What follows belongs to an exercise in optimizing a design on an open flow for small area; a production flow would make more cautious choices. The RTL was checked by simulation tests, not by an equivalence proof against the original design. The series may have gaps, and a smaller design here may also do less where the tests do not look. No driver is modelled on the clock port, so clocking that relies on it looks cheaper here than on a real chip.

==> design.v <==
module hft(
  input  clk,
  input  rst_n,
  input  rx,
  output tx
);
  localparam [7:0] K_START = 8'd214;    
  localparam [7:0] K_LEAD  = 8'd58;     
  localparam [7:0] K_GAP   = 8'd182;    
  reg [3:0] rph;
  reg [7:0] rcnt;
  wire rterm = ({rcnt[7:6], rcnt[3:0]} == 6'b011100);
  wire ridle = (rph == 4'd0);
  wire [2:0] ridx = rph[2:0];
  wire samp = rph[3] && rterm;               
  wire bev  = (rph == 4'd2) && rterm;        
  always @(posedge clk) begin
    rcnt <= ridle ? K_START : {rcnt[6:0], rcnt[7] ^ rcnt[4]};
    if (!rst_n) begin
      rph <= 4'd0;
    end else begin
      case (rph)
        4'd0: if (!rx) rph <= 4'd1;
        4'd1: if (rterm) rph <= rx ? 4'd0 : 4'd8;
        4'd2: if (rterm) rph <= 4'd3;
        4'd3: rph <= 4'd0;
        4'd15: if (rterm) rph <= 4'd2;
        default: if (rterm) rph <= {1'b1, ridx[2] ^ (ridx[1] & ridx[0]), ridx[1] ^ ridx[0], ~ridx[0]};
      endcase
    end
  end
  reg [2:0] pg;
  reg [1:0] ps;
  reg       ok;         
  reg       gt, lt;     
  reg       buy;        
  wire g0 = ~pg[2] & ~pg[0];
  wire chk_start = g0 & ps[0];
  wire chk_addr  = g0 & ~ps[0];
  wire chk_stop  = pg[2] & ~pg[1];
  wire exp_bit   = chk_start ? ridx[2] : chk_stop ? ~ridx[2] : 1'b0;
  wire vol       = pg[2] & pg[1];
  wire kbit      = ridx[0] & ~ridx[2];       
  wire accept    = bev && chk_stop && ok;
  always @(posedge clk) begin
    if (ridle && chk_start) ok <= 1'b1;
    else if (samp && (g0 || chk_stop) && (rx != exp_bit)) ok <= 1'b0;
    if (samp && vol) begin
      case (ps)
        2'b00: begin                         
          if (rx != kbit) begin gt <= rx; lt <= ~rx; end
          else if (ridx == 3'd0) begin gt <= 1'b0; lt <= 1'b0; end
        end
        2'b01: if (rx) begin gt <= 1'b1; lt <= 1'b0; end    
        default: if (rx && !lt) gt <= 1'b1;                 
      endcase
    end
    if (bev && pg == 3'b111 && ps == 2'b10) buy <= gt;
    if (!rst_n) begin
      pg <= 3'b000;
      ps <= 2'b11;
    end else if (bev) begin
      if (chk_start) begin
        if (ok) ps <= 2'b10;
      end else if (chk_stop) begin
        pg <= 3'b000;
        ps <= 2'b11;
      end else begin
        ps <= {ps[0], ~ps[1]};
        if (ps == 2'b10) pg <= {pg[1:0], ~pg[2]};
      end
    end
  end
  reg [3:0] tph;
  reg [2:0] tby;
  reg [7:0] tcnt;
  wire tterm = ({tcnt[7:6], tcnt[3:0]} == 6'b011100);
  reg dbit;
  always @(*) begin
    case ({tby, tph[2:0]})
      {3'd0, 3'd7}: dbit = 1'b1;
      {3'd2, 3'd0}: dbit = gt & ~buy;
      {3'd2, 3'd1}: dbit = buy;
      {3'd3, 3'd0}: dbit = 1'b1;
      {3'd7, 3'd0}: dbit = 1'b1;
      default:      dbit = 1'b0;
    endcase
  end
  assign tx = tph[3] ? dbit : (tph != 4'd7);
  always @(posedge clk) begin
    if (accept) tcnt <= K_LEAD;
    else if (tph == 4'd1 && tterm) tcnt <= K_GAP;
    else tcnt <= {tcnt[6:0], tcnt[7] ^ tcnt[4]};
    if (!rst_n) begin
      tph <= 4'd0;
    end else if (accept) begin
      tph <= 4'd6;
      tby <= 3'd0;
    end else if (tterm) begin
      case (tph)
        4'd0: ;
        4'd1: begin
          tph <= (tby == 3'd7) ? 4'd0 : 4'd6;
          tby <= {tby[2] ^ (tby[1] & tby[0]), tby[1] ^ tby[0], ~tby[0]};
        end
        4'd6: tph <= 4'd7;
        4'd7: tph <= 4'd8;
        4'd15: tph <= 4'd1;
        default: tph <= {1'b1, tph[2] ^ (tph[1] & tph[0]), tph[1] ^ tph[0], ~tph[0]};
      endcase
    end
  end
endmodule
==> run.sh <==
#!/bin/bash
# synth_recipe.tcl (not shown) runs the flow's synth.tcl, then flattens the netlist and writes it again
# the make line also repeats each setting of config.mk as NAME=value (left out here)
make -C /OpenROAD-flow-scripts/flow DESIGN_CONFIG=/design/flow/config.mk WORK_HOME=/design/flow/orfs CLKGATE_MAP_FILE= SYNTH_SCRIPT=/design/flow/synth_recipe.tcl finish
==> config.mk <==
export PLATFORM = sky130hd
export DESIGN_NAME = hft
export DESIGN_NICKNAME = hft
export VERILOG_FILES = /design/flow/design.v
export SDC_FILE = /design/flow/constraint.sdc
export NUM_CORES = 4
export LEC_CHECK = 0
export CAP_MARGIN = 20
export CORE_MARGIN = 2
export CORE_UTILIZATION = 40
export SLEW_MARGIN = 20
==> constraint.sdc <==
create_clock -name core_clock -period 10.0 [get_ports {clk}]
set_input_delay 2.0000 -clock core_clock [delete_from_list [all_inputs] [get_ports {clk}]]
set_output_delay 2.0000 -clock core_clock [all_outputs]
set_load 0.01 [all_outputs]
run_1/route_heat.png
Scale: 4 px per um. The die is cut into 14 by 14 equal tiles; dark purple is low, yellow is high, scaled to the fullest tile. Values are wire area over tile area, all layers added.
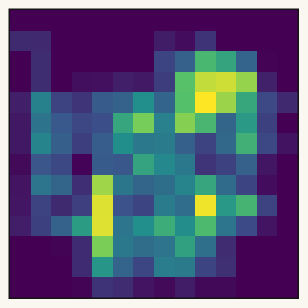
tiles over half the peak	15%
fullest tile	0.43
emptiest ninth of the die	north-west
nearly empty tiles	30%

run_1/util_map.png
Scale: 4 px per um. The die is cut into 7 by 7 equal tiles; dark purple is low, yellow is high, 0 to 100% covered.
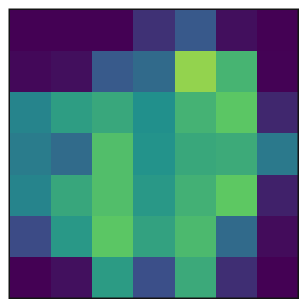
fullest tile	83%
emptiest ninth of the die	north-west
nearly empty tiles	14%
tiles over 75% full	2.0%
mean over tiles	37%

run_1/chip.png
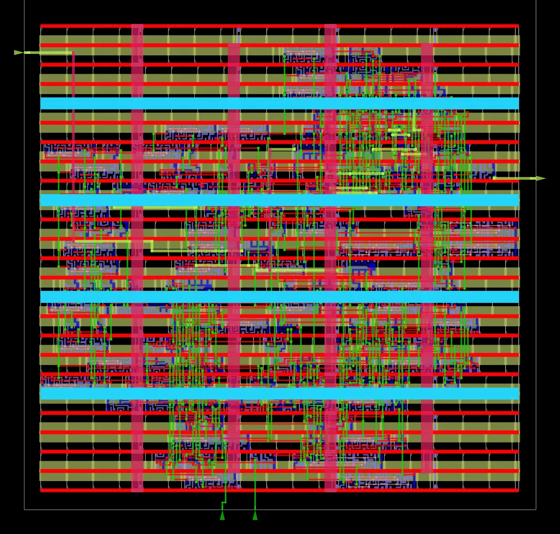
post-route cell area: 2000 um^2
Die Span Y: 71.9 um

[run 1: per-stage QoR]
| stage | worst slack, ns | hold WS, ns |
|---|---|---|
| 3_3_place_gp | 6.26 | 0.402 |
| 3_5_place_dp | 6.15 | 0.405 |
| 5_1_grt | 5.66 | 0.435 |
| 4_1_cts | 5.83 | 0.421 |
| 2_1_floorplan | 6.74 | 0.393 |
| 6_report | 5.85 | 0.417 |
[run 1: logic make-up after synthesis]
group	count (synthesis)	share of synthesized area, %
simple gates	79	24.7
compound gates	49	18.3
flops	36	42.3
buf+inv	18	4.07
fa+ha+maj	11	7.46
xor+xnor	3	1.42
mux	3	1.70
[run 1: synthesized netlist by cell type (2+ instances only)]
| master | instances | share of area [%] |
|---|---|---|
| sky130_fd_sc_hd__dfxtp_1 | 30 | 33 |
| sky130_fd_sc_hd__nor2_1 | 16 | 3.3 |
| sky130_fd_sc_hd__inv_1 | 12 | 2.4 |
| sky130_fd_sc_hd__ha_1 | 11 | 7.5 |
| sky130_fd_sc_hd__nand2_1 | 11 | 2.2 |
| sky130_fd_sc_hd__a21oi_1 | 10 | 2.7 |
| sky130_fd_sc_hd__nand2b_1 | 10 | 3.4 |
| sky130_fd_sc_hd__o21ai_0 | 10 | 2.7 |
| sky130_fd_sc_hd__and2_1 | 6 | 2.0 |
| sky130_fd_sc_hd__edfxtp_1 | 6 | 9.8 |
| sky130_fd_sc_hd__or2_2 | 6 | 2.0 |
| sky130_fd_sc_hd__clkbuf_1 | 5 | 1.0 |
| sky130_fd_sc_hd__nor3_1 | 5 | 1.4 |
| sky130_fd_sc_hd__a211oi_1 | 3 | 1.2 |
| sky130_fd_sc_hd__a31oi_1 | 3 | 1.0 |
| sky130_fd_sc_hd__nand3_1 | 3 | 0.81 |
| sky130_fd_sc_hd__nor2b_1 | 3 | 1.0 |
| sky130_fd_sc_hd__o21a_1 | 3 | 1.2 |
| sky130_fd_sc_hd__or2_1 | 3 | 1.0 |
| sky130_fd_sc_hd__or3_1 | 3 | 1.0 |
| sky130_fd_sc_hd__xnor2_1 | 3 | 1.4 |
| sky130_fd_sc_hd__a21boi_0 | 2 | 0.81 |
| sky130_fd_sc_hd__a21o_1 | 2 | 0.81 |
| sky130_fd_sc_hd__mux2i_1 | 2 | 1.1 |
| sky130_fd_sc_hd__nor4b_1 | 2 | 0.95 |
| sky130_fd_sc_hd__o2111ai_1 | 2 | 0.95 |
==> run summary, run 1 <==
The longest clock path from root to sink contains 2 buffers. The highest fanout seen on the critical path is 7. Along the worst hold path, the cell count comes to 1.

The worst path required time came out at 8.00 ns. Entering global routing, the biggest net connects 15 pins.

The fraction of registers with async set/reset is 0%. The initial standard-cell utilization of the core is 42.1%.

The clock distribution area overhead in the final layout came out at 4.08%. The CTS tree is yes. In the final layout, the registers with the most flip-flops are rcnt: 8 flops, tcnt: 8 flops. The count of standard-cell rows came out at 24. In this run, synthesis produced a sequential element count of 36. After layout, the minimum clock period comes to 4.15 ns. The number of instances in the synthesized netlist is 199.

STA classifies the critical path endpoint as an output pin. The cell area after placement came out at 1910 um^2. The flow inserted 52 tap cells.

The sequential standard cell area is 781 um^2. The number of enable flip-flop cells after synthesis is 6. The clock reaches the later pin of the worst-skew pair after 0.28 ns.

The synthesis-to-layout area growth is 8.21%. The first global-routing pass estimated 5.98 mm of wire. Adding up every negative setup slack in the final design gives 0 ns. The total die area came out at 5170 um^2.

The fill cell instance count of the final layout is 434. The residual overflow from global routing came out at 0. In this run the top signal layer used is met4. The length in cells of the worst reg-to-reg path is 7.

The via count of the first global-routing pass came out at 1336. The worst setup path is of the flip-flop to output pin kind. The layout buffer count excluding clock buffers is 3. The clock transition time at the flip-flop clock pins of the worst setup and hold paths came out at 0.07 ns. In the detailed route, the total length drawn on met2 is 1.55 mm. The total detailed-routing wirelength came out at 3.43 mm. The fraction of final layout cells with drive strength greater than 1 is 10.8%.

In the final layout, the multi-input gates occupy 993 um^2. The half-perimeter wire length after detailed placement came out at 2.48 mm. The proportion of cell area occupied by registers is 39.1%. Setup repair after global routing left no endpoint under its margin. The number of clock-tree buffers in the layout came out at 7. The total number of sequential cells came out at 36. The number of violations reported at the end of detailed-routing iteration 0 is 119. The post-synthesis net count came out at 213.

CTS placed an instance of sky130_fd_sc_hd__clkbuf_8 at the clock tree root. The post-route clock period utilization is 41.5%. The count of endpoints failing setup in the final report came out at 0. Of the total standard cell area in the layout, the multi-input combinational portion is 49.8%. In the final layout, non-clock buffers account for 1.50% of the cell area. The signal on the critical path passes through ha_1 -> nand2_1 -> o32ai_1 -> a21boi_0 -> o21ai_0 -> clkdlybuf4s50_1. The via-per-instance ratio came out at 5.45. The count of multi-input combinational gates is 145. The first detailed-routing pass took 4 iterations. The data arrival time of the critical path came out at 2.15 ns.

The die width is 71.9 um. Based on the critical path, the design can be clocked at up to 0.241 GHz. The met3 layer wire length in the routed design is 115 um. The total track usage came out at 14.7%. The worst hold path startpoint is rcnt[5]$_SDFF_PP0_. After global routing, the most crowded layer is met2. The utilization after layout is 45.5%.

The register-to-register path setup slack is 7.56 ns. The post-cts repair resize count is 0. The synthesized area came out at 1840 um^2. The post-CTS setup repair buffer count came out at 0. In this run the mean area of a mapped cell was 9.27 um^2.

The most critical setup path has its endpoint at tx. The number of placed I/O pins is 4. The biggest slice of the area belongs to multi-input gates.

The number of design rule violations left after detail routing is 0. Clock tree synthesis found a total of 36 sinks. The net count reported at finish is 217. The total stage count of the critical path is 6. The layout has 12 inverters outside the clock class. The area of the placeable core came out at 4380 um^2.

In the layout the commonest cells are sky130_fd_sc_hd__dfxtp_1, sky130_fd_sc_hd__nor2_1, sky130_fd_sc_hd__inv_1. The run finished with no timing, DRC or antenna violations. The kind of cell with the highest combined delay on the critical path is buffers and inverters. The met1 global-route usage came out at 18.4%. The wire length on met1 is 1.71 mm.

The destination of the worst register-to-register timing path is tby[2]$_SDFFCE_PP0P_. The count of buffers added on input and output ports is 3. The sequential area share after synthesis came out at 42.3%. The number of H-tree levels came out at 2.

The leading cell type in the layout, fill and taps excluded is sky130_fd_sc_hd__dfxtp_1. The stage delay of the slowest cell on the critical path is 0.55 ns. The final weighted congestion of routability-driven global placement came out at 0.807.

The number of buffers and inverters on the critical path is 1. Clock tree synthesis inserted a total of 5 buffers. The unique cell type count in the Yosys netlist is 53. The type of the worst min-delay path is flip-flop to flip-flop.

The clock skew after layout came out at 0.00864 ns.
run_1/port_trees.png
Scale: 4 px per um.
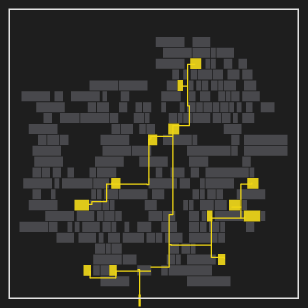

==> run 2, diff against run 1 <==
--- a/design.v
+++ b/design.v
@@ -4,18 +4,20 @@
   input  rx,
   output tx
 );
-  localparam [7:0] K_START = 8'd214;    
-  localparam [7:0] K_LEAD  = 8'd58;     
-  localparam [7:0] K_GAP   = 8'd182;    
+  localparam [7:0] RP      = 8'b10101010;
+  localparam [7:0] K_START = 8'he6;     
+  localparam [7:0] T_RX    = 8'he2;     
+  localparam [7:0] T_TX    = 8'haa;     
   reg [3:0] rph;
-  reg [7:0] rcnt;
-  wire rterm = ({rcnt[7:6], rcnt[3:0]} == 6'b011100);
+  reg [7:0] rq;
+  wire [7:0] r = rq ^ RP;
+  wire rterm = ({r[7:6], r[4:0]} == {T_RX[7:6], T_RX[4:0]});
   wire ridle = (rph == 4'd0);
   wire [2:0] ridx = rph[2:0];
   wire samp = rph[3] && rterm;               
   wire bev  = (rph == 4'd2) && rterm;        
   always @(posedge clk) begin
-    rcnt <= ridle ? K_START : {rcnt[6:0], rcnt[7] ^ rcnt[4]};
+    rq <= (ridle ? K_START : {r[6:0], r[7] ^ r[4]}) ^ RP;
     if (!rst_n) begin
       rph <= 4'd0;
     end else begin
@@ -73,8 +75,10 @@
   end
   reg [3:0] tph;
   reg [2:0] tby;
-  reg [7:0] tcnt;
-  wire tterm = ({tcnt[7:6], tcnt[3:0]} == 6'b011100);
+  reg [7:0] t;
+  wire tterm = ({t[7:2], t[0]} == {T_TX[7:2], T_TX[0]});
+  wire tidle = (tph == 4'd0);
+  wire tgap  = (tph == 4'd6);
   reg dbit;
   always @(*) begin
     case ({tby, tph[2:0]})
@@ -88,13 +92,11 @@
   end
   assign tx = tph[3] ? dbit : (tph != 4'd7);
   always @(posedge clk) begin
-    if (accept) tcnt <= K_LEAD;
-    else if (tph == 4'd1 && tterm) tcnt <= K_GAP;
-    else tcnt <= {tcnt[6:0], tcnt[7] ^ tcnt[4]};
+    t <= {t[6:0], tidle ? r[0] : (t[7] ^ (t[4] & ~tgap))};
     if (!rst_n) begin
       tph <= 4'd0;
     end else if (accept) begin
-      tph <= 4'd6;
+      tph <= 4'd5;
       tby <= 3'd0;
     end else if (tterm) begin
       case (tph)
@@ -103,7 +105,7 @@
           tph <= (tby == 3'd7) ? 4'd0 : 4'd6;
           tby <= {tby[2] ^ (tby[1] & tby[0]), tby[1] ^ tby[0], ~tby[0]};
         end
-        4'd6: tph <= 4'd7;
+        4'd5, 4'd6: tph <= 4'd7;
         4'd7: tph <= 4'd8;
         4'd15: tph <= 4'd1;
         default: tph <= {1'b1, tph[2] ^ (tph[1] & tph[0]), tph[1] ^ tph[0], ~tph[0]};
--- a/config.mk
+++ b/config.mk
@@ -8,4 +8,8 @@
 export CAP_MARGIN = 20
 export CORE_MARGIN = 2
 export CORE_UTILIZATION = 40
+export CTS_BUF_LIST = sky130_fd_sc_hd__clkbuf_4
+export CTS_CLUSTER_DIAMETER = 100
+export CTS_CLUSTER_SIZE = 40
+export HOLD_SLACK_MARGIN = 0
 export SLEW_MARGIN = 20
run_2/port_trees.png
Scale: 4 px per um.
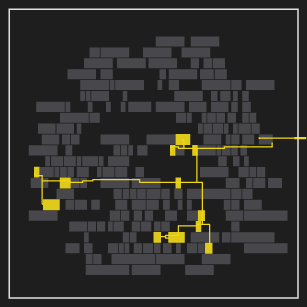
port	color	bits	direction	end cells	buffers	wire
rst_n	yellow	1	input	12	1	133 um

==> run summary, run 2 <==
The endpoint identified for the worst register-to-register timing path is tby[1]$_SDFFCE_PP0P_. The number of H-tree levels came out at 2 (unchanged). The number of design rule violations left after detail routing came out at 0 (unchanged).

Detailed routing inserted a total of 1442 vias. The sequential standard cell area came out at 781 um^2 (unchanged).

The synthesized design spends more area on one cell type than any other, namely sky130_fd_sc_hd__dfxtp_1. The worst path required time is 8.00 ns (about the same). The count of endpoints failing setup in the final report was 0 (unchanged).

STA classifies the critical path endpoint as an output pin. The final critical delay including setup and external delays is 4.37 ns (+0.219 ns). The total die area is 5160 um^2 (-0.25%).

The synthesis-to-layout area growth is 6.46%. The final weighted congestion of routability-driven global placement was 0.871 (+8.0%). The average instance area after synthesis is 9.38 um^2 (+1.3%).

The number of placed I/O pins is 4 (unchanged). The top cell type's share of synthesized area is 32.7% (+0.089 points). The area of the placeable core is 4380 um^2 (unchanged). The largest registers in the layout are rq: 8 flops, t: 8 flops.

The number of iterations in the first detailed-routing pass is 4 (unchanged). The residual overflow from global routing was 0 (unchanged). The fraction of final layout cells with drive strength greater than 1 came out at 7.46% (-3.3 points).

Setup repair after global routing left no endpoint under its margin. The global-route wire length before repair came to 5.91 mm (-1.0%). The unique cell type count in the Yosys netlist was 52 (-1.9%). The peak clock frequency supported by timing was 0.229 GHz (-5.0%). The number of buffers on the longest clock path is 2 (unchanged).

The via count of the first global-routing pass is 1329 (-0.52%). The via-per-instance ratio was 5.70 (+4.7%). The post-cts repair resize count is 0 (unchanged). The utilization after layout came to 44.7% (-0.86 points). The die width came to 71.8 um (-0.13%). The flip-flop and latch count after synthesis is 36 (unchanged). The summed negative setup slack over all endpoints came out at 0 ns (unchanged).

The clock skew after layout is 0.00304 ns (-0.00560 ns). The number of violations reported at the end of detailed-routing iteration 0 came out at 89 (-25%). The flow ran to the end and the layout has no timing, DRC or antenna violations.

The startpoint identified for the worst hold timing path is t[1]$_DFF_P_. The type of the worst min-delay path is flip-flop to flip-flop. The minimum setup slack after placement is 6.00 ns (-0.155 ns). The post-route clock period utilization is 43.7% (+2.2 points). The largest net degree at the start of global routing came out at 14 (-1). The count of standard-cell rows is 24 (unchanged). The data arrival time of the critical path is 2.37 ns (+0.22 ns). Leaving out fill and tap cells, the most frequent cells in the layout are sky130_fd_sc_hd__dfxtp_1, sky130_fd_sc_hd__nand2_1, sky130_fd_sc_hd__a21oi_1. The post-CTS setup repair buffer count came to 0 (unchanged). The critical path start-end classification is flip-flop to output pin. The worst setup margin came out at 5.63 ns (-0.219 ns). The count of input and output buffers is 3 (unchanged). The total track usage is 14.7% (-0.045 points). The total detailed-routing wirelength is 3.49 mm (+1.9%). The number of CTS-inserted buffers is 5 (unchanged). The highest fanout seen on the critical path came out at 6 (-1).

The post-synthesis net count was 210 (-1.4%). The leading cell type in the layout, fill and taps excluded is sky130_fd_sc_hd__dfxtp_1. The cell count of the worst hold path came out at 0 (-1). The half-perimeter wire length after detailed placement came out at 2.57 mm (+3.3%). The number of instances in the synthesized netlist came out at 196 (-1.5%). The most common cell in the synthesized netlist is sky130_fd_sc_hd__dfxtp_1. The initial standard-cell utilization of the core was 42.0% (-0.11 points). The fill cell instance count of the final layout is 415 (-4.4%). The tree is rooted in a sky130_fd_sc_hd__clkbuf_4. The register-to-register path setup slack is 7.99 ns (+0.43 ns). The synthesized area came out at 1840 um^2 (-0.27%). The clock transition time at the flip-flop clock pins of the worst setup and hold paths came out at 0.10 ns (+0.03 ns).

The net count reported at finish came out at 214 (-1.4%). The number of clock sinks came out at 36 (unchanged). TritonCTS built the clock tree.
run_2/class_map.png
Scale: 8 px per um.
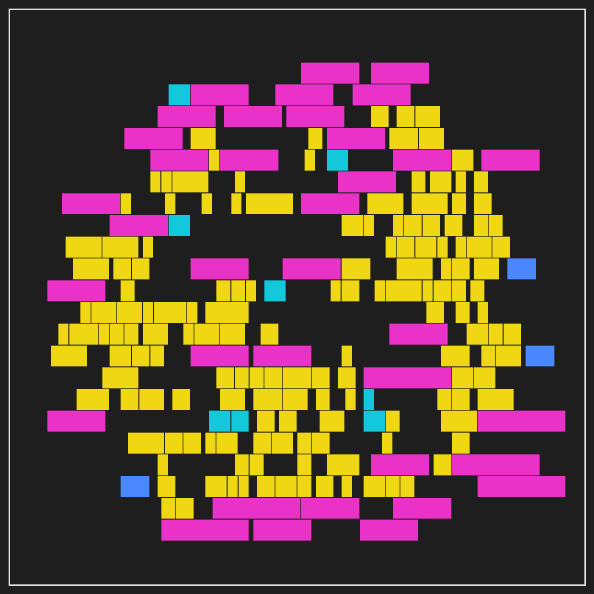
class	color	cells	share of their area
sequential cells	magenta	36	41%
remaining buffers and delay cells	blue	3	1.6%
clock drivers and dummy loads	cyan	8	2.9%
remaining logic cells	yellow	154	54%

==> run 2: worst max-delay path by stage <==
stage / end
CTS: tx
global route: tx
floorplan: tx
detailed placement: tx
global placement: tx
finish: tx
==> run 2: cell type report <==
class | instances | area share (%)
clock inverters | 2 | 0.511
multi-input cells | 145 | 50.7
well taps | 52 | 3.32
inverters | 9 | 1.73
flip-flops and latches | 36 | 39.9
clock buffers | 6 | 2.30
repair buffers | 3 | 1.53
==> run 2: stage by stage <==
stage	hold WS, ns	instance area, um^2
detailed placement	0.320	1900
floorplan	0.310	1840
global placement	0.313	1900
global route	0.356	1960
CTS	0.343	1960
finish	0.337	1960
==> run 2: per-layer routing <==
layer  track usage, %  routed length (um)
met1             19.3                1700
met2             21.9                1560
met3             4.50                 140
met4             7.13                  82
met5                0                   0
==> run 2: worst max-delay path, cell delays in order (launching register included) <==
cell and delay [ns]:
sky130_fd_sc_hd__dfxtp_1 0.44, sky130_fd_sc_hd__ha_1 0.26, sky130_fd_sc_hd__and2_1 0.21, sky130_fd_sc_hd__nand2_1 0.08, sky130_fd_sc_hd__or4_1 0.41, sky130_fd_sc_hd__o221ai_1 0.08
sky130_fd_sc_hd__clkdlybuf4s50_1 0.56
==> run 2: kinds of logic (layout without fill, tap and decap cells) <==
group	count (synthesis)	after routing	synth area share [%]
compound gates	48	48	17.6
xor+xnor	3	3	1.43
fa+ha+maj	11	11	7.48
buf+inv	15	20	3.54
flops	36	36	42.4
mux	3	3	1.63
simple gates	80	80	25.9
run_2/util_map.png
Scale: 4 px per um. The die is cut into 7 by 7 equal tiles; dark purple is low, yellow is high, 0 to 100% covered.
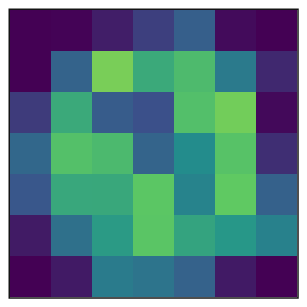

==> run 3, diff against run 2 <==
--- a/config.mk
+++ b/config.mk
@@ -8,8 +8,4 @@
 export CAP_MARGIN = 20
 export CORE_MARGIN = 2
 export CORE_UTILIZATION = 40
-export CTS_BUF_LIST = sky130_fd_sc_hd__clkbuf_4
-export CTS_CLUSTER_DIAMETER = 100
-export CTS_CLUSTER_SIZE = 40
-export HOLD_SLACK_MARGIN = 0
 export SLEW_MARGIN = 20
run_3/util_map.png
Scale: 4 px per um. The die is cut into 7 by 7 equal tiles; dark purple is low, yellow is high, 0 to 100% covered.
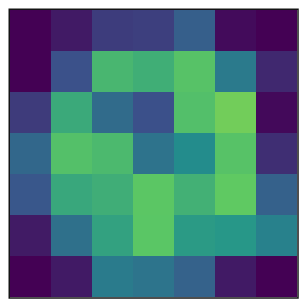
Core Region: 4380 um^2
starting density of the core: 42.0%
final core area utilization: 45.5%

run_3/placed.png
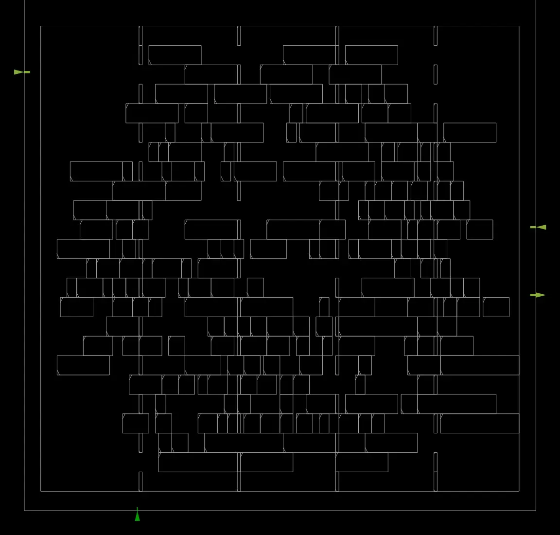
count of sequential standard cells: 36
Seq/total area: 39.1%

==> run summary, run 3 <==
The synthesis-to-layout area growth is 8.50%. The via count of the first global-routing pass came out at 1339 (+0.75%). The final weighted congestion of routability-driven global placement is 0.871 (unchanged).

The clock skew after layout is 0.00358 ns (+0.000538 ns). The global-route wire length before repair came to 5.90 mm (-0.24%). The data arrival time of the critical path came to 2.30 ns (-0.07 ns).

The highest fanout seen on the critical path came out at 6 (unchanged). The number of placed I/O pins came out at 4 (unchanged). The number of H-tree levels is 2 (unchanged). The sequential standard cell area is 781 um^2 (unchanged).

The residual overflow from global routing came to 0 (unchanged). The number of violations reported at the end of detailed-routing iteration 0 is 72 (-19%). The number of clock sinks is 36 (unchanged). The flow ran to the end and the layout has no timing, DRC or antenna violations. The type of the worst min-delay path is flip-flop to flip-flop. The post-synthesis net count is 210 (unchanged). The final critical delay including setup and external delays came out at 4.30 ns (-0.0739 ns). The register-to-register path setup slack is 7.97 ns (-0.02 ns). The via-per-instance ratio is 5.65 (-0.83%). The largest registers in the layout are rq: 8 flops, t: 8 flops. The cell area after placement came to 1900 um^2 (unchanged).

The fraction of final layout cells with drive strength greater than 1 is 7.46% (unchanged). The half-perimeter wire length after detailed placement came to 2.57 mm (unchanged). The total detailed-routing wirelength came out at 3.52 mm (+0.72%). The top cell type's share of synthesized area is 32.7% (unchanged). The number of design rule violations left after detail routing came out at 0 (unchanged). Summed over all instances, the cell type with the most area after synthesis is sky130_fd_sc_hd__dfxtp_1. The number of instances in the synthesized netlist is 196 (unchanged).

The final worst hold slack came out at 0.329 ns (-0.00857 ns). The net count reported at finish is 214 (unchanged). The count of standard-cell rows is 24 (unchanged). The total track usage came out at 14.7% (-0.029 points). The summed negative setup slack over all endpoints is 0 ns (unchanged). The count of endpoints failing setup in the final report came out at 0 (unchanged). The post-cts repair resize count came to 0 (unchanged). The fill cell instance count of the final layout is 417 (+0.48%). The post-route clock period utilization came out at 43.0% (-0.74 points). The final instance area came out at 2000 um^2 (+1.9%). The top cell types in the final layout, fill and taps aside, are sky130_fd_sc_hd__dfxtp_1, sky130_fd_sc_hd__nand2_1, sky130_fd_sc_hd__a21oi_1. The count of input and output buffers is 3 (unchanged). The post-CTS setup repair buffer count is 0 (unchanged). The number of buffers on the longest clock path came out at 2 (unchanged). The largest net degree at the start of global routing is 14 (unchanged).
[run 3: cell counts after synthesis]
No cell type changed its count.
[run 3: area by class of cell]
type                    count  share of cell area, %
flip-flops and latches     36                   39.1
clock buffers               7                   4.33
repair buffers              3                   1.50
inverters                   9                   1.69
clock inverters             1                  0.313
multi-input cells         145                   49.8
well taps                  52                   3.26
[run 3: cells by family (layout without fill, tap and decap cells)]
| group | after synthesis | after routing | synth area share, % |
|---|---|---|---|
| and+or+nand+nor | 80 | 80 | 25.9 |
| DFF | 36 | 36 | 42.4 |
| adders and majority gates | 11 | 11 | 7.48 |
| xor gates and xnor gates | 3 | 3 | 1.43 |
| buffers and inverters | 15 | 20 | 3.54 |
| AOI/OAI and AO/OA | 48 | 48 | 17.6 |
| muxes | 3 | 3 | 1.63 |
[run 3: worst max-delay path, cell delays in order (launching register included)]
cell                              delay (ns)
sky130_fd_sc_hd__dfxtp_1                0.42
sky130_fd_sc_hd__ha_1                   0.25
sky130_fd_sc_hd__and2_1                 0.21
sky130_fd_sc_hd__nand2_1                0.08
sky130_fd_sc_hd__or4_1                  0.41
sky130_fd_sc_hd__o221ai_1               0.08
sky130_fd_sc_hd__clkdlybuf4s50_1        0.56
[run 3: layer usage]
layer / up-vias / routed length, um / track usage [%]
met3: 8 / 146 / 4.50
li1: 724 / - / -
met2: 22 / 1590 / 22.4
met4: 0 / 71 / 6.50
met1: 676 / 1710 / 19.1
met5: - / 0 / 0
[run 3: final timing paths]
path,from,endpoint,depth (start not counted)
max,tph[0]$_SDFFE_PN0P_,tx,6
min,t[1]$_DFF_P_,t[2]$_DFF_P_,0
max reg2reg,rph[0]$_SDFFE_PN0P_,tby[1]$_SDFFCE_PP0P_,5
min reg2reg,t[1]$_DFF_P_,t[2]$_DFF_P_,0
[run 3: metrics by stage]
step	std cells	util, %	setup slack, ns
2_1_floorplan	196	-	6.64
3_3_place_gp	245	43.4	6.07
3_5_place_dp	245	43.4	6.00
4_1_cts	253	45.5	5.68
5_1_grt	253	45.5	5.56
6_report	253	45.5	5.70
run_3/port_trees.png
Scale: 4 px per um.
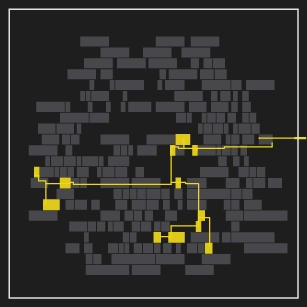

==> run 4, diff against run 3 <==
==> flow/run.sh (new file) <==
#!/bin/bash
# Own layout flow: the standard synthesis, then the combinational logic of
# its netlist is re-mapped by ABC for area (registers, their names and cell
# types untouched), then the standard layout steps from the synthesized
# netlist on.
set -euo pipefail
W=$PWD
R=$W/orfs/results/sky130hd/hft/base
LIB=$FLOW_HOME/platforms/sky130hd/lib/sky130_fd_sc_hd__tt_025C_1v80.lib

bash standard.sh synth > standard_synth.log 2>&1

cp $R/1_2_yosys.v $W/std_synth_netlist.v
cat > $W/remap.ys <<EOS
read_liberty -ignore_miss_func $LIB
setattr -mod -set keep_hierarchy 1 sky130_fd_sc_hd__dfxtp_1 sky130_fd_sc_hd__edfxtp_1
read_verilog $W/std_synth_netlist.v
hierarchy -top hft
flatten
rename -hide w:*.*
opt_clean
abc -script $W/flow/area.abc -liberty $LIB $(cat $W/flow/dontuse.txt)
opt_clean
hilomap -singleton -hicell sky130_fd_sc_hd__conb_1 HI -locell sky130_fd_sc_hd__conb_1 LO
setattr -mod -set blackbox 1 sky130_fd_sc_hd__*
tee -o $W/remap_stat.log stat -liberty $LIB
write_verilog -noattr -nohex -nodec $W/remap_netlist.v
EOS
yosys -l $W/remap.log -s $W/remap.ys > /dev/null 2>&1

cp $W/remap_netlist.v $R/1_2_yosys.v
rm -f $R/1_synth.odb $R/1_synth.sdc

bash standard.sh finish > standard_finish.log 2>&1
==> flow/area.abc (new file) <==
strash
&get -n
&fraig -x
&put
dc2
dc2
&get -n
&dch -f
&nf -a -R 1000
&put
==> flow/dontuse.txt (new file) <==
-dont_use sky130_fd_sc_hd__lpflow_bleeder_1 -dont_use sky130_fd_sc_hd__lpflow_clkbufkapwr_1 -dont_use sky130_fd_sc_hd__lpflow_clkbufkapwr_16 -dont_use sky130_fd_sc_hd__lpflow_clkbufkapwr_2 -dont_use sky130_fd_sc_hd__lpflow_clkbufkapwr_4 -dont_use sky130_fd_sc_hd__lpflow_clkbufkapwr_8 -dont_use sky130_fd_sc_hd__lpflow_clkinvkapwr_1 -dont_use sky130_fd_sc_hd__lpflow_clkinvkapwr_16 -dont_use sky130_fd_sc_hd__lpflow_clkinvkapwr_2 -dont_use sky130_fd_sc_hd__lpflow_clkinvkapwr_4 -dont_use sky130_fd_sc_hd__lpflow_clkinvkapwr_8 -dont_use sky130_fd_sc_hd__lpflow_decapkapwr_12 -dont_use sky130_fd_sc_hd__lpflow_decapkapwr_3 -dont_use sky130_fd_sc_hd__lpflow_decapkapwr_4 -dont_use sky130_fd_sc_hd__lpflow_decapkapwr_6 -dont_use sky130_fd_sc_hd__lpflow_decapkapwr_8 -dont_use sky130_fd_sc_hd__lpflow_inputiso0n_1 -dont_use sky130_fd_sc_hd__lpflow_inputiso0p_1 -dont_use sky130_fd_sc_hd__lpflow_inputiso1n_1 -dont_use sky130_fd_sc_hd__lpflow_inputiso1p_1 -dont_use sky130_fd_sc_hd__lpflow_inputisolatch_1 -dont_use sky130_fd_sc_hd__lpflow_isobufsrc_1 -dont_use sky130_fd_sc_hd__lpflow_isobufsrc_16 -dont_use sky130_fd_sc_hd__lpflow_isobufsrc_2 -dont_use sky130_fd_sc_hd__lpflow_isobufsrc_4 -dont_use sky130_fd_sc_hd__lpflow_isobufsrc_8 -dont_use sky130_fd_sc_hd__lpflow_isobufsrckapwr_16 -dont_use sky130_fd_sc_hd__lpflow_lsbuf_lh_hl_isowell_tap_1 -dont_use sky130_fd_sc_hd__lpflow_lsbuf_lh_hl_isowell_tap_2 -dont_use sky130_fd_sc_hd__lpflow_lsbuf_lh_hl_isowell_tap_4 -dont_use sky130_fd_sc_hd__lpflow_lsbuf_lh_isowell_4 -dont_use sky130_fd_sc_hd__lpflow_lsbuf_lh_isowell_tap_1 -dont_use sky130_fd_sc_hd__lpflow_lsbuf_lh_isowell_tap_2 -dont_use sky130_fd_sc_hd__lpflow_lsbuf_lh_isowell_tap_4 -dont_use sky130_fd_sc_hd__probe_p_8 -dont_use sky130_fd_sc_hd__probec_p_8 
==> standard.sh (new file) <==
#!/bin/bash
# synth_recipe.tcl (not shown) runs the flow's synth.tcl, then flattens the netlist and writes it again
# the make line also repeats each setting of config.mk as NAME=value (left out here)
make -C /OpenROAD-flow-scripts/flow DESIGN_CONFIG=/design/flow/config.mk WORK_HOME=/design/flow/orfs CLKGATE_MAP_FILE= SYNTH_SCRIPT=/design/flow/synth_recipe.tcl "${@:-finish}"
removed: run.sh
run_4/port_trees.png
Scale: 6 px per um.
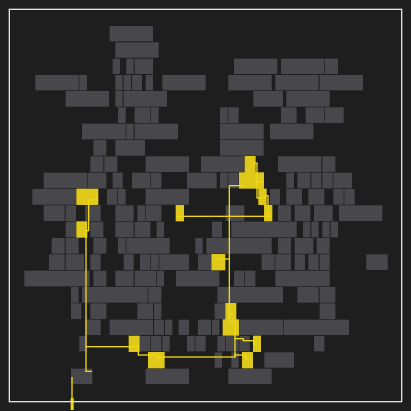
port	color	bits	direction	end cells	buffers	wire
rst_n	yellow	1	input	15	1	134 um

==> run summary, run 4 <==
The flow ran to the end and the layout has no timing, DRC or antenna violations. The type of the worst min-delay path is flip-flop to flip-flop. The total count of max-transition violations in the final report is 0.

The number of iterations in the first detailed-routing pass is 4. The peak clock frequency supported by timing came out at 0.238 GHz. The count of input and output buffers came out at 3 (unchanged). The number of instances in the synthesized netlist came to 162 (-17%).

The summed negative setup slack over all endpoints came to 0 ns (unchanged). The die covers 4240 um^2. The startpoint class of the critical path is a flip-flop. The highest fanout seen on the critical path is 10 (+4).

The post-route antenna net violation count came out at 0. The overall die height came out at 65.1 um. The synthesis-to-layout area growth came out at 13.4%. The die width is 65.1 um. The residual overflow from global routing came out at 0 (unchanged). The count of standard-cell rows came out at 22 (-8.3%). The synthesized area is 1500 um^2.

The tool flagged a number of max-cap violations equal to 0. The total detailed-routing wirelength came out at 2.85 mm (-19%). In the final layout, the registers with the most flip-flops are rq: 8 flops, t: 8 flops. The worst register-to-register path ends at tby[1]$_SDFFCE_PP0P_.

The clock skew after layout is 0.00729 ns (+0.00372 ns). The via count of the first global-routing pass is 1123 (-16%). The stage delay of the slowest cell on the critical path is 0.57 ns (about the same). The average instance area after synthesis is 9.23 um^2. The worst path required time came out at 8.00 ns. The number of placed I/O pins was 4 (unchanged).

The area of the placeable core is 3630 um^2 (-17%). The number of buffers on the longest clock path is 2 (unchanged). The critical path is of the flip-flop to output pin type. The half-perimeter wire length after detailed placement came out at 2.07 mm (-19%).

On the critical path, the stage with the largest delay is an instance of sky130_fd_sc_hd__clkdlybuf4s50_1. Hold repair after CTS inserted 0 buffers.

The largest net degree at the start of global routing came out at 16 (+2). STA classifies the critical path endpoint as an output pin. The signal on the critical path passes through and3_1 -> nand2_1 -> o32a_1 -> o221ai_1 -> clkdlybuf4s50_1. The total track usage was 15.6% (+0.95 points). The final worst hold slack came out at 0.348 ns (+0.0191 ns). The via-per-instance ratio came out at 5.47 (-3.3%). The number of design rule violations left after detail routing is 0 (unchanged). The final critical delay including setup and external delays came out at 4.20 ns (-0.0989 ns). The number of CTS-inserted buffers came out at 5. The clock transition time at the flip-flop clock pins of the worst setup and hold paths came out at 0.06 ns.

The number of H-tree levels came to 2 (unchanged). The final weighted congestion of routability-driven global placement came out at 0.847 (-2.8%). The cell count of the worst hold path is 0 (unchanged). The count of endpoints failing setup in the final report came out at 0 (unchanged). The number of antenna violations at the first check in global routing is 0. The fill cell instance count of the final layout is 381 (-8.6%).

The post-route clock period utilization came out at 42.0% (-0.99 points). Setup repair after global routing left no endpoint under its margin. The fraction of final layout cells with drive strength greater than 1 came out at 4.60% (-2.9 points). The number of hold violations in the final report is 0.

The worst hold endpoint is t[2]$_DFF_P_. The number of clock sinks is 36 (unchanged). The number of synthesis warnings came out at 1.

Among cell families on the critical path, the largest total delay comes from buffers and inverters. The critical register-to-register path startpoint is rq[4]$_SDFF_PP0_. The data arrival time of the critical path is 2.20 ns (-0.10 ns).

The minimum setup slack after placement is 5.85 ns (-0.142 ns). The initial standard-cell utilization of the core was 41.2% (-0.80 points). For the pin with the worst max-slew slack, the measured transition is 0.873 ns.

The worst-case headroom to the max-slew limit came out at 41.3%. In this run the clock root is driven by a sky130_fd_sc_hd__clkbuf_8. Dividing the detail-routed wire length by the instance count gives 12.8 um. The global-route wire length before repair is 5.07 mm (-14%).

The worst setup margin is 5.80 ns (+0.0989 ns). The clock latency on the worst-skew pair came out at 0.29 ns. TritonCTS built the clock tree. The antenna cell count came out at 0. The number of buffers and inverters on the critical path came out at 1 (unchanged). The post-synthesis net count came out at 165 (-21%). The net count reported at finish is 176 (-18%). The post-cts repair resize count was 0 (unchanged). The leading cell type in the layout, fill and taps excluded is sky130_fd_sc_hd__dfxtp_1. The register-to-register path setup slack is 7.57 ns (-0.40 ns). The number of violations reported at the end of detailed-routing iteration 0 came out at 95 (+32%). The post-CTS setup repair buffer count is 0 (unchanged).

The length in cells of the worst reg-to-reg path is 6 (+1). The worst hold path startpoint is t[1]$_DFF_P_. Leaving out fill and tap cells, the most frequent cells in the layout are sky130_fd_sc_hd__dfxtp_1, sky130_fd_sc_hd__nor2_1, sky130_fd_sc_hd__nand2_1. The routed layout has 1214 vias.
run_4/util_map.png
Scale: 6 px per um. The die is cut into 7 by 7 equal tiles; dark purple is low, yellow is high, 0 to 100% covered.
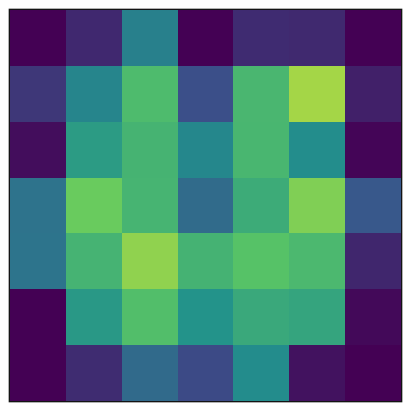
fullest tile	86%
densest ninth of the die	center
mean over tiles	39%
nearly empty tiles	14%
tiles over 75% full	8.2%

[run 4: worst max-delay path by stage]
stage	start	depth (start not counted)	end	slack, ns
6_report	tph[0]$_SDFFE_PN0P_	5	tx	5.80
4_1_cts	tph[2]$_SDFFE_PN0P_	5	tx	5.79
3_5_place_dp	rst_n	3	tby[1]$_SDFFCE_PP0P_	5.85
3_3_place_gp	rst_n	3	tby[2]$_SDFFCE_PP0P_	5.98
2_1_floorplan	rx	4	gt$_SDFFCE_PP1P_	6.74
5_1_grt	tph[2]$_SDFFE_PN0P_	5	tx	5.64
[run 4: routing by layer]
metal  GRT usage, %  vias to the layer above  wire length [um]
li1               -                      622                 -
met1           20.0                      564              1390
met2           23.6                       21              1300
met3           5.14                        7               100
met4           7.81                        0                63
met5              0                        -                 0
[run 4: metrics by stage]
step / instances / utilization [%] / cell area, um^2
after floorplan: 162 / - / 1500
after global placement: 214 / 43.8 / 1590
after detailed placement: 214 / 43.8 / 1590
after global routing: 222 / 46.7 / 1700
final: 222 / 46.7 / 1700
after CTS: 222 / 46.7 / 1700
[run 4: layout make-up]
class	instances	area (um^2)	area share, %
Tap cell	48	60.1	3.54
Timing Repair Buffer	4	37.5	2.21
Sequential cell	36	781	46.1
Multi-Input combinational cell	123	703	41.5
Inverter	3	11.3	0.664
Clock inverter	1	5.00	0.295
Clock buffer	7	97.6	5.76
run_4/class_map.png
Scale: 10 px per um.
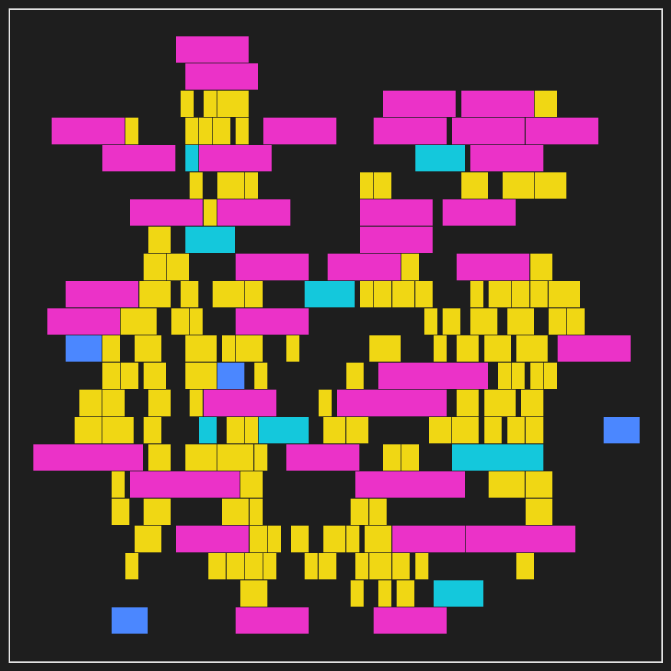

==> run 5, diff against run 4 <==
--- a/flow/run.sh
+++ b/flow/run.sh
@@ -31,4 +31,5 @@
 cp $W/remap_netlist.v $R/1_2_yosys.v
 rm -f $R/1_synth.odb $R/1_synth.sdc
 
+export CTS_ARGS="-sink_clustering_enable -repair_clock_nets -sink_clustering_size 40 -sink_clustering_max_diameter 200 -dont_use_dummy_load -buf_list sky130_fd_sc_hd__clkbuf_8"
 bash standard.sh finish > standard_finish.log 2>&1
run_5/class_map.png
Scale: 10 px per um.
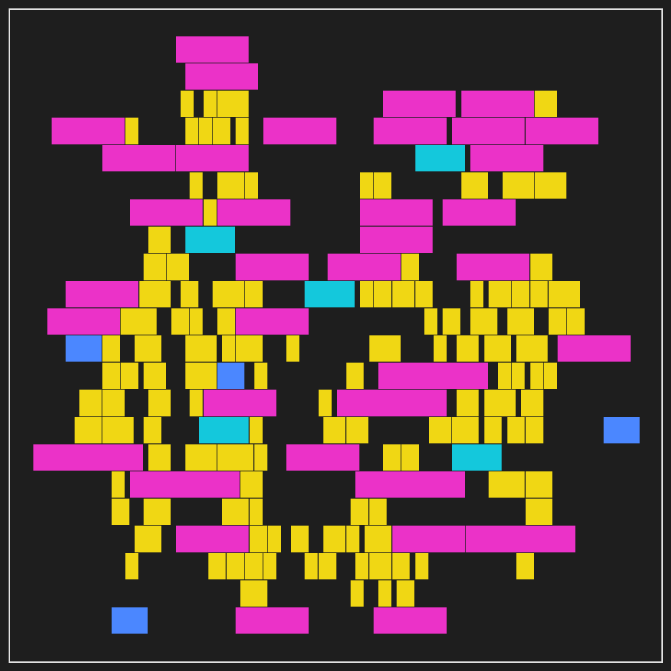
class	color	cells	share of their area
clock-net drivers	cyan	5	4.3%
remaining logic cells	yellow	126	45%
remaining buffers and delay cells	blue	4	2.3%
sequential cells	magenta	36	49%
final core area utilization: 45.7%
total number of placement rows: 22
Seq/total area: 47.0%

run_5/route_heat.png
Scale: 6 px per um. The die is cut into 13 by 13 equal tiles; dark purple is low, yellow is high, scaled to the fullest tile. Values are wire area over tile area, all layers added.
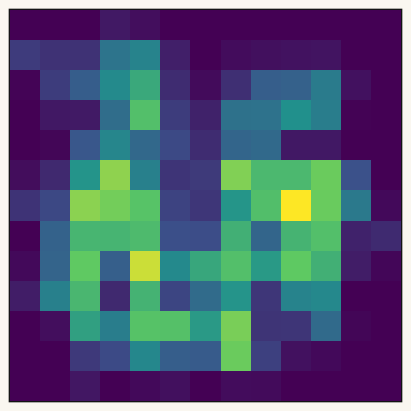
Wirelength per Cell: 13.0 um
Detailed Route WL: 2.85 mm
Global Route Usage Sum: 15.7%
total number of vias: 1203

==> run summary, run 5 <==
The number of instances in the synthesized netlist came out at 162 (unchanged). The half-perimeter wire length after detailed placement came out at 2.07 mm (unchanged). The length in cells of the worst reg-to-reg path came out at 6 (unchanged). The average instance area after synthesis is 9.23 um^2 (unchanged). The number of H-tree levels came to 2 (unchanged).

The worst register-to-register path ends at tby[1]$_SDFFCE_PP0P_. The total count of max-transition violations in the final report was 0 (unchanged). The number of clock sinks came to 36 (unchanged). The via-per-instance ratio is 5.49 (+0.45%). The clock transition time at the flip-flop clock pins of the worst setup and hold paths is 0.06 ns (about the same). The worst-case headroom to the max-slew limit came to 41.1% (-0.19 points).

Leaving out fill and tap cells, the most frequent cell in the layout is sky130_fd_sc_hd__dfxtp_1. The global-route wire length before repair is 5.08 mm (+0.14%). The final critical delay including setup and external delays is 4.21 ns (+0.00766 ns). The post-route clock period utilization came out at 42.1% (+0.077 points). The actual transition at the worst max-transition pin came out at 0.876 ns (+0.00288 ns). Leaving out fill and tap cells, the most frequent cells in the layout are sky130_fd_sc_hd__dfxtp_1, sky130_fd_sc_hd__nor2_1, sky130_fd_sc_hd__nand2_1. The post-cts repair resize count came to 0 (unchanged). The number of buffers inserted for hold repair after clock tree synthesis is 0 (unchanged). The critical path in this run is classified as flip-flop to output pin. The synthesized area was 1500 um^2 (unchanged). The clock skew after layout is 0.00836 ns (+0.00106 ns). The worst hold path belongs to the class flip-flop to flip-flop. The number of iterations in the first detailed-routing pass is 4 (unchanged).

For this design, the slowest cell found on the critical path is sky130_fd_sc_hd__clkdlybuf4s50_1. The number of CTS-inserted buffers came out at 5 (unchanged). The initial standard-cell utilization of the core is 41.2% (unchanged). The post-route antenna net violation count is 0 (unchanged). Clock tree synthesis selected as its root buffer the cell sky130_fd_sc_hd__clkbuf_8. The worst hold endpoint is t[2]$_DFF_P_. The clock latency on the worst-skew pair is 0.28 ns (about the same). The overall die height is 65.1 um (unchanged).

The flow ran to the end and the layout has no timing, DRC or antenna violations. Relative to the synthesized area, the layout overhead comes to 11.1%. The register-to-register path setup slack came out at 7.55 ns (-0.02 ns). TritonCTS built the clock tree.

The total die area is 4240 um^2 (unchanged). The summed negative setup slack over all endpoints came out at 0 ns (unchanged). The worst setup path is launched from a flip-flop.

The sequential standard cell area is 781 um^2 (unchanged). The startpoint identified for the worst hold timing path is t[1]$_DFF_P_. The worst path required time came out at 8.00 ns (about the same). The residual overflow from global routing came out at 0 (unchanged). The largest registers in the layout are rq: 8 flops, t: 8 flops. The peak clock frequency supported by timing was 0.238 GHz (-0.18%).

The area of the placeable core came out at 3630 um^2 (unchanged). The final instance area is 1660 um^2 (-2.0%).
## run 5: worst max-delay path by stage
stage / endpoint / slack [ns] / cells after the start / startpoint
after floorplan: gt$_SDFFCE_PP1P_ / 6.74 / 4 / rx
after global placement: tby[2]$_SDFFCE_PP0P_ / 5.98 / 3 / rst_n
after detailed placement: tby[1]$_SDFFCE_PP0P_ / 5.85 / 3 / rst_n
after CTS: tx / 5.80 / 5 / tph[2]$_SDFFE_PN0P_
after global routing: tx / 5.64 / 5 / tph[2]$_SDFFE_PN0P_
final: tx / 5.79 / 5 / tph[2]$_SDFFE_PN0P_
## run 5: cell type report
cell class	count	share of cell area, %
well taps	48	3.61
multi-input cells	123	42.3
flip-flops and latches	36	47.0
inverters	3	0.678
clock buffers	5	4.14
repair buffers	4	2.26
## run 5: worst max-delay path, delay by kind of cell, from the launching register on
kind | cells | cell delay, ns
compound gates | 2 | 0.49
buf+inv | 1 | 0.57
flops | 1 | 0.51
simple gates | 2 | 0.35
## run 5: metal layers
metal	vias to the layer above	global-route usage [%]	routed length (um)
li1	620	-	-
met1	563	20.0	1380
met2	15	23.8	1330
met3	5	4.11	94
met4	0	9.38	46
met5	-	0	0
## run 5: per-stage QoR
| step | hold slack [ns] | cells | util, % |
|---|---|---|---|
| 6_report | 0.340 | 219 | 45.7 |
| 5_1_grt | 0.354 | 219 | 45.7 |
| 4_1_cts | 0.346 | 219 | 45.7 |
| 2_1_floorplan | 0.310 | 162 | - |
| 3_3_place_gp | 0.314 | 214 | 43.8 |
| 3_5_place_dp | 0.323 | 214 | 43.8 |
==> run 6, diff against run 5 <==
--- a/flow/run.sh
+++ b/flow/run.sh
@@ -31,5 +31,6 @@
 cp $W/remap_netlist.v $R/1_2_yosys.v
 rm -f $R/1_synth.odb $R/1_synth.sdc
 
+# CTS without dummy loads, clkbuf_8 only
 export CTS_ARGS="-sink_clustering_enable -repair_clock_nets -sink_clustering_size 40 -sink_clustering_max_diameter 200 -dont_use_dummy_load -buf_list sky130_fd_sc_hd__clkbuf_8"
 bash standard.sh finish > standard_finish.log 2>&1
run_6/port_trees.png
Scale: 6 px per um.
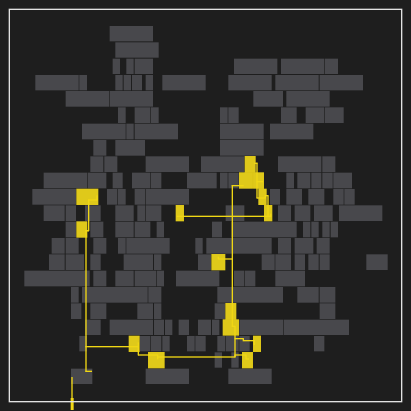
port	color	bits	direction	end cells	buffers	wire
rst_n	yellow	1	input	15	1	133 um
# port buffers: 3
top-level port count: 4

run_6/chip.png
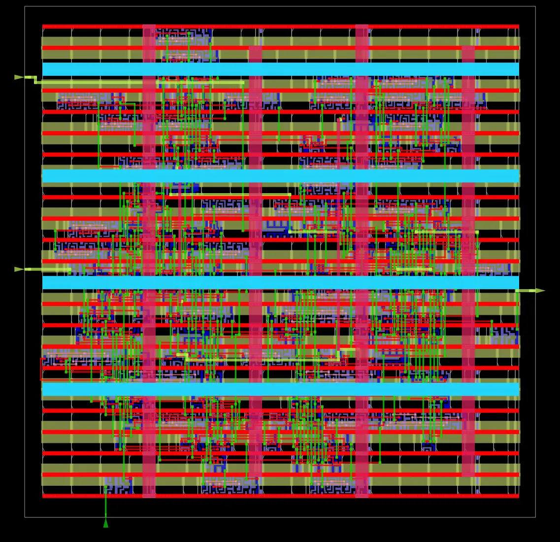
full die area: 4240 um^2
width of the die: 65.1 um

==> run summary, run 6 <==
The flow ran to the end and the layout has no timing, DRC or antenna violations. The via total after detailed routing is 1203 (unchanged). The clock transition time at the flip-flop clock pins of the worst setup and hold paths is 0.06 ns (about the same).

The post-cts repair resize count came out at 0 (unchanged). The initial standard-cell utilization of the core came to 41.2% (unchanged). The CTS tree is yes. The via-per-instance ratio came out at 5.49 (unchanged). The min-delay analysis places its worst path in the category flip-flop to flip-flop.

The peak clock frequency supported by timing is 0.238 GHz (unchanged). The number of iterations in the first detailed-routing pass is 4 (unchanged). The clock latency on the worst-skew pair came out at 0.28 ns (about the same). The total count of max-transition violations in the final report is 0 (unchanged). The post-placement cell count was 214 (unchanged). The number of instances in the synthesized netlist came to 162 (unchanged). The worst setup path is launched from a flip-flop. The synthesis-to-layout area growth came out at 11.1% (unchanged).

The half-perimeter wire length after detailed placement came out at 2.07 mm (unchanged). The clock skew after layout was 0.00836 ns (unchanged). The post-route clock period utilization is 42.1% (unchanged). The slowest stage of the critical path is the sky130_fd_sc_hd__clkdlybuf4s50_1 cell.

The average instance area after synthesis came out at 9.23 um^2 (unchanged). The number of buffers and inverters on the critical path is 1 (unchanged). The number of H-tree levels is 2 (unchanged). The residual overflow from global routing is 0 (unchanged). The count of standard-cell rows came out at 22 (unchanged). The global-route wire length before repair is 5.08 mm (unchanged).

The final worst hold slack is 0.340 ns (unchanged). The library cell used most frequently in the layout, excluding fill and tap cells, is sky130_fd_sc_hd__dfxtp_1. The wire length per cell is 13.0 um (unchanged). Among cell families on the critical path, the largest total delay comes from buffers and inverters. The top cell types in the final layout, fill and taps aside, are sky130_fd_sc_hd__dfxtp_1, sky130_fd_sc_hd__nor2_1, sky130_fd_sc_hd__nand2_1. The number of non-filler instances in the completed layout is 219 (unchanged). The post-route antenna net violation count came out at 0 (unchanged).

The largest registers in the layout are rq: 8 flops, t: 8 flops. The number of CTS-inserted buffers is 5 (unchanged). The total track usage is 15.7% (unchanged). The number of clock sinks came to 36 (unchanged). The critical path start-end classification is flip-flop to output pin. The actual transition at the worst max-transition pin is 0.876 ns (unchanged). The total detailed-routing wirelength came out at 2.85 mm (unchanged).

The worst path required time came out at 8.00 ns (about the same). In this run the clock root is driven by a sky130_fd_sc_hd__clkbuf_8. The length in cells of the worst reg-to-reg path was 6 (unchanged).
[run 6: layer usage]
metal  up-vias  track usage, %  wire [um]  share of wire (%)
li1        620               -          -                  -
met1       563            20.0       1380                 48
met2        15            23.8       1330                 47
met3         5            4.11         94                3.3
met4         0            9.38         46                1.6
met5         -               0          0                  0
[run 6: worst register-to-register path: cells and delay by family (launching register included)]
kind                   cells  cell delay (ns)
AO/OA/AOI/OAI              1             0.19
buffers and inverters      1             0.21
flip-flops                 1             0.33
AND/OR/NAND/NOR            4             1.35
[run 6: final timing paths]
check                                          from                    to  slack, ns
worst max register to register     rq[4]$_SDFF_PP0_  tby[1]$_SDFFCE_PP0P_       7.55
worst min register to register         t[1]$_DFF_P_          t[2]$_DFF_P_       0.34
worst min-delay path                   t[1]$_DFF_P_          t[2]$_DFF_P_       0.34
worst max-delay path            tph[2]$_SDFFE_PN0P_                    tx       5.79
[run 6: area by class of cell]
| type | count | area, um^2 | area share (%) |
|---|---|---|---|
| clock buffer | 5 | 68.8 | 4.14 |
| inverter | 3 | 11.3 | 0.678 |
| multi-input combinational | 123 | 703 | 42.3 |
| sequential | 36 | 781 | 47.0 |
| tap | 48 | 60.1 | 3.61 |
| timing repair buffer | 4 | 37.5 | 2.26 |
[run 6: metrics by stage]
stage	setup WS [ns]	instance area [um^2]	utilization (%)
2_1_floorplan	6.74	1500	-
3_3_place_gp	5.98	1590	43.8
3_5_place_dp	5.85	1590	43.8
4_1_cts	5.80	1660	45.7
5_1_grt	5.64	1660	45.7
6_report	5.79	1660	45.7
run_6/util_map.png
Scale: 6 px per um. The die is cut into 7 by 7 equal tiles; dark purple is low, yellow is high, 0 to 100% covered.
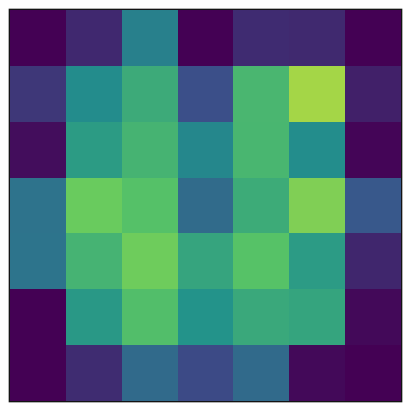

==> run 7, diff against run 6 <==
--- a/flow/run.sh
+++ b/flow/run.sh
@@ -31,6 +31,30 @@
 cp $W/remap_netlist.v $R/1_2_yosys.v
 rm -f $R/1_synth.odb $R/1_synth.sdc
 
-# CTS without dummy loads, clkbuf_8 only
-export CTS_ARGS="-sink_clustering_enable -repair_clock_nets -sink_clustering_size 40 -sink_clustering_max_diameter 200 -dont_use_dummy_load -buf_list sky130_fd_sc_hd__clkbuf_8"
+bash standard.sh place > standard_place.log 2>&1
+
+# Clock tree: a few clkbuf_8 placed by hand, each driving the flip-flops of
+# one slice of the placement; the CTS step then finds no net to buffer.
+cat > $W/clkins_run.tcl <<EOS
+read_db $R/3_place.odb
+read_liberty $LIB
+read_sdc $R/3_place.sdc
+source $FLOW_HOME/platforms/sky130hd/setRC.tcl
+source $W/flow/clkins.tcl
+clk_insert sky130_fd_sc_hd__clkbuf_8 \$::env(NBUF)
+detailed_placement
+set_propagated_clock [all_clocks]
+estimate_parasitics -placement
+set mx 0
+foreach p [get_pins -hierarchical */CLK] { set s [get_property \$p slew_max]; if {\$s > \$mx} {set mx \$s} }
+puts "MAXCLKSLEW \$mx"
+if {\$mx <= 0.105} { write_db $R/3_place_clk.odb }
+EOS
+for nb in 2 3 4; do
+  NBUF=$nb openroad -no_init -exit $W/clkins_run.tcl > $W/clkins_$nb.log 2>&1
+  if [[ -f $R/3_place_clk.odb ]]; then break; fi
+done
+mv $R/3_place_clk.odb $R/3_place.odb
+
+export CTS_ARGS="-clk_nets clk -repair_clock_nets -dont_use_dummy_load -buf_list sky130_fd_sc_hd__clkbuf_8"
 bash standard.sh finish > standard_finish.log 2>&1
==> flow/clkins.tcl (new file) <==
# Drive the clock sinks from NB buffers of type BUF, each feeding the sinks of
# one vertical slice of the placement, placed at that group's centroid.
proc clk_insert {BUF NB} {
  set block [ord::get_db_block]
  set clknet [$block findNet clk]
  set master [[ord::get_db] findMaster $BUF]
  set sinks {}
  foreach it [$clknet getITerms] {
    set loc [[$it getInst] getLocation]
    lappend sinks [list [lindex $loc 0] [lindex $loc 1] $it]
  }
  set sinks [lsort -integer -index 0 $sinks]
  set n [llength $sinks]
  for {set g 0} {$g < $NB} {incr g} {
    set lo [expr {$g * $n / $NB}]
    set hi [expr {($g + 1) * $n / $NB - 1}]
    set inst [odb::dbInst_create $block $master clkbuf_root_$g]
    set net [odb::dbNet_create $block clknet_root_$g]
    $net setSigType CLOCK
    set sx 0; set sy 0; set k 0
    foreach s [lrange $sinks $lo $hi] {
      set it [lindex $s 2]
      $it disconnect
      $it connect $net
      set sx [expr {$sx + [lindex $s 0]}]; set sy [expr {$sy + [lindex $s 1]}]; incr k
    }
    [$inst findITerm A] connect $clknet
    [$inst findITerm X] connect $net
    $inst setLocation [expr {$sx / $k}] [expr {$sy / $k}]
    $inst setPlacementStatus PLACED
  }
}
run_7/util_map.png
Scale: 6 px per um. The die is cut into 7 by 7 equal tiles; dark purple is low, yellow is high, 0 to 100% covered.
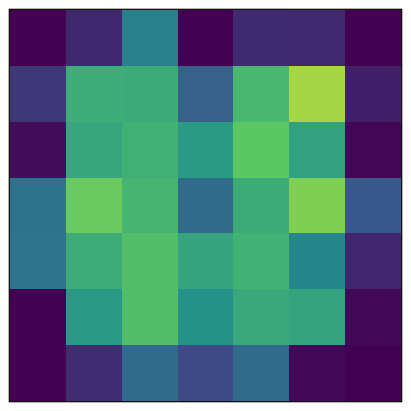
mean over tiles	38%
nearly empty tiles	14%
emptiest ninth of the die	south-east
densest ninth of the die	center
fullest tile	86%
starting density of the core: 41.2%
Core Region: 3630 um^2

run_7/port_trees.png
Scale: 6 px per um.
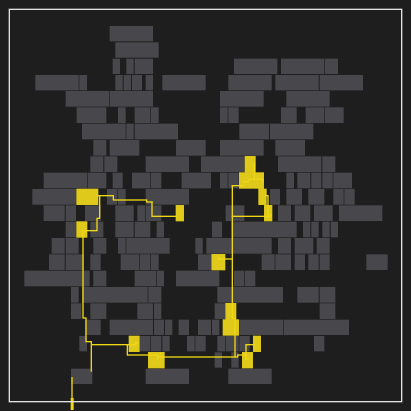

==> run summary, run 7 <==
The average instance area after synthesis is 9.23 um^2 (unchanged). The actual transition at the worst max-transition pin was 0.926 ns (+0.0507 ns). The total area of multi-input combinational cells is 703 um^2 (unchanged).

The total track usage is 14.7% (-1.0 points). The register-to-register path setup slack came to 7.53 ns (-0.02 ns). The largest registers in the layout are rq: 8 flops, t: 8 flops.

The critical path ends at tx. The length in cells of the worst reg-to-reg path is 6 (unchanged). The total detailed-routing wirelength is 2.82 mm (-1.0%). The half-perimeter wire length after detailed placement is 2.07 mm (unchanged). The post-cts repair resize count came out at 0 (unchanged).

The peak clock frequency supported by timing was 0.233 GHz (-2.1%). The flow ran to the end and the layout has no timing, DRC or antenna violations. The worst setup margin came out at 5.70 ns (-0.0897 ns).

The post-route clock period utilization came out at 43.0% (+0.90 points). The total count of max-transition violations in the final report came to 0 (unchanged). The wire length per cell came out at 12.8 um (-1.5%). The library cells used most frequently in the layout, excluding fill and tap cells, are sky130_fd_sc_hd__dfxtp_1, sky130_fd_sc_hd__nor2_1, sky130_fd_sc_hd__nand2_1. The area growth from synthesis to layout is 12.1%. The number of buffers and inverters on the critical path is 1 (unchanged). The final worst hold slack came out at 0.347 ns (+0.00666 ns). The count of standard-cell rows is 22 (unchanged). The clock transition time at the flip-flop clock pins of the worst setup and hold paths came out at 0.08 ns (+0.02 ns). The number of iterations in the first detailed-routing pass is 4 (unchanged).

The die width came out at 65.1 um (unchanged). The worst setup path is of the flip-flop to output pin kind. The total die area is 4240 um^2 (unchanged). The via-per-instance ratio came to 5.43 (-1.1%). The residual overflow from global routing is 0 (unchanged). The number of placed I/O pins came to 4 (unchanged). The post-route antenna net violation count came out at 0 (unchanged). The most critical setup path has its startpoint at tph[2]$_SDFFE_PN0P_. The clock skew after layout came out at 0.0126 ns (+0.00429 ns). The global-route wire length before repair is 5.00 mm (-1.6%).

The utilization after layout is 46.1% (+0.38 points). The count of input and output buffers is 3 (unchanged). The sequential standard cell area was 781 um^2 (unchanged). STA classifies the critical path startpoint as a flip-flop. The critical register-to-register path startpoint is rq[4]$_SDFF_PP0_. The via total after detailed routing came out at 1195 (-0.67%). The clock latency on the worst-skew pair is 0.37 ns (+0.09 ns).
[run 7: metal layers]
layer | wire length, um | vias to the layer above | track usage (%)
li1 | - | 624 | -
met1 | 1400 | 556 | 19.3
met2 | 1330 | 11 | 24.1
met3 | 60 | 4 | 4.11
met4 | 24 | 0 | 3.39
met5 | 0 | - | 0
[run 7: how the worst min path moves through the flow]
| stage | from | endpoint | slack (ns) | cells past startpoint |
|---|---|---|---|---|
| final | t[1]$_DFF_P_ | t[2]$_DFF_P_ | 0.35 | 0 |
| after global routing | t[2]$_DFF_P_ | t[3]$_DFF_P_ | 0.36 | 0 |
| after CTS | t[6]$_DFF_P_ | t[7]$_DFF_P_ | 0.35 | 0 |
| after detailed placement | t[1]$_DFF_P_ | t[2]$_DFF_P_ | 0.32 | 0 |
| after global placement | t[1]$_DFF_P_ | t[2]$_DFF_P_ | 0.31 | 0 |
| after floorplan | t[1]$_DFF_P_ | t[2]$_DFF_P_ | 0.31 | 0 |
[run 7: stage by stage]
step,cell area (um^2),std cells
finish,1680,220
CTS,1680,220
global route,1680,220
global placement,1590,214
floorplan,1500,162
detailed placement,1590,214
[run 7: worst reg2reg max path: cells and delay by family, from the launching register on]
family,cells,cell delay (ns)
DFF,1,0.33
AOI/OAI and AO/OA,1,0.19
and+or+nand+nor,4,1.36
buffers and inverters,1,0.21
[run 7: area by class of cell]
type / instances / area share [%]
multi-input combinational: 123 / 42.0
sequential: 36 / 46.6
buffer: 3 / 2.46
clock buffer: 3 / 2.46
tap: 48 / 3.58
inverter: 3 / 0.672
timing repair buffer: 4 / 2.24
run_7/route_heat.png
Scale: 6 px per um. The die is cut into 13 by 13 equal tiles; dark purple is low, yellow is high, scaled to the fullest tile. Values are wire area over tile area, all layers added.
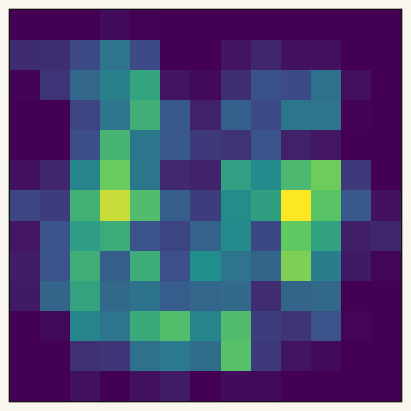

==> run 8, diff against run 7 <==
--- a/flow/run.sh
+++ b/flow/run.sh
@@ -28,27 +28,36 @@
 EOS
 yosys -l $W/remap.log -s $W/remap.ys > /dev/null 2>&1
 
-cp $W/remap_netlist.v $R/1_2_yosys.v
+# Check that the re-mapped logic equals the standard netlist's (flip-flops cut
+# into ports, then a SAT proof); keep the standard netlist otherwise.
+python3 $W/flow/cut.py $W/std_synth_netlist.v $W/cec_a.v
+python3 $W/flow/cut.py $W/remap_netlist.v $W/cec_b.v
+if yosys -l $W/cec.log -p "read_liberty -ignore_miss_func $LIB; read_verilog $W/cec_a.v; rename hft gold; read_verilog $W/cec_b.v; rename hft gate; miter -equiv -flatten -make_assert gold gate miter; hierarchy -top miter; flatten; opt -fast; sat -verify -prove-asserts miter" > /dev/null 2>&1; then
+  cp $W/remap_netlist.v $R/1_2_yosys.v
+  echo "remapped netlist used" > $W/cec_result.log
+else
+  echo "equivalence check failed: standard netlist kept" > $W/cec_result.log
+fi
 rm -f $R/1_synth.odb $R/1_synth.sdc
 
 bash standard.sh place > standard_place.log 2>&1
 
-# Clock tree: a few clkbuf_8 placed by hand, each driving the flip-flops of
-# one slice of the placement; the CTS step then finds no net to buffer.
+# Clock tree by hand (flow/clkins.tcl): a root buffer and two or more
+# clkbuf_8 leaves; the CTS step then finds no net to buffer.
 cat > $W/clkins_run.tcl <<EOS
 read_db $R/3_place.odb
 read_liberty $LIB
 read_sdc $R/3_place.sdc
 source $FLOW_HOME/platforms/sky130hd/setRC.tcl
 source $W/flow/clkins.tcl
-clk_insert sky130_fd_sc_hd__clkbuf_8 \$::env(NBUF)
+clk_insert sky130_fd_sc_hd__clkbuf_1 sky130_fd_sc_hd__clkbuf_8 \$::env(NBUF)
 detailed_placement
 set_propagated_clock [all_clocks]
 estimate_parasitics -placement
 set mx 0
 foreach p [get_pins -hierarchical */CLK] { set s [get_property \$p slew_max]; if {\$s > \$mx} {set mx \$s} }
 puts "MAXCLKSLEW \$mx"
-if {\$mx <= 0.105} { write_db $R/3_place_clk.odb }
+if {\$mx <= 0.118} { write_db $R/3_place_clk.odb }
 EOS
 for nb in 2 3 4; do
   NBUF=$nb openroad -no_init -exit $W/clkins_run.tcl > $W/clkins_$nb.log 2>&1
==> flow/area.abc (replaced) <==
strash
dc2
&get -n
&deepsyn -T 20
&put
&get -n
&dch -f
&nf -a -R 1000
&put
==> flow/clkins.tcl (replaced) <==
# Clock tree by hand: the clock port drives one root buffer (RBUF), which
# drives NB leaf buffers (BUF); each leaf feeds the flip-flops of one vertical
# slice of the placement and sits at their centroid. The port's net then has
# a single sink, so the CTS step leaves it alone.
proc clk_insert {RBUF BUF NB} {
  set block [ord::get_db_block]
  set clknet [$block findNet clk]
  set sinks {}
  foreach it [$clknet getITerms] {
    set loc [[$it getInst] getLocation]
    lappend sinks [list [lindex $loc 0] [lindex $loc 1] $it]
  }
  set sinks [lsort -integer -index 0 $sinks]
  set n [llength $sinks]
  set rnet [odb::dbNet_create $block clknet_root]
  $rnet setSigType CLOCK
  set tx 0; set ty 0
  for {set g 0} {$g < $NB} {incr g} {
    set lo [expr {$g * $n / $NB}]
    set hi [expr {($g + 1) * $n / $NB - 1}]
    set inst [odb::dbInst_create $block [[ord::get_db] findMaster $BUF] clkbuf_leaf_$g]
    set net [odb::dbNet_create $block clknet_leaf_$g]
    $net setSigType CLOCK
    set sx 0; set sy 0; set k 0
    foreach s [lrange $sinks $lo $hi] {
      set it [lindex $s 2]
      $it disconnect
      $it connect $net
      set sx [expr {$sx + [lindex $s 0]}]; set sy [expr {$sy + [lindex $s 1]}]; incr k
    }
    [$inst findITerm A] connect $rnet
    [$inst findITerm X] connect $net
    $inst setLocation [expr {$sx / $k}] [expr {$sy / $k}]
    $inst setPlacementStatus PLACED
    set tx [expr {$tx + $sx / $k}]; set ty [expr {$ty + $sy / $k}]
  }
  set root [odb::dbInst_create $block [[ord::get_db] findMaster $RBUF] clkbuf_root]
  [$root findITerm A] connect $clknet
  [$root findITerm X] connect $rnet
  $root setLocation [expr {$tx / $NB}] [expr {$ty / $NB}]
  $root setPlacementStatus PLACED
}
==> flow/cut.py (new file) <==
# Combinational view of a netlist for the equivalence check in run.sh: each
# flip-flop becomes a top-level input (its Q) and outputs (its D and DE).
# cut.py in.v out.v : replace flop instances by top-level ports (combinational view)
import re,sys
s=open(sys.argv[1]).read()
m=re.search(r'module hft\((.*?)\);',s,re.S)
ports=[]; decl=[]; assigns=[]
def repl(mo):
    typ,name,body=mo.group(1),mo.group(2),mo.group(3)
    conns=dict(re.findall(r'\.(\w+)\(([^()]*)\)',body))
    key=re.sub(r'[^A-Za-z0-9_]','_',name.strip().lstrip('\\'))
    out=[]
    for p,n in conns.items():
        n=n.strip()
        if p=='CLK': continue
        if p=='Q':
            ports.append(f'ffq_{key}'); decl.append(f'  input ffq_{key};'); out.append(f'  assign {n} = ffq_{key} ;')
        else:
            ports.append(f'ffd_{p}_{key}'); decl.append(f'  output ffd_{p}_{key};'); out.append(f'  assign ffd_{p}_{key} = {n} ;')
    return '\n'.join(out)+'\n'
s=re.sub(r'sky130_fd_sc_hd__(e?dfxtp_\d)\s+(\\\S+\s|\S+)\s*\((.*?)\);',repl,s,flags=re.S)
ports.sort()
s=s.replace(m.group(0),'module hft('+m.group(1)+', '+', '.join(ports)+');\n'+'\n'.join(decl),1)
open(sys.argv[2],'w').write(s)
run_8/route_heat.png
Scale: 6 px per um. The die is cut into 13 by 13 equal tiles; dark purple is low, yellow is high, scaled to the fullest tile. Values are wire area over tile area, all layers added.
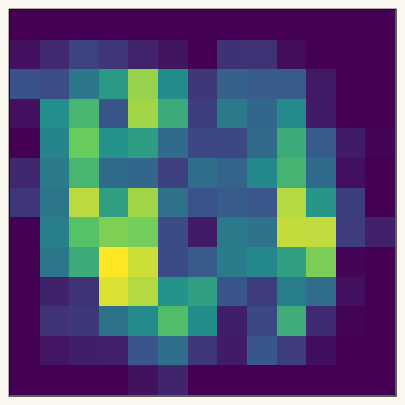
mean over tiles	0.093
tiles over half the peak	19%
emptiest ninth of the die	north-east
nearly empty tiles	28%
fullest tile	0.35
densest ninth of the die	west

run_8/class_map.png
Scale: 10 px per um.
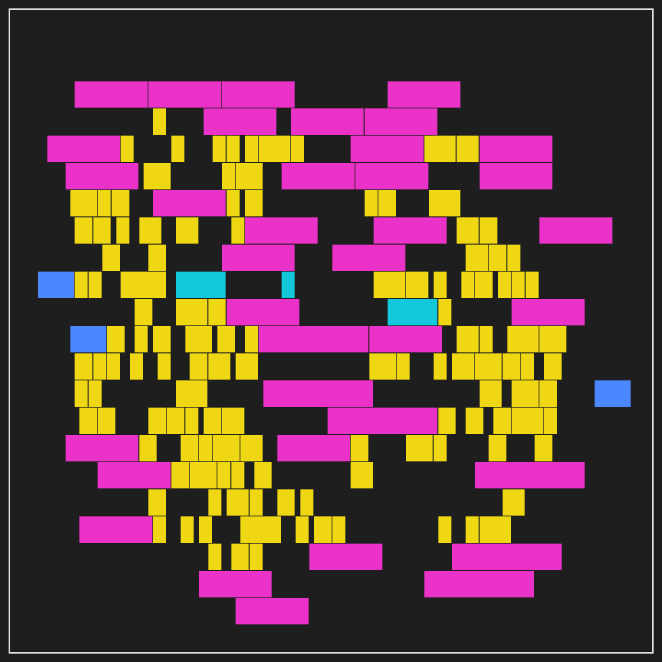
final core area utilization: 46.1%
total number of placement rows: 21
post-route cell area: 1580 um^2

==> run summary, run 8 <==
The critical path start-end classification is flip-flop to output pin. The overall die height is 64.2 um. The clock skew after layout is 0.00294 ns (-0.00971 ns). The peak clock frequency supported by timing is 0.259 GHz (+11%). The number of violations reported at the end of detailed-routing iteration 0 is 64. The count of endpoints failing setup in the final report came out at 0. The number of instances in the synthesized netlist is 165. The post-CTS setup repair buffer count came out at 0. The wire length per cell was 11.5 um (-10%). The total die area came to 4120 um^2 (-2.8%).

The final weighted congestion of routability-driven global placement is 0.785. The net count reported at finish came out at 176. The area of the placeable core came out at 3420 um^2 (-6.0%). The synthesized netlist occupies a cell area of 1450 um^2. The number of synthesis warnings came out at 1. The fraction of final layout cells with drive strength greater than 1 is 1.75%. The final worst hold slack came out at 0.340 ns (-0.00654 ns). The total detailed-routing wirelength is 2.50 mm (-11%). The post-route clock period utilization came out at 38.6% (-4.4 points). Setup repair after global routing left no endpoint under its margin. When the netlist entered floorplanning its net count stood at 168. The slowest stage of the critical path belongs to the cell sky130_fd_sc_hd__clkdlybuf4s50_1. The actual transition at the worst max-transition pin is 0.852 ns (-0.0746 ns). The via total after detailed routing came out at 1122 (-6.1%).

The via count of the first global-routing pass came to 1003. The library cells used most frequently in the layout, excluding fill and tap cells, are sky130_fd_sc_hd__dfxtp_1, sky130_fd_sc_hd__nor2_1, sky130_fd_sc_hd__nand2_1. The average instance area after synthesis came out at 8.79 um^2 (-4.8%). The total track usage came out at 12.4% (-2.3 points).

Along the worst path, the maximum fanout reaches 7. The number of hold violations in the final report was 0. The max-cap violation count is 0. The stage delay of the slowest cell on the critical path came out at 0.56 ns. The signal on the critical path passes through o21ai_0 -> o2111ai_1 -> o211ai_1 -> clkdlybuf4s50_1. The die width is 64.2 um (-1.4%). The post-route antenna net violation count is 0 (unchanged). Data on the critical path is required at its endpoint by 8.00 ns. The half-perimeter wire length after detailed placement came out at 1.85 mm (-11%). The startpoint class of the critical path is a flip-flop. The number of placed I/O pins is 4 (unchanged). The count of input and output buffers is 3 (unchanged). The post-placement cell count was 214 (unchanged). The number of iterations in the first detailed-routing pass is 4 (unchanged).

The number of antenna violations at the first check in global routing came out at 0. The number of hold buffers added after CTS was 0. The via-per-instance ratio is 5.17 (-4.8%). The flow ran to the end and the layout has no timing, DRC or antenna violations.

The post-cts repair resize count came out at 0 (unchanged). The worst-case headroom to the max-slew limit came out at 42.8%. Adding up every negative setup slack in the final design gives 0 ns. The cell count of the worst hold path came out at 0 (unchanged). The residual overflow from global routing came to 0 (unchanged).

The clock transition time at the flip-flop clock pins of the worst setup and hold paths is 0.10 ns (+0.02 ns). The largest registers in the layout are rq: 8 flops, t: 8 flops. The type of the worst min-delay path is flip-flop to flip-flop. Leaving out fill and tap cells, the most frequent cell in the layout is sky130_fd_sc_hd__dfxtp_1.

The number of non-filler instances in the completed layout came out at 217 (-1.4%). The length in cells of the worst reg-to-reg path is 8 (+2). For the worst setup path, the data arrival time is 1.86 ns.

Relative to the synthesized area, the layout overhead comes to 8.63%. The total count of max-transition violations in the final report is 0 (unchanged). The global-route wire length before repair came out at 4.35 mm (-13%). The largest net degree at the start of global routing came out at 19. The antenna cell count came out at 0. The number of design rule violations left after detail routing is 0. The sort of element at the end of the critical path is an output pin.

The routed design could run at a clock period as short as 3.86 ns. The clock latency on the worst-skew pair is 0.35 ns (-0.02 ns). The initial standard-cell utilization of the core came to 42.5% (+1.3 points).
==> run 8: per-layer routing <==
metal / vias to the layer above / share of wire, % / wire [um] / global-route usage [%]
met5: - / 0 / 0 / 0
met4: 0 / 0.48 / 12 / 0.798
met3: 2 / 2.1 / 52 / 1.23
met2: 8 / 47 / 1180 / 22.5
met1: 510 / 50 / 1260 / 16.6
li1: 602 / - / - / -
==> run 8: path summary, 6_finish.rpt <==
path	slack, ns	to	start
min	0.34	t[2]$_DFF_P_	t[1]$_DFF_P_
max	6.14	tx	tby[0]$_SDFFCE_PP0P_
min reg2reg	0.34	t[2]$_DFF_P_	t[1]$_DFF_P_
max reg2reg	6.91	tby[0]$_SDFFCE_PP0P_	rq[4]$_SDFF_PP0_
==> run 8: through the flow <==
step | cell area, um^2 | worst slack (ns)
finish | 1580 | 6.14
global route | 1580 | 6.01
CTS | 1570 | 6.25
detailed placement | 1540 | 6.25
global placement | 1540 | 6.37
floorplan | 1450 | 6.98
==> run 8: layout make-up <==
cell class / count / area, um^2
buffer: 3 / 31.3
multi-input combinational: 123 / 653
fill: 344 / 1840
inverter: 6 / 22.5
tap: 46 / 57.6
sequential: 36 / 781
timing repair buffer: 3 / 30.0
==> run 8: worst max-delay path, delay by kind of cell (launching register included) <==
kind,cells,cell delay (ns)
buffers and inverters,1,0.56
AOI/OAI and AO/OA,3,0.45
DFF,1,0.51
run_8/port_trees.png
Scale: 6 px per um.
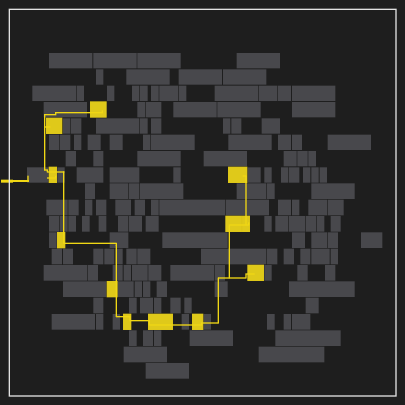

==> run 9, diff against run 8 <==
--- a/flow/run.sh
+++ b/flow/run.sh
@@ -40,6 +40,8 @@
 fi
 rm -f $R/1_synth.odb $R/1_synth.sdc
 
+# Port buffers as in the standard flow, but the smallest buffer cell.
+export BUFFER_PORTS_ARGS="-buffer_cell sky130_fd_sc_hd__buf_1"
 bash standard.sh place > standard_place.log 2>&1
 
 # Clock tree by hand (flow/clkins.tcl): a root buffer and two or more
run_9/port_trees.png
Scale: 6 px per um.
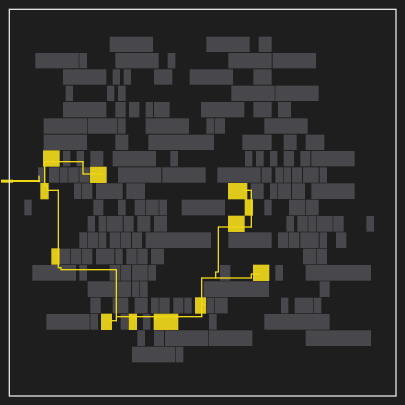
port	color	bits	direction	end cells	buffers	wire
rst_n	yellow	1	input	12	1	111 um

==> run summary, run 9 <==
The antenna cell count is 0 (unchanged). The leading cell type in the layout, fill and taps excluded is sky130_fd_sc_hd__dfxtp_1. The count of endpoints failing setup in the final report came to 0 (unchanged). The max-cap violation count is 0 (unchanged). The number of non-filler instances in the completed layout is 217 (unchanged). The number of instances in the synthesized netlist came out at 165 (unchanged).

The largest registers in the layout are rq: 8 flops, t: 8 flops. The total die area is 4120 um^2 (unchanged). The worst-case headroom to the max-slew limit came out at 49.8% (+7.0 points). The net count reported at finish was 176 (unchanged).

The total detailed-routing wirelength came out at 2.60 mm (+4.0%). The number of antenna violations at the first check in global routing is 0 (unchanged). The fraction of final layout cells with drive strength greater than 1 came to 1.75% (unchanged). The overall die height came to 64.2 um (unchanged).

The residual overflow from global routing is 0 (unchanged). The die width is 64.2 um (unchanged). The fill cell instance count of the final layout was 365 (+6.1%). The post-CTS setup repair buffer count is 0 (unchanged).

In the layout the commonest cells are sky130_fd_sc_hd__dfxtp_1, sky130_fd_sc_hd__nor2_1, sky130_fd_sc_hd__nand2_1. The average instance area after synthesis is 8.79 um^2 (unchanged). The via total after detailed routing is 1156 (+3.0%).

The sort of element at the end of the critical path is an output pin. The clock skew after layout came out at 0.00416 ns (+0.00123 ns). The total count of max-transition violations in the final report came to 0 (unchanged).

The peak clock frequency supported by timing came to 0.287 GHz (+11%). The wire length per cell came to 12.0 um (+4.0%). The number of placed I/O pins is 4 (unchanged). The worst path required time came out at 8.00 ns (about the same). The count of standard-cell rows is 21 (unchanged). The cell family contributing the most delay on the critical path is flip-flops. The post-cts repair resize count came out at 0 (unchanged).

The number of buffers inserted for hold repair after clock tree synthesis came to 0 (unchanged). The number of iterations in the first detailed-routing pass came to 4 (unchanged). The via count of the first global-routing pass came to 1053 (+5.0%). The stage delay of the slowest cell on the critical path is 0.50 ns (-0.06 ns). The total area of multi-input combinational cells came to 653 um^2 (unchanged).

The synthesis-to-layout area growth is 7.33%. Setup repair after global routing left no endpoint under its margin. The actual transition at the worst max-transition pin is 0.747 ns (-0.104 ns). The global-route wire length before repair came out at 4.49 mm (+3.2%). Walking the worst path, the cells encountered are o21ai_0 -> o2111ai_1 -> o211ai_1 -> buf_1. The run finished with no timing, DRC or antenna violations. The data arrival time of the critical path is 1.48 ns (-0.38 ns).

The count of input and output buffers came out at 3 (unchanged). The post-placement cell count was 214 (unchanged). The startpoint class of the critical path is a flip-flop. The post-route antenna net violation count was 0 (unchanged).

The synthesized area is 1450 um^2 (unchanged). The summed negative setup slack over all endpoints is 0 ns (unchanged). The highest fanout seen on the critical path was 7 (unchanged). The critical path in this run is classified as flip-flop to output pin.

The number of design rule violations left after detail routing is 0 (unchanged). The clock transition time at the flip-flop clock pins of the worst setup and hold paths came out at 0.11 ns (about the same). The slowest cell on the critical path is sky130_fd_sc_hd__edfxtp_1. The largest net degree at the start of global routing was 19 (unchanged).

The number of buffers and inverters on the critical path came to 1 (unchanged). The post-synthesis net count came out at 168 (unchanged). The final critical delay including setup and external delays was 3.48 ns (-0.376 ns). The number of violations reported at the end of detailed-routing iteration 0 is 111 (+73%). The number of synthesis warnings came to 1 (unchanged). The final worst hold slack came to 0.345 ns (+0.00517 ns). The tightest min-delay check is of the flip-flop to flip-flop type.

The initial standard-cell utilization of the core came out at 42.5% (unchanged). The sequential standard cell area came to 781 um^2 (unchanged). The area of the placeable core is 3420 um^2 (unchanged). The via-per-instance ratio is 5.33 (+3.0%). The number of hold violations in the final report is 0 (unchanged).

The half-perimeter wire length after detailed placement is 1.86 mm (+0.57%). The total track usage came out at 12.9% (+0.45 points). The post-route clock period utilization was 34.8% (-3.8 points).

The clock latency on the worst-skew pair is 0.36 ns (about the same). The final weighted congestion of routability-driven global placement is 0.811 (+3.3%).
run_9/util_map.png
Scale: 6 px per um. The die is cut into 6 by 6 equal tiles; dark purple is low, yellow is high, 0 to 100% covered.
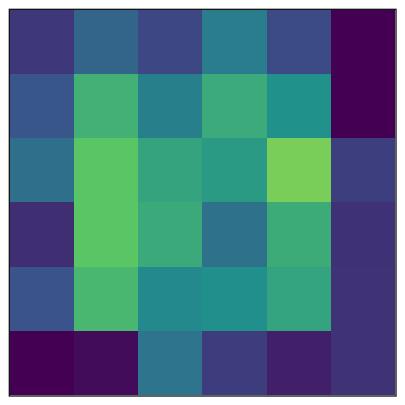
tiles over 75% full	2.8%
emptiest ninth of the die	north-east
fullest tile	79%
nearly empty tiles	8.3%

-- run 9: per-stage QoR --
stage	setup WS, ns	util (%)	area (um^2)
after CTS	6.62	45.4	1550
after global placement	6.72	44.5	1520
final	6.52	45.6	1560
after floorplan	6.98	-	1450
after detailed placement	6.63	44.5	1520
after global routing	6.33	45.6	1560
-- run 9: area by class of cell --
cell class              instances  share of cell area, %
plain buffers                   3                   2.01
inverters                       6                   1.45
multi-input cells             123                   42.0
flip-flops and latches         36                   50.2
well taps                      46                   3.70
repair buffers                  3                  0.723
-- run 9: path summary, 6_finish.rpt --
| kind | cells after the start | slack, ns | start | to |
|---|---|---|---|---|
| max | 4 | 6.52 | tby[0]$_SDFFCE_PP0P_ | tx |
| min reg2reg | 0 | 0.35 | t[1]$_DFF_P_ | t[2]$_DFF_P_ |
| max reg2reg | 8 | 6.97 | rq[4]$_SDFF_PP0_ | tby[1]$_SDFFCE_PP0P_ |
| min | 0 | 0.35 | t[1]$_DFF_P_ | t[2]$_DFF_P_ |
-- run 9: per-layer routing --
metal / wire length (um) / global-route usage (%)
met1: 1210 / 17.0
met2: 1280 / 23.3
met3: 94 / 1.58
met4: 12 / 1.06
met5: 0 / 0
run_9/class_map.png
Scale: 10 px per um.
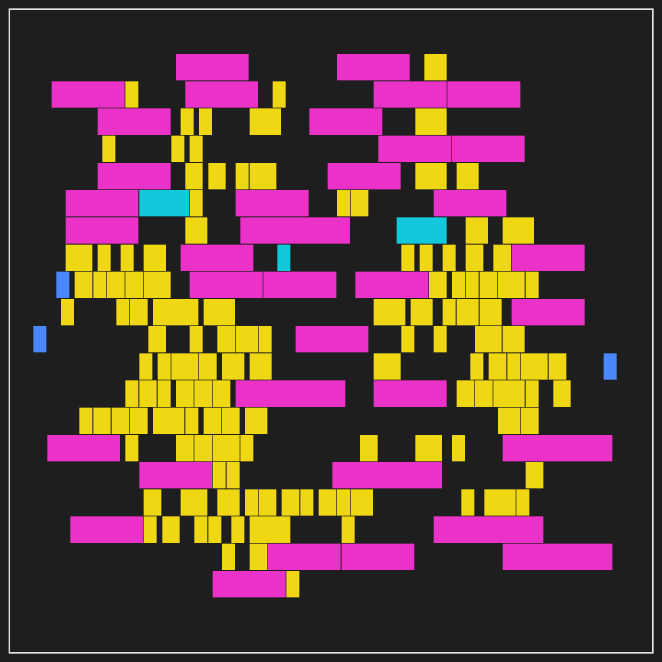

==> run 10, diff against run 9 <==
--- a/design.v
+++ b/design.v
@@ -73,42 +73,63 @@
       end
     end
   end
+  localparam [3:0] IDLE = 4'd15;
+  localparam [3:0] PRE = 4'd0;
+  localparam [3:0] START = 4'd1;
+  localparam [3:0] D0 = 4'd2;
+  localparam [3:0] D1 = 4'd3;
+  localparam [3:0] D2 = 4'd4;
+  localparam [3:0] D3 = 4'd5;
+  localparam [3:0] D4 = 4'd6;
+  localparam [3:0] D5 = 4'd7;
+  localparam [3:0] D6 = 4'd8;
+  localparam [3:0] D7 = 4'd9;
+  localparam [3:0] STOP = 4'd10;
   reg [3:0] tph;
   reg [2:0] tby;
   reg [7:0] t;
   wire tterm = ({t[7:2], t[0]} == {T_TX[7:2], T_TX[0]});
-  wire tidle = (tph == 4'd0);
-  wire tgap  = (tph == 4'd6);
+  wire tidle = (tph == IDLE);
+  wire tgap  = (tph == PRE) && (tby != 3'd0);
   reg dbit;
   always @(*) begin
-    case ({tby, tph[2:0]})
-      {3'd0, 3'd7}: dbit = 1'b1;
-      {3'd2, 3'd0}: dbit = gt & ~buy;
-      {3'd2, 3'd1}: dbit = buy;
-      {3'd3, 3'd0}: dbit = 1'b1;
-      {3'd7, 3'd0}: dbit = 1'b1;
-      default:      dbit = 1'b0;
+    dbit = 1'b0;
+    case (tph)
+      START: dbit = 1'b0;
+      D0: dbit = (tby == 3'd2) ? (gt & ~buy) : (tby[1:0] == 2'b11);
+      D1: dbit = (tby == 3'd2) & buy;
+      D7: dbit = (tby == 3'd0);
+      D2, D3, D4, D5, D6: dbit = 1'b0;
+      default: dbit = 1'b1;
     endcase
   end
-  assign tx = tph[3] ? dbit : (tph != 4'd7);
+  assign tx = dbit;
+  wire tinc = tterm && (tph == STOP);
+  always @(posedge clk)
+    tby <= accept ? 3'd0 : tby ^ {tinc & tby[1] & tby[0], tinc & tby[0], tinc};
   always @(posedge clk) begin
     t <= {t[6:0], tidle ? r[0] : (t[7] ^ (t[4] & ~tgap))};
     if (!rst_n) begin
-      tph <= 4'd0;
+      tph <= IDLE;
     end else if (accept) begin
-      tph <= 4'd5;
-      tby <= 3'd0;
+      tph <= PRE;
     end else if (tterm) begin
       case (tph)
-        4'd0: ;
-        4'd1: begin
-          tph <= (tby == 3'd7) ? 4'd0 : 4'd6;
-          tby <= {tby[2] ^ (tby[1] & tby[0]), tby[1] ^ tby[0], ~tby[0]};
+        IDLE: ;
+        STOP: begin
+          tph <= (tby == 3'd7) ? IDLE : PRE;
         end
-        4'd5, 4'd6: tph <= 4'd7;
-        4'd7: tph <= 4'd8;
-        4'd15: tph <= 4'd1;
-        default: tph <= {1'b1, tph[2] ^ (tph[1] & tph[0]), tph[1] ^ tph[0], ~tph[0]};
+        PRE: tph <= START;
+        START: tph <= D0;
+        D7: tph <= STOP;
+        D0: tph <= D1;
+        D1: tph <= D2;
+        D2: tph <= D3;
+        D3: tph <= D4;
+        D4: tph <= D5;
+        D5: tph <= D6;
+        D6: tph <= D7;
+        default: ;
       endcase
     end
   end
--- a/flow/run.sh
+++ b/flow/run.sh
@@ -11,7 +11,11 @@
 bash standard.sh synth > standard_synth.log 2>&1
 
 cp $R/1_2_yosys.v $W/std_synth_netlist.v
-cat > $W/remap.ys <<EOS
+
+remap() {
+  local S=$1
+  printf 'strash\ndc2\n&get -n\n&deepsyn -T 20 -S %s\n&put\n&get -n\n&dch -f\n&nf -a -R 1000\n&put\n' $S > $W/area_$S.abc
+  cat > $W/remap_$S.ys <<EOS
 read_liberty -ignore_miss_func $LIB
 setattr -mod -set keep_hierarchy 1 sky130_fd_sc_hd__dfxtp_1 sky130_fd_sc_hd__edfxtp_1
 read_verilog $W/std_synth_netlist.v
@@ -19,24 +23,29 @@
 flatten
 rename -hide w:*.*
 opt_clean
-abc -script $W/flow/area.abc -liberty $LIB $(cat $W/flow/dontuse.txt)
+abc -script $W/area_$S.abc -liberty $LIB $(cat $W/flow/dontuse.txt)
 opt_clean
 hilomap -singleton -hicell sky130_fd_sc_hd__conb_1 HI -locell sky130_fd_sc_hd__conb_1 LO
 setattr -mod -set blackbox 1 sky130_fd_sc_hd__*
-tee -o $W/remap_stat.log stat -liberty $LIB
-write_verilog -noattr -nohex -nodec $W/remap_netlist.v
+tee -o $W/remap_stat_$S.log stat -liberty $LIB
+write_verilog -noattr -nohex -nodec $W/remap_netlist_$S.v
 EOS
-yosys -l $W/remap.log -s $W/remap.ys > /dev/null 2>&1
-
-# Check that the re-mapped logic equals the standard netlist's (flip-flops cut
-# into ports, then a SAT proof); keep the standard netlist otherwise.
+  yosys -l $W/remap_$S.log -s $W/remap_$S.ys > /dev/null 2>&1 || return 0
+  python3 $W/flow/cut.py $W/remap_netlist_$S.v $W/cec_b_$S.v
+  if yosys -l $W/cec_$S.log -p "read_liberty -ignore_miss_func $LIB; read_verilog $W/cec_a.v; rename hft gold; read_verilog $W/cec_b_$S.v; rename hft gate; miter -equiv -flatten -make_assert gold gate miter; hierarchy -top miter; flatten; opt -fast; sat -verify -prove-asserts miter" > /dev/null 2>&1; then
+    echo "$(grep 'Chip area' $W/remap_stat_$S.log | awk '{print $NF}') $S" >> $W/remap_ok.log
+  fi
+}
 python3 $W/flow/cut.py $W/std_synth_netlist.v $W/cec_a.v
-python3 $W/flow/cut.py $W/remap_netlist.v $W/cec_b.v
-if yosys -l $W/cec.log -p "read_liberty -ignore_miss_func $LIB; read_verilog $W/cec_a.v; rename hft gold; read_verilog $W/cec_b.v; rename hft gate; miter -equiv -flatten -make_assert gold gate miter; hierarchy -top miter; flatten; opt -fast; sat -verify -prove-asserts miter" > /dev/null 2>&1; then
-  cp $W/remap_netlist.v $R/1_2_yosys.v
-  echo "remapped netlist used" > $W/cec_result.log
+: > $W/remap_ok.log
+for S in 1 2 3 4; do remap $S & done
+wait
+BEST=$(sort -n $W/remap_ok.log | head -1 | awk '{print $2}')
+if [[ -n "$BEST" ]]; then
+  cp $W/remap_netlist_$BEST.v $R/1_2_yosys.v
+  echo "remapped netlist from seed $BEST used" > $W/cec_result.log
 else
-  echo "equivalence check failed: standard netlist kept" > $W/cec_result.log
+  echo "no remapped netlist passed the check: standard netlist kept" > $W/cec_result.log
 fi
 rm -f $R/1_synth.odb $R/1_synth.sdc
 
removed: flow/area.abc
run_10/class_map.png
Scale: 10 px per um.
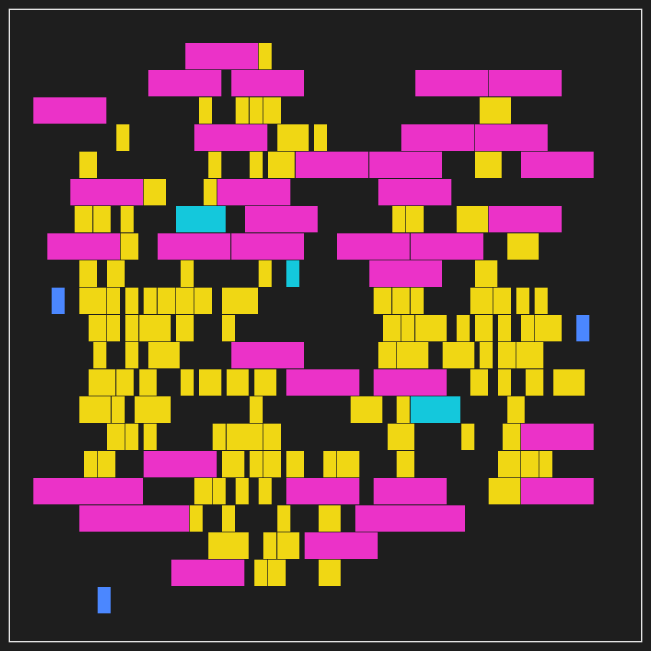
class	color	cells	share of their area
remaining buffers and delay cells	blue	3	0.78%
remaining logic cells	yellow	121	45%
sequential cells	magenta	36	52%
clock-net drivers	cyan	3	2.2%
post-route cell area: 1500 um^2
final core area utilization: 44.8%

run_10/port_trees.png
Scale: 6 px per um.
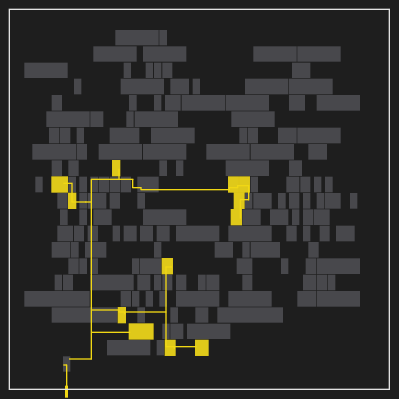
port	color	bits	direction	end cells	buffers	wire
rst_n	yellow	1	input	12	1	122 um

==> run summary, run 10 <==
The total count of max-transition violations in the final report was 0 (unchanged). The library cells used most frequently in the layout, excluding fill and tap cells, are sky130_fd_sc_hd__dfxtp_1, sky130_fd_sc_hd__nor2_1, sky130_fd_sc_hd__nand2_1. The stage delay of the slowest cell on the critical path came out at 0.37 ns (-0.13 ns).

The number of buffers and inverters on the critical path came out at 1 (unchanged). The minimum setup slack after placement is 6.85 ns (+0.225 ns). The number of iterations in the first detailed-routing pass is 4 (unchanged). STA classifies the critical path endpoint as an output pin. The actual transition at the worst max-transition pin was 0.905 ns (+0.158 ns). The net count reported at finish came out at 168 (-4.5%).

The initial standard-cell utilization of the core came out at 41.8% (-0.61 points). The total track usage came to 12.4% (-0.41 points). The count of endpoints failing setup in the final report was 0 (unchanged). The number of non-filler instances in the completed layout is 209 (-3.7%).

The final worst hold slack came out at 0.345 ns (-0.000250 ns). The run finished with no timing, DRC or antenna violations. The count of input and output buffers came to 3 (unchanged). Setup repair after global routing left no endpoint under its margin. The total die area came out at 3980 um^2 (-3.5%). The leading cell type in the layout, fill and taps excluded is sky130_fd_sc_hd__dfxtp_1. The highest fanout seen on the critical path came to 6 (-1).

The met1 global-route usage is 16.2% (-0.84 points). The layer carrying the most global-route usage is met2. The post-route antenna net violation count is 0 (unchanged).

The clock transition time at the flip-flop clock pins of the worst setup and hold paths came out at 0.10 ns (about the same). The total detailed-routing wirelength is 2.53 mm (-2.8%). The area of the placeable core came out at 3340 um^2 (-2.3%).

The final critical delay including setup and external delays is 3.49 ns (+0.00859 ns). The sequential standard cell area is 751 um^2 (-3.8%). The summed negative setup slack over all endpoints came to 0 ns (unchanged).

The total area of multi-input combinational cells is 623 um^2 (-4.6%). The number of hold violations in the final report is 0 (unchanged). The post-CTS setup repair buffer count came to 0 (unchanged). The via total after detailed routing came out at 1113 (-3.7%). The average instance area after synthesis came to 8.89 um^2 (+1.2%). The post-cts repair resize count came out at 0 (unchanged). By startpoint and endpoint, the worst setup path is classified as flip-flop to output pin. The worst path required time came out at 8.00 ns (about the same). The half-perimeter wire length after detailed placement is 1.88 mm (+0.72%).

The max-cap violation count came out at 0 (unchanged). The largest registers in the layout are rq: 8 flops, t: 8 flops. The wire length per cell came out at 12.1 um (+0.87%). The clock skew after layout was 0.00548 ns (+0.00131 ns). The residual overflow from global routing is 0 (unchanged). The worst setup margin is 6.51 ns (-0.00859 ns).

Walking the worst path, the cells encountered are nor3_1 -> a211oi_1 -> a22oi_1 -> buf_1. The number of placed I/O pins came out at 4 (unchanged). The overall die height is 63.1 um (-1.8%). The number of buffers inserted for hold repair after clock tree synthesis is 0 (unchanged). The via count of the first global-routing pass came to 1014 (-3.7%). Relative to the synthesized area, the layout overhead comes to 7.17%. The met2 track demand over resource came to 22.9% (-0.43 points). The number of synthesis warnings came out at 1 (unchanged).

The die width came out at 63.1 um (-1.8%).
==> run 10: cell count changes in the layout (fill, tap and decap cells not counted), sizes merged, moves of 2 or more <==
cell	previous run	this run
dfxtp	30	33
edfxtp	6	3
a211oi	3	1
nand2b	3	1
nor4	2	0
o211ai	3	1
or3	2	0
==> run 10: layer usage <==
| layer | vias up | part of all wire (%) |
|---|---|---|
| li1 | 573 | - |
| met1 | 523 | 47 |
| met2 | 15 | 49 |
| met3 | 2 | 2.9 |
| met4 | 0 | 0.63 |
| met5 | - | 0 |
==> run 10: worst register-to-register path: stages, from the launching register on <==
cell and delay, ns:
sky130_fd_sc_hd__dfxtp_1 0.34, sky130_fd_sc_hd__or4_1 0.52, sky130_fd_sc_hd__nor3_1 0.71, sky130_fd_sc_hd__mux2i_1 0.31, sky130_fd_sc_hd__nand3_1 0.21, sky130_fd_sc_hd__nor2_1 0.23
sky130_fd_sc_hd__nand2_1 0.10, sky130_fd_sc_hd__a31oi_1 0.22, sky130_fd_sc_hd__and3_1 0.19
==> run 10: stage by stage <==
| step | cell area, um^2 | util (%) |
|---|---|---|
| 2_1_floorplan | 1400 | - |
| 3_5_place_dp | 1470 | 43.9 |
| 3_3_place_gp | 1470 | 43.9 |
| 6_report | 1500 | 44.8 |
| 4_1_cts | 1500 | 44.8 |
| 5_1_grt | 1500 | 44.8 |
==> run 10: path summary, 6_finish.rpt <==
kind / from / endpoint / depth (start not counted)
setup / recovery: tby[0]$_SDFF_PN0_ / tx / 4
hold / removal: t[1]$_DFF_P_ / t[2]$_DFF_P_ / 0
setup reg to reg: rq[4]$_SDFF_PP0_ / buy$_DFFE_PP_ / 8
hold reg to reg: t[1]$_DFF_P_ / t[2]$_DFF_P_ / 0
==> run 10: cell type report <==
| class | instances | share of cell area [%] |
|---|---|---|
| Buffer | 3 | 2.09 |
| Inverter | 6 | 1.51 |
| Multi-Input combinational cell | 115 | 41.6 |
| Sequential cell | 36 | 50.2 |
| Tap cell | 46 | 3.85 |
| Timing Repair Buffer | 3 | 0.753 |
run_10/chip.png
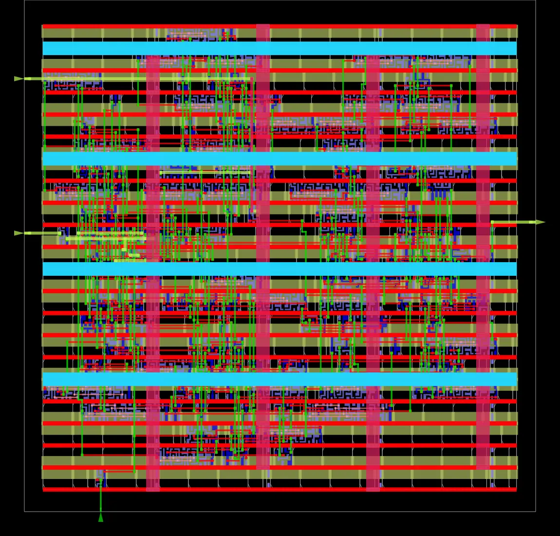

==> run 11, diff against run 10 <==
--- a/design.v
+++ b/design.v
@@ -35,7 +35,6 @@
   reg [1:0] ps;
   reg       ok;         
   reg       gt, lt;     
-  reg       buy;        
   wire g0 = ~pg[2] & ~pg[0];
   wire chk_start = g0 & ps[0];
   wire chk_addr  = g0 & ~ps[0];
@@ -47,17 +46,18 @@
   always @(posedge clk) begin
     if (ridle && chk_start) ok <= 1'b1;
     else if (samp && (g0 || chk_stop) && (rx != exp_bit)) ok <= 1'b0;
-    if (samp && vol) begin
+    if (bev && pg == 3'b011 && ps == 2'b10) begin
+      gt <= 1'b0;
+      lt <= 1'b0;
+    end else if (bev && pg == 3'b111 && ps == 2'b10) begin
+      lt <= gt;
+    end else if (samp && vol && !(gt && lt)) begin
       case (ps)
-        2'b00: begin                         
-          if (rx != kbit) begin gt <= rx; lt <= ~rx; end
-          else if (ridx == 3'd0) begin gt <= 1'b0; lt <= 1'b0; end
-        end
+        2'b00: if (rx != kbit) begin gt <= rx; lt <= ~rx; end   
         2'b01: if (rx) begin gt <= 1'b1; lt <= 1'b0; end    
         default: if (rx && !lt) gt <= 1'b1;                 
       endcase
     end
-    if (bev && pg == 3'b111 && ps == 2'b10) buy <= gt;
     if (!rst_n) begin
       pg <= 3'b000;
       ps <= 2'b11;
@@ -96,8 +96,8 @@
     dbit = 1'b0;
     case (tph)
       START: dbit = 1'b0;
-      D0: dbit = (tby == 3'd2) ? (gt & ~buy) : (tby[1:0] == 2'b11);
-      D1: dbit = (tby == 3'd2) & buy;
+      D0: dbit = (tby == 3'd2) ? (gt & ~lt) : (tby[1:0] == 2'b11);
+      D1: dbit = (tby == 3'd2) & gt & lt;
       D7: dbit = (tby == 3'd0);
       D2, D3, D4, D5, D6: dbit = 1'b0;
       default: dbit = 1'b1;
run_11/chip.png
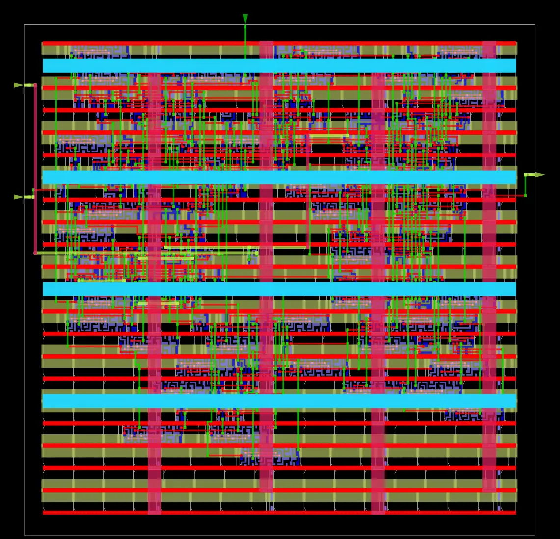
width of the die: 62.2 um
count of placed standard cells in the final layout, fillers left out: 206

==> run summary, run 11 <==
The run finished with no timing, DRC or antenna violations. The largest registers in the layout are rq: 8 flops, t: 8 flops. The number of instances in the synthesized netlist came out at 154. The via-per-instance ratio is 5.19. In this run the worst setup path begins at tph[1]$_SDFFE_PN1P_. The highest fanout seen on the critical path was 9 (+3). The number of placed I/O pins came out at 4 (unchanged).

The post-cts repair resize count came out at 0 (unchanged). The total count of max-transition violations in the final report was 0 (unchanged). The clock skew after layout came to 0.00615 ns (+0.000671 ns).

The number of buffers inserted for hold repair after clock tree synthesis was 0 (unchanged). The length in cells of the worst reg-to-reg path came to 9 (+1). The worst path uses 36.2% of the clock period. The half-perimeter wire length after detailed placement was 1.81 mm (-3.3%). The count of input and output buffers is 3 (unchanged). The first global-routing pass estimated 4.44 mm of wire. The final worst hold slack is 0.341 ns (-0.00386 ns). For the worst-skew pair, the clock arrives at the later sink with an insertion delay of 0.39 ns. In the routed design, unresolved DRC markers number 0. The post-route netlist has 1.25% of its cells at a drive strength greater than 1. The number of hold violations in the final report is 0 (unchanged). The net count reported at finish is 165 (-1.8%).

The initial standard-cell utilization of the core came out at 41.2% (-0.66 points). The most critical setup path has its endpoint at tx. The post-CTS setup repair buffer count is 0 (unchanged). The post-route antenna net violation count came out at 0 (unchanged). The via total after detailed routing was 1069 (-4.0%). The actual transition at the worst max-transition pin came out at 0.595 ns (-0.310 ns). The number of synthesis warnings is 1 (unchanged).

The slowest stage of the critical path belongs to the cell sky130_fd_sc_hd__or4_1. The total detailed-routing wirelength came to 2.40 mm (-4.9%). The synthesis-to-layout area growth is 7.40%. The summed negative setup slack over all endpoints came out at 0 ns (unchanged). The kind of cell with the highest combined delay on the critical path is simple AND/OR/NAND/NOR gates. The number of iterations in the first detailed-routing pass is 5 (+1).

The number of buffers and inverters on the critical path was 1 (unchanged). STA classifies the critical path endpoint as an output pin. The final weighted congestion of routability-driven global placement came out at 0.825.

The critical path is of the flip-flop to output pin type. The total track usage came out at 13.1% (+0.70 points). The final critical delay including setup and external delays came out at 3.62 ns (+0.128 ns). Setup repair after global routing left no endpoint under its margin. The critical path goes through or4_1 -> o211ai_1 -> buf_1.

The worst path required time is 8.00 ns (about the same). The via count of the first global-routing pass is 989 (-2.5%). The count of endpoints failing setup in the final report is 0 (unchanged).

The top cell types in the final layout, fill and taps aside, are sky130_fd_sc_hd__dfxtp_1, sky130_fd_sc_hd__nor2_1, sky130_fd_sc_hd__nand2_1. Counting every net in the synthesized netlist gives 157. The stage delay of the slowest cell on the critical path came to 0.56 ns (+0.19 ns).

The count of standard-cell rows came out at 21. The wire length per cell came to 11.7 um (-3.5%). The register-to-register path setup slack came out at 7.11 ns. The area of the placeable core is 3280 um^2 (-1.6%). The total die area is 3860 um^2 (-2.9%).

The leading cell type in the layout, fill and taps excluded is sky130_fd_sc_hd__dfxtp_1. The clock transition time at the flip-flop clock pins of the worst setup and hold paths is 0.10 ns (about the same). The first routing iteration left 97 violations. The number of antenna violations at the first check in global routing is 0. The residual overflow from global routing came to 0 (unchanged). The critical register-to-register path startpoint is rq[4]$_SDFF_PP0_. The post-placement cell count came out at 203.

The data arrival time of the critical path came out at 1.62 ns. The average instance area after synthesis came out at 8.78 um^2 (-1.2%). Entering global routing, the biggest net connects 19 pins. The max-cap violation count came to 0 (unchanged). After synthesis the cells add up to 1350 um^2.

The worst register-to-register path ends at lt$_SDFFE_PP0P_. The worst setup path is launched from a flip-flop. Based on the critical path, the design can be clocked at up to 0.276 GHz. The utilization after layout came to 44.2% (-0.62 points).

The total stage count of the critical path is 3 (-1). The antenna cell count is 0.
run_11/port_trees.png
Scale: 6 px per um.
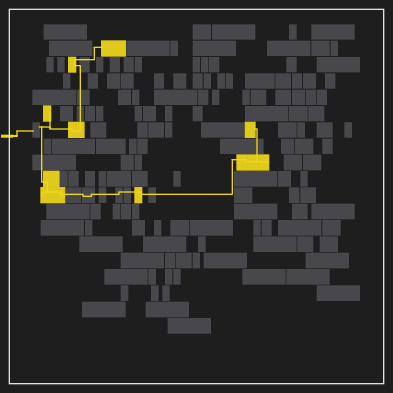
port	color	bits	direction	end cells	buffers	wire
rst_n	yellow	1	input	11	1	98.3 um

[run 11: layout make-up]
cell class | instances | area [um^2]
timing repair buffer | 3 | 11.3
sequential | 35 | 701
tap | 46 | 57.6
multi-input combinational | 117 | 644
buffer | 3 | 31.3
fill | 360 | 1830
inverter | 2 | 7.51
[run 11: per-layer routing]
layer / vias to the layer above / share of wire (%) / global-route usage, %
met4: 0 / 1.4 / 1.67
met2: 12 / 44 / 22.1
met1: 489 / 51 / 18.9
met3: 4 / 2.8 / 1.27
li1: 564 / - / -
met5: - / 0 / 0
[run 11: worst register-to-register path, stage by stage (launching register included)]
cell	delay, ns
sky130_fd_sc_hd__dfxtp_1	0.34
sky130_fd_sc_hd__or4_1	0.52
sky130_fd_sc_hd__nor3_1	0.48
sky130_fd_sc_hd__mux2_1	0.40
sky130_fd_sc_hd__nor2_1	0.32
sky130_fd_sc_hd__and3_1	0.23
sky130_fd_sc_hd__nand3_1	0.13
sky130_fd_sc_hd__nor2_1	0.12
sky130_fd_sc_hd__nor3_1	0.07
sky130_fd_sc_hd__o22a_1	0.19
[run 11: worst min-delay path by stage]
stage | start | to | slack, ns | cells past startpoint
after global placement | t[1]$_DFF_P_ | t[2]$_DFF_P_ | 0.31 | 0
after detailed placement | t[1]$_DFF_P_ | t[2]$_DFF_P_ | 0.32 | 0
after CTS | t[1]$_DFF_P_ | t[2]$_DFF_P_ | 0.32 | 0
final | t[1]$_DFF_P_ | t[2]$_DFF_P_ | 0.34 | 0
after floorplan | t[1]$_DFF_P_ | t[2]$_DFF_P_ | 0.31 | 0
after global routing | t[1]$_DFF_P_ | t[2]$_DFF_P_ | 0.35 | 0
[run 11: stage by stage]
step                      cell area (um^2)  setup WS [ns]
after floorplan                       1350           6.95
after global placement                1420           6.82
after detailed placement              1420           6.80
after CTS                             1450           6.80
after global routing                  1450           6.24
final                                 1450           6.38
run_11/class_map.png
Scale: 10 px per um.
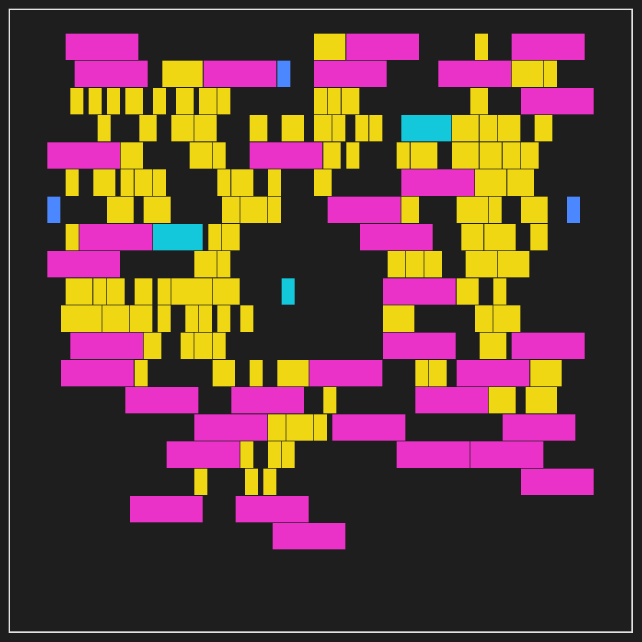

==> run 12, diff against run 11 <==
--- a/flow/run.sh
+++ b/flow/run.sh
@@ -53,28 +53,40 @@
 export BUFFER_PORTS_ARGS="-buffer_cell sky130_fd_sc_hd__buf_1"
 bash standard.sh place > standard_place.log 2>&1
 
-# Clock tree by hand (flow/clkins.tcl): a root buffer and two or more
-# clkbuf_8 leaves; the CTS step then finds no net to buffer.
+# Clock tree by hand (flow/clkins.tcl): a root clkbuf_1 and one clkbuf_16
+# leaf driving every flip-flop; the CTS step then finds no net to buffer.
+# After CTS both become inverters (inv_2 root, inv_16 leaf), which are
+# smaller; CTS itself would clone inverters next to each flip-flop.
 cat > $W/clkins_run.tcl <<EOS
 read_db $R/3_place.odb
+source $W/flow/clkins.tcl
+clk_insert sky130_fd_sc_hd__clkbuf_1 sky130_fd_sc_hd__clkbuf_16 1
+detailed_placement
+write_db $R/3_place_clk.odb
+EOS
+openroad -no_init -exit $W/clkins_run.tcl > $W/clkins.log 2>&1
+mv $R/3_place_clk.odb $R/3_place.odb
+
+export CTS_ARGS="-clk_nets clk -repair_clock_nets -dont_use_dummy_load -buf_list sky130_fd_sc_hd__clkbuf_8"
+bash standard.sh cts > standard_cts.log 2>&1
+
+cat > $W/clkswap_run.tcl <<EOS
+read_db $R/4_cts.odb
 read_liberty $LIB
-read_sdc $R/3_place.sdc
+read_sdc $R/4_cts.sdc
 source $FLOW_HOME/platforms/sky130hd/setRC.tcl
-source $W/flow/clkins.tcl
-clk_insert sky130_fd_sc_hd__clkbuf_1 sky130_fd_sc_hd__clkbuf_8 \$::env(NBUF)
+source $W/flow/clkswap.tcl
+clk_swap clkbuf_root sky130_fd_sc_hd__inv_2
+clk_swap clkbuf_leaf_0 sky130_fd_sc_hd__inv_16
 detailed_placement
 set_propagated_clock [all_clocks]
 estimate_parasitics -placement
 set mx 0
 foreach p [get_pins -hierarchical */CLK] { set s [get_property \$p slew_max]; if {\$s > \$mx} {set mx \$s} }
 puts "MAXCLKSLEW \$mx"
-if {\$mx <= 0.118} { write_db $R/3_place_clk.odb }
+if {\$mx <= 0.118} { write_db $R/4_cts_inv.odb }
 EOS
-for nb in 2 3 4; do
-  NBUF=$nb openroad -no_init -exit $W/clkins_run.tcl > $W/clkins_$nb.log 2>&1
-  if [[ -f $R/3_place_clk.odb ]]; then break; fi
-done
-mv $R/3_place_clk.odb $R/3_place.odb
+openroad -no_init -exit $W/clkswap_run.tcl > $W/clkswap.log 2>&1
+if [[ -f $R/4_cts_inv.odb ]]; then mv $R/4_cts_inv.odb $R/4_cts.odb; fi
 
-export CTS_ARGS="-clk_nets clk -repair_clock_nets -dont_use_dummy_load -buf_list sky130_fd_sc_hd__clkbuf_8"
 bash standard.sh finish > standard_finish.log 2>&1
==> flow/clkswap.tcl (new file) <==
# Replace a placed buffer by an inverter at the same spot (same input and
# output nets); the clock tree is a root and a leaf, so the two inversions
# cancel.
proc clk_swap {name master} {
  set block [ord::get_db_block]
  set old [$block findInst $name]
  set in [[$old findITerm A] getNet]
  set out [[$old findITerm X] getNet]
  set loc [$old getLocation]
  odb::dbInst_destroy $old
  set new [odb::dbInst_create $block [[ord::get_db] findMaster $master] $name]
  [$new findITerm A] connect $in
  [$new findITerm Y] connect $out
  $new setLocation [lindex $loc 0] [lindex $loc 1]
  $new setPlacementStatus PLACED
}
run_12/class_map.png
Scale: 10 px per um.
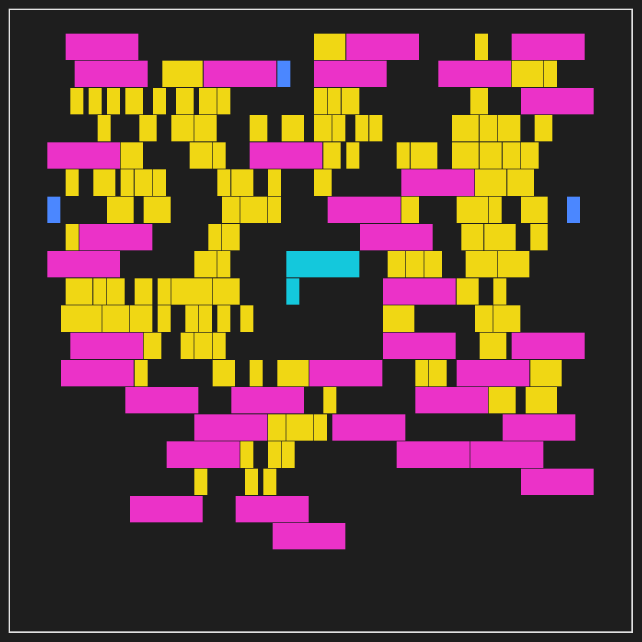
Seq/total area: 48.5%
Core Region: 3280 um^2

==> run summary, run 12 <==
The flow ran to the end and the layout has no timing, DRC or antenna violations. The wire length per cell came out at 11.5 um (-1.8%). The sequential standard cell area is 701 um^2 (unchanged). The post-cts repair resize count came out at 0 (unchanged). The final instance area is 1450 um^2 (-0.52%). The register-to-register path setup slack came out at 7.08 ns (-0.03 ns).

The cell count of the worst hold path is 0 (unchanged). The post-route clock period utilization is 34.1% (-2.2 points). The number of buffers and inverters on the critical path is 1 (unchanged). The count of standard-cell rows came out at 21 (unchanged).

The number of buffers inserted for hold repair after clock tree synthesis was 0 (unchanged). The startpoint class of the critical path is a flip-flop. The half-perimeter wire length after detailed placement is 1.81 mm (unchanged). The synthesized area came out at 1350 um^2 (unchanged). The number of violations reported at the end of detailed-routing iteration 0 is 102 (+5.2%).

The post-synthesis net count came out at 157 (unchanged). The number of antenna violations at the first check in global routing came to 0 (unchanged). The fraction of final layout cells with drive strength greater than 1 came out at 1.26% (+0.0079 points). The initial standard-cell utilization of the core came out at 41.2% (unchanged).

The worst hold endpoint is t[2]$_DFF_P_. The number of design rule violations left after detail routing was 0 (unchanged). In the layout the commonest cells are sky130_fd_sc_hd__dfxtp_1, sky130_fd_sc_hd__nor2_1, sky130_fd_sc_hd__nand2_1.

The summed negative setup slack over all endpoints is 0 ns (unchanged). The fill cell instance count of the final layout is 362 (+0.56%). The highest layer touched by signal routing is met4.
run_12/placed.png
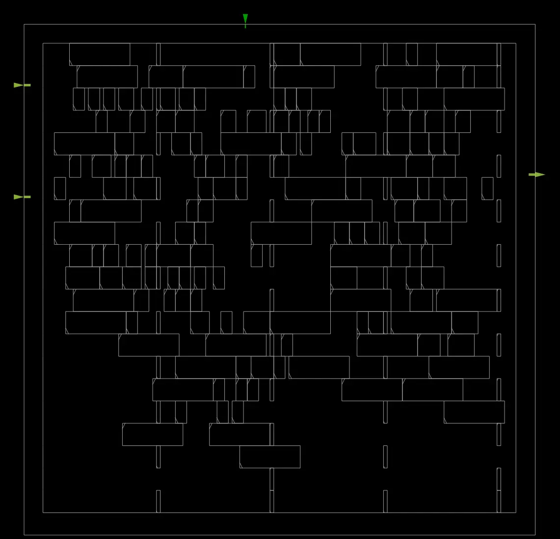
total number of tap cells: 46
count of placed standard cells in the final layout, fillers left out: 205
count of sequential standard cells: 35
final core area utilization: 44.0%

[run 12: how the worst max path moves through the flow]
stage | cells past startpoint | slack (ns) | end | from
2_1_floorplan | 2 | 6.95 | tx | tph[1]$_SDFFE_PN1P_
3_3_place_gp | 3 | 6.82 | tx | tph[1]$_SDFFE_PN1P_
3_5_place_dp | 3 | 6.80 | tx | tph[1]$_SDFFE_PN1P_
4_1_cts | 3 | 6.80 | tx | tph[1]$_SDFFE_PN1P_
5_1_grt | 3 | 6.47 | tx | tph[1]$_SDFFE_PN1P_
6_report | 3 | 6.59 | tx | tph[1]$_SDFFE_PN1P_
[run 12: layout make-up]
cell class | count | share of cell area [%]
multi-input combinational | 117 | 44.6
inverter | 4 | 2.16
tap | 46 | 3.98
sequential | 35 | 48.5
timing repair buffer | 3 | 0.779

==> notes/layouts.md <==
Pictures saved along the way, in no particular order.

Cell placement.
picture 1
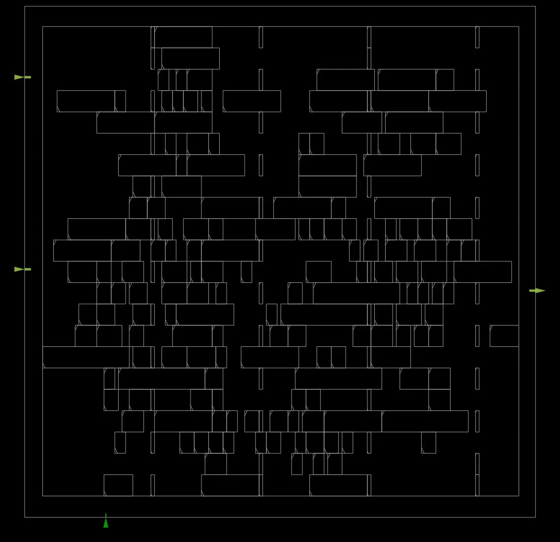
picture 2
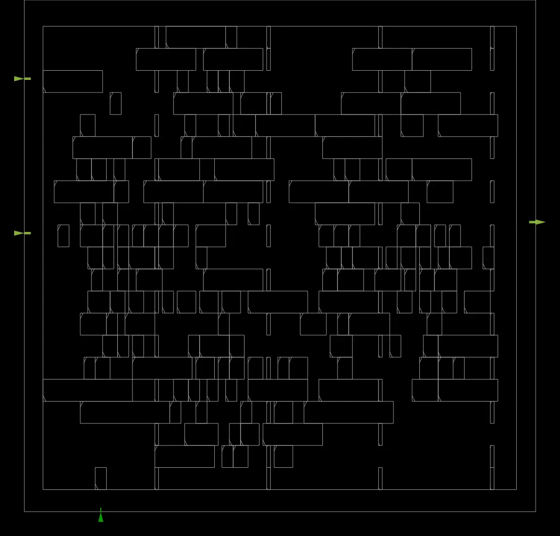
picture 3
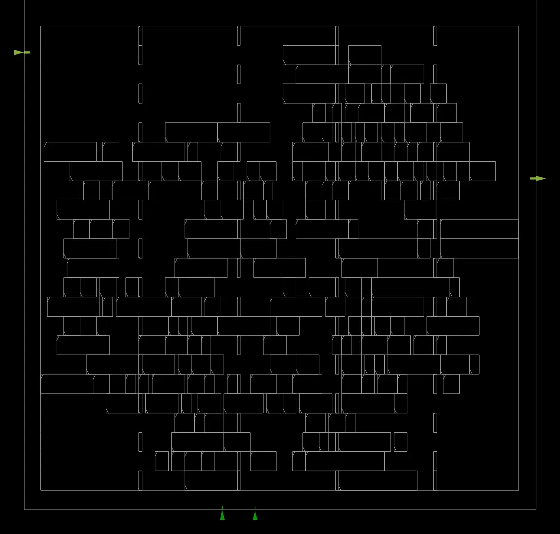
picture 4
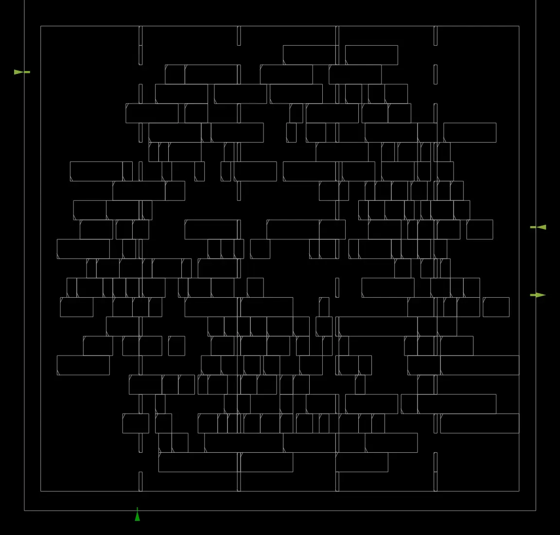
picture 5
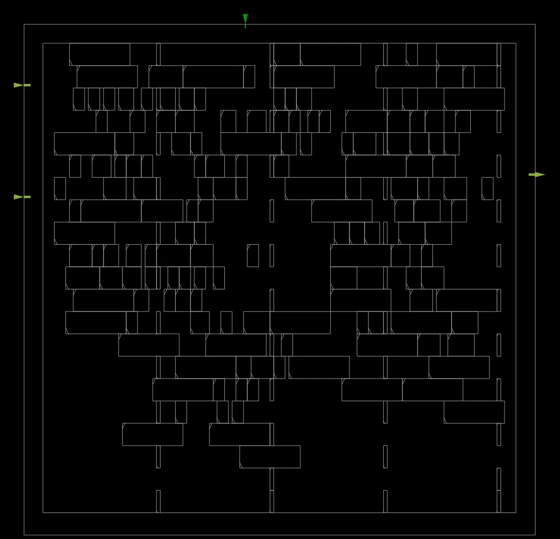
- run 11 = picture 5
- run 1 = picture 3
- run 5 = picture 1
- run 2 = picture 4
- run 10 = picture 2


==> layout pictures side by side <==
Routed metal per tile.
image #1
Scale: 6 px per um. The die is cut into 13 by 13 equal tiles; dark purple is low, yellow is high, scaled to the fullest tile. Values are wire area over tile area, all layers added.
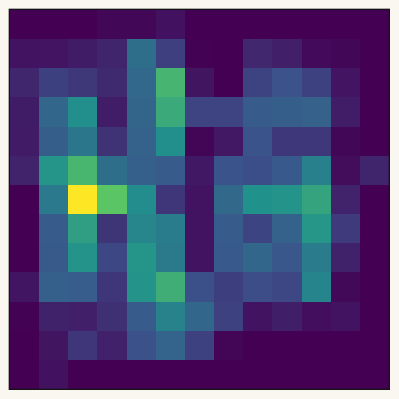
image #2
Scale: 6 px per um. The die is cut into 12 by 12 equal tiles; dark purple is low, yellow is high, scaled to the fullest tile. Values are wire area over tile area, all layers added.
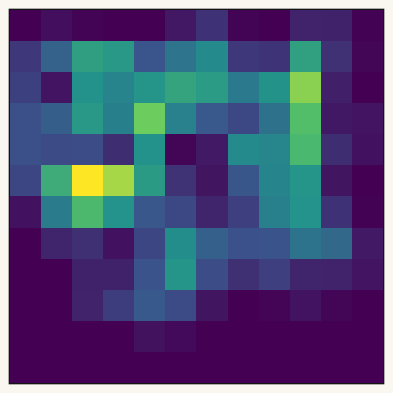
image #3
Scale: 6 px per um. The die is cut into 13 by 13 equal tiles; dark purple is low, yellow is high, scaled to the fullest tile. Values are wire area over tile area, all layers added.
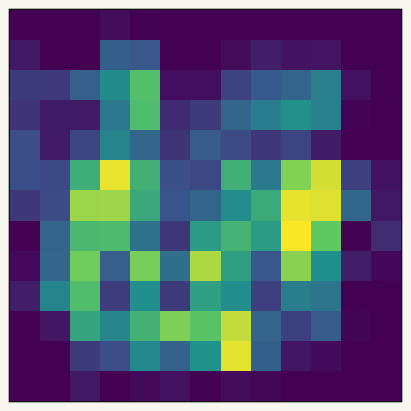
image #4
Scale: 4 px per um. The die is cut into 14 by 14 equal tiles; dark purple is low, yellow is high, scaled to the fullest tile. Values are wire area over tile area, all layers added.
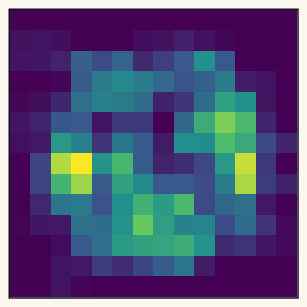
image #5
Scale: 6 px per um. The die is cut into 13 by 13 equal tiles; dark purple is low, yellow is high, scaled to the fullest tile. Values are wire area over tile area, all layers added.
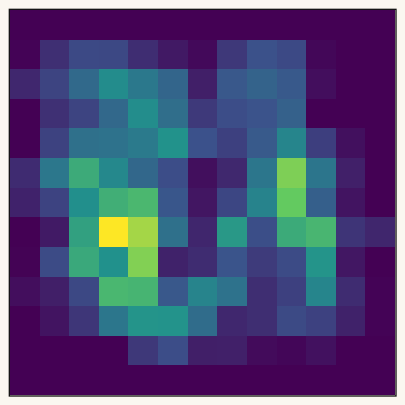
- largest die: image #4
For run 10, see image #1.
For run 4, see image #3.
For run 12, see image #2.
For run 9, see image #5.
For run 2, see image #4.

## static timing again, ports no longer ideal
No port has a modelled driver above. Below, the same layouts with a new extraction and two added sets of constraints.
Step 1 (the two cells are an assumption about what drives the block):
set clk [get_ports {clk}]
set_driving_cell -lib_cell sky130_fd_sc_hd__clkbuf_16 $clk
set_driving_cell -lib_cell sky130_fd_sc_hd__buf_2 [delete_from_list [all_inputs] $clk]
Step 2, shift: input delay + t, output delay - t, t = (earliest + latest rising clock arrival at the registers) / 2. This alone moves slack from input paths to output paths.
Slacks: no drivers / after step 1 / after step 2; pairs: no drivers / after step 1.
| run | shift t [ns] | slack for setup (ns) | worst setup path at the end | worst register clock-pin slew, ns | cell pins on the clock port's net |
|---|---|---|---|---|---|
| run 1 | 0.302 | 5.846 / 5.821 / 6.123 | register to output | 0.07 / 0.07 | 1 |
| run 2 | 0.352 | 5.627 / 5.604 / 5.956 | register to output | 0.10 / 0.10 | 1 |
| run 3 | 0.306 | 5.701 / 5.675 / 5.981 | register to output | 0.07 / 0.07 | 1 |
| run 4 | 0.305 | 5.800 / 5.777 / 5.877 | input to register | 0.07 / 0.07 | 1 |
| run 5 | 0.299 | 5.792 / 5.769 / 5.857 | input to register | 0.07 / 0.07 | 1 |
| run 6 | 0.299 | 5.792 / 5.769 / 5.857 | input to register | 0.07 / 0.07 | 1 |
| run 7 | 0.391 | 5.702 / 5.680 / 5.867 | input to register | 0.08 / 0.08 | 1 |
| run 8 | 0.365 | 6.139 / 6.118 / 6.240 | input to register | 0.10 / 0.10 | 1 |
| run 9 | 0.382 | 6.515 / 6.495 / 6.604 | input to register | 0.11 / 0.11 | 1 |
| run 10 | 0.391 | 6.507 / 6.486 / 6.868 | input to register | 0.11 / 0.11 | 1 |
| run 11 | 0.410 | 6.378 / 6.356 / 6.766 | register to output | 0.10 / 0.10 | 1 |
| run 12 | 0.203 | 6.594 / 6.568 / 6.771 | register to output | 0.11 / 0.11 | 1 |
After both steps every run listed still meets setup and hold.
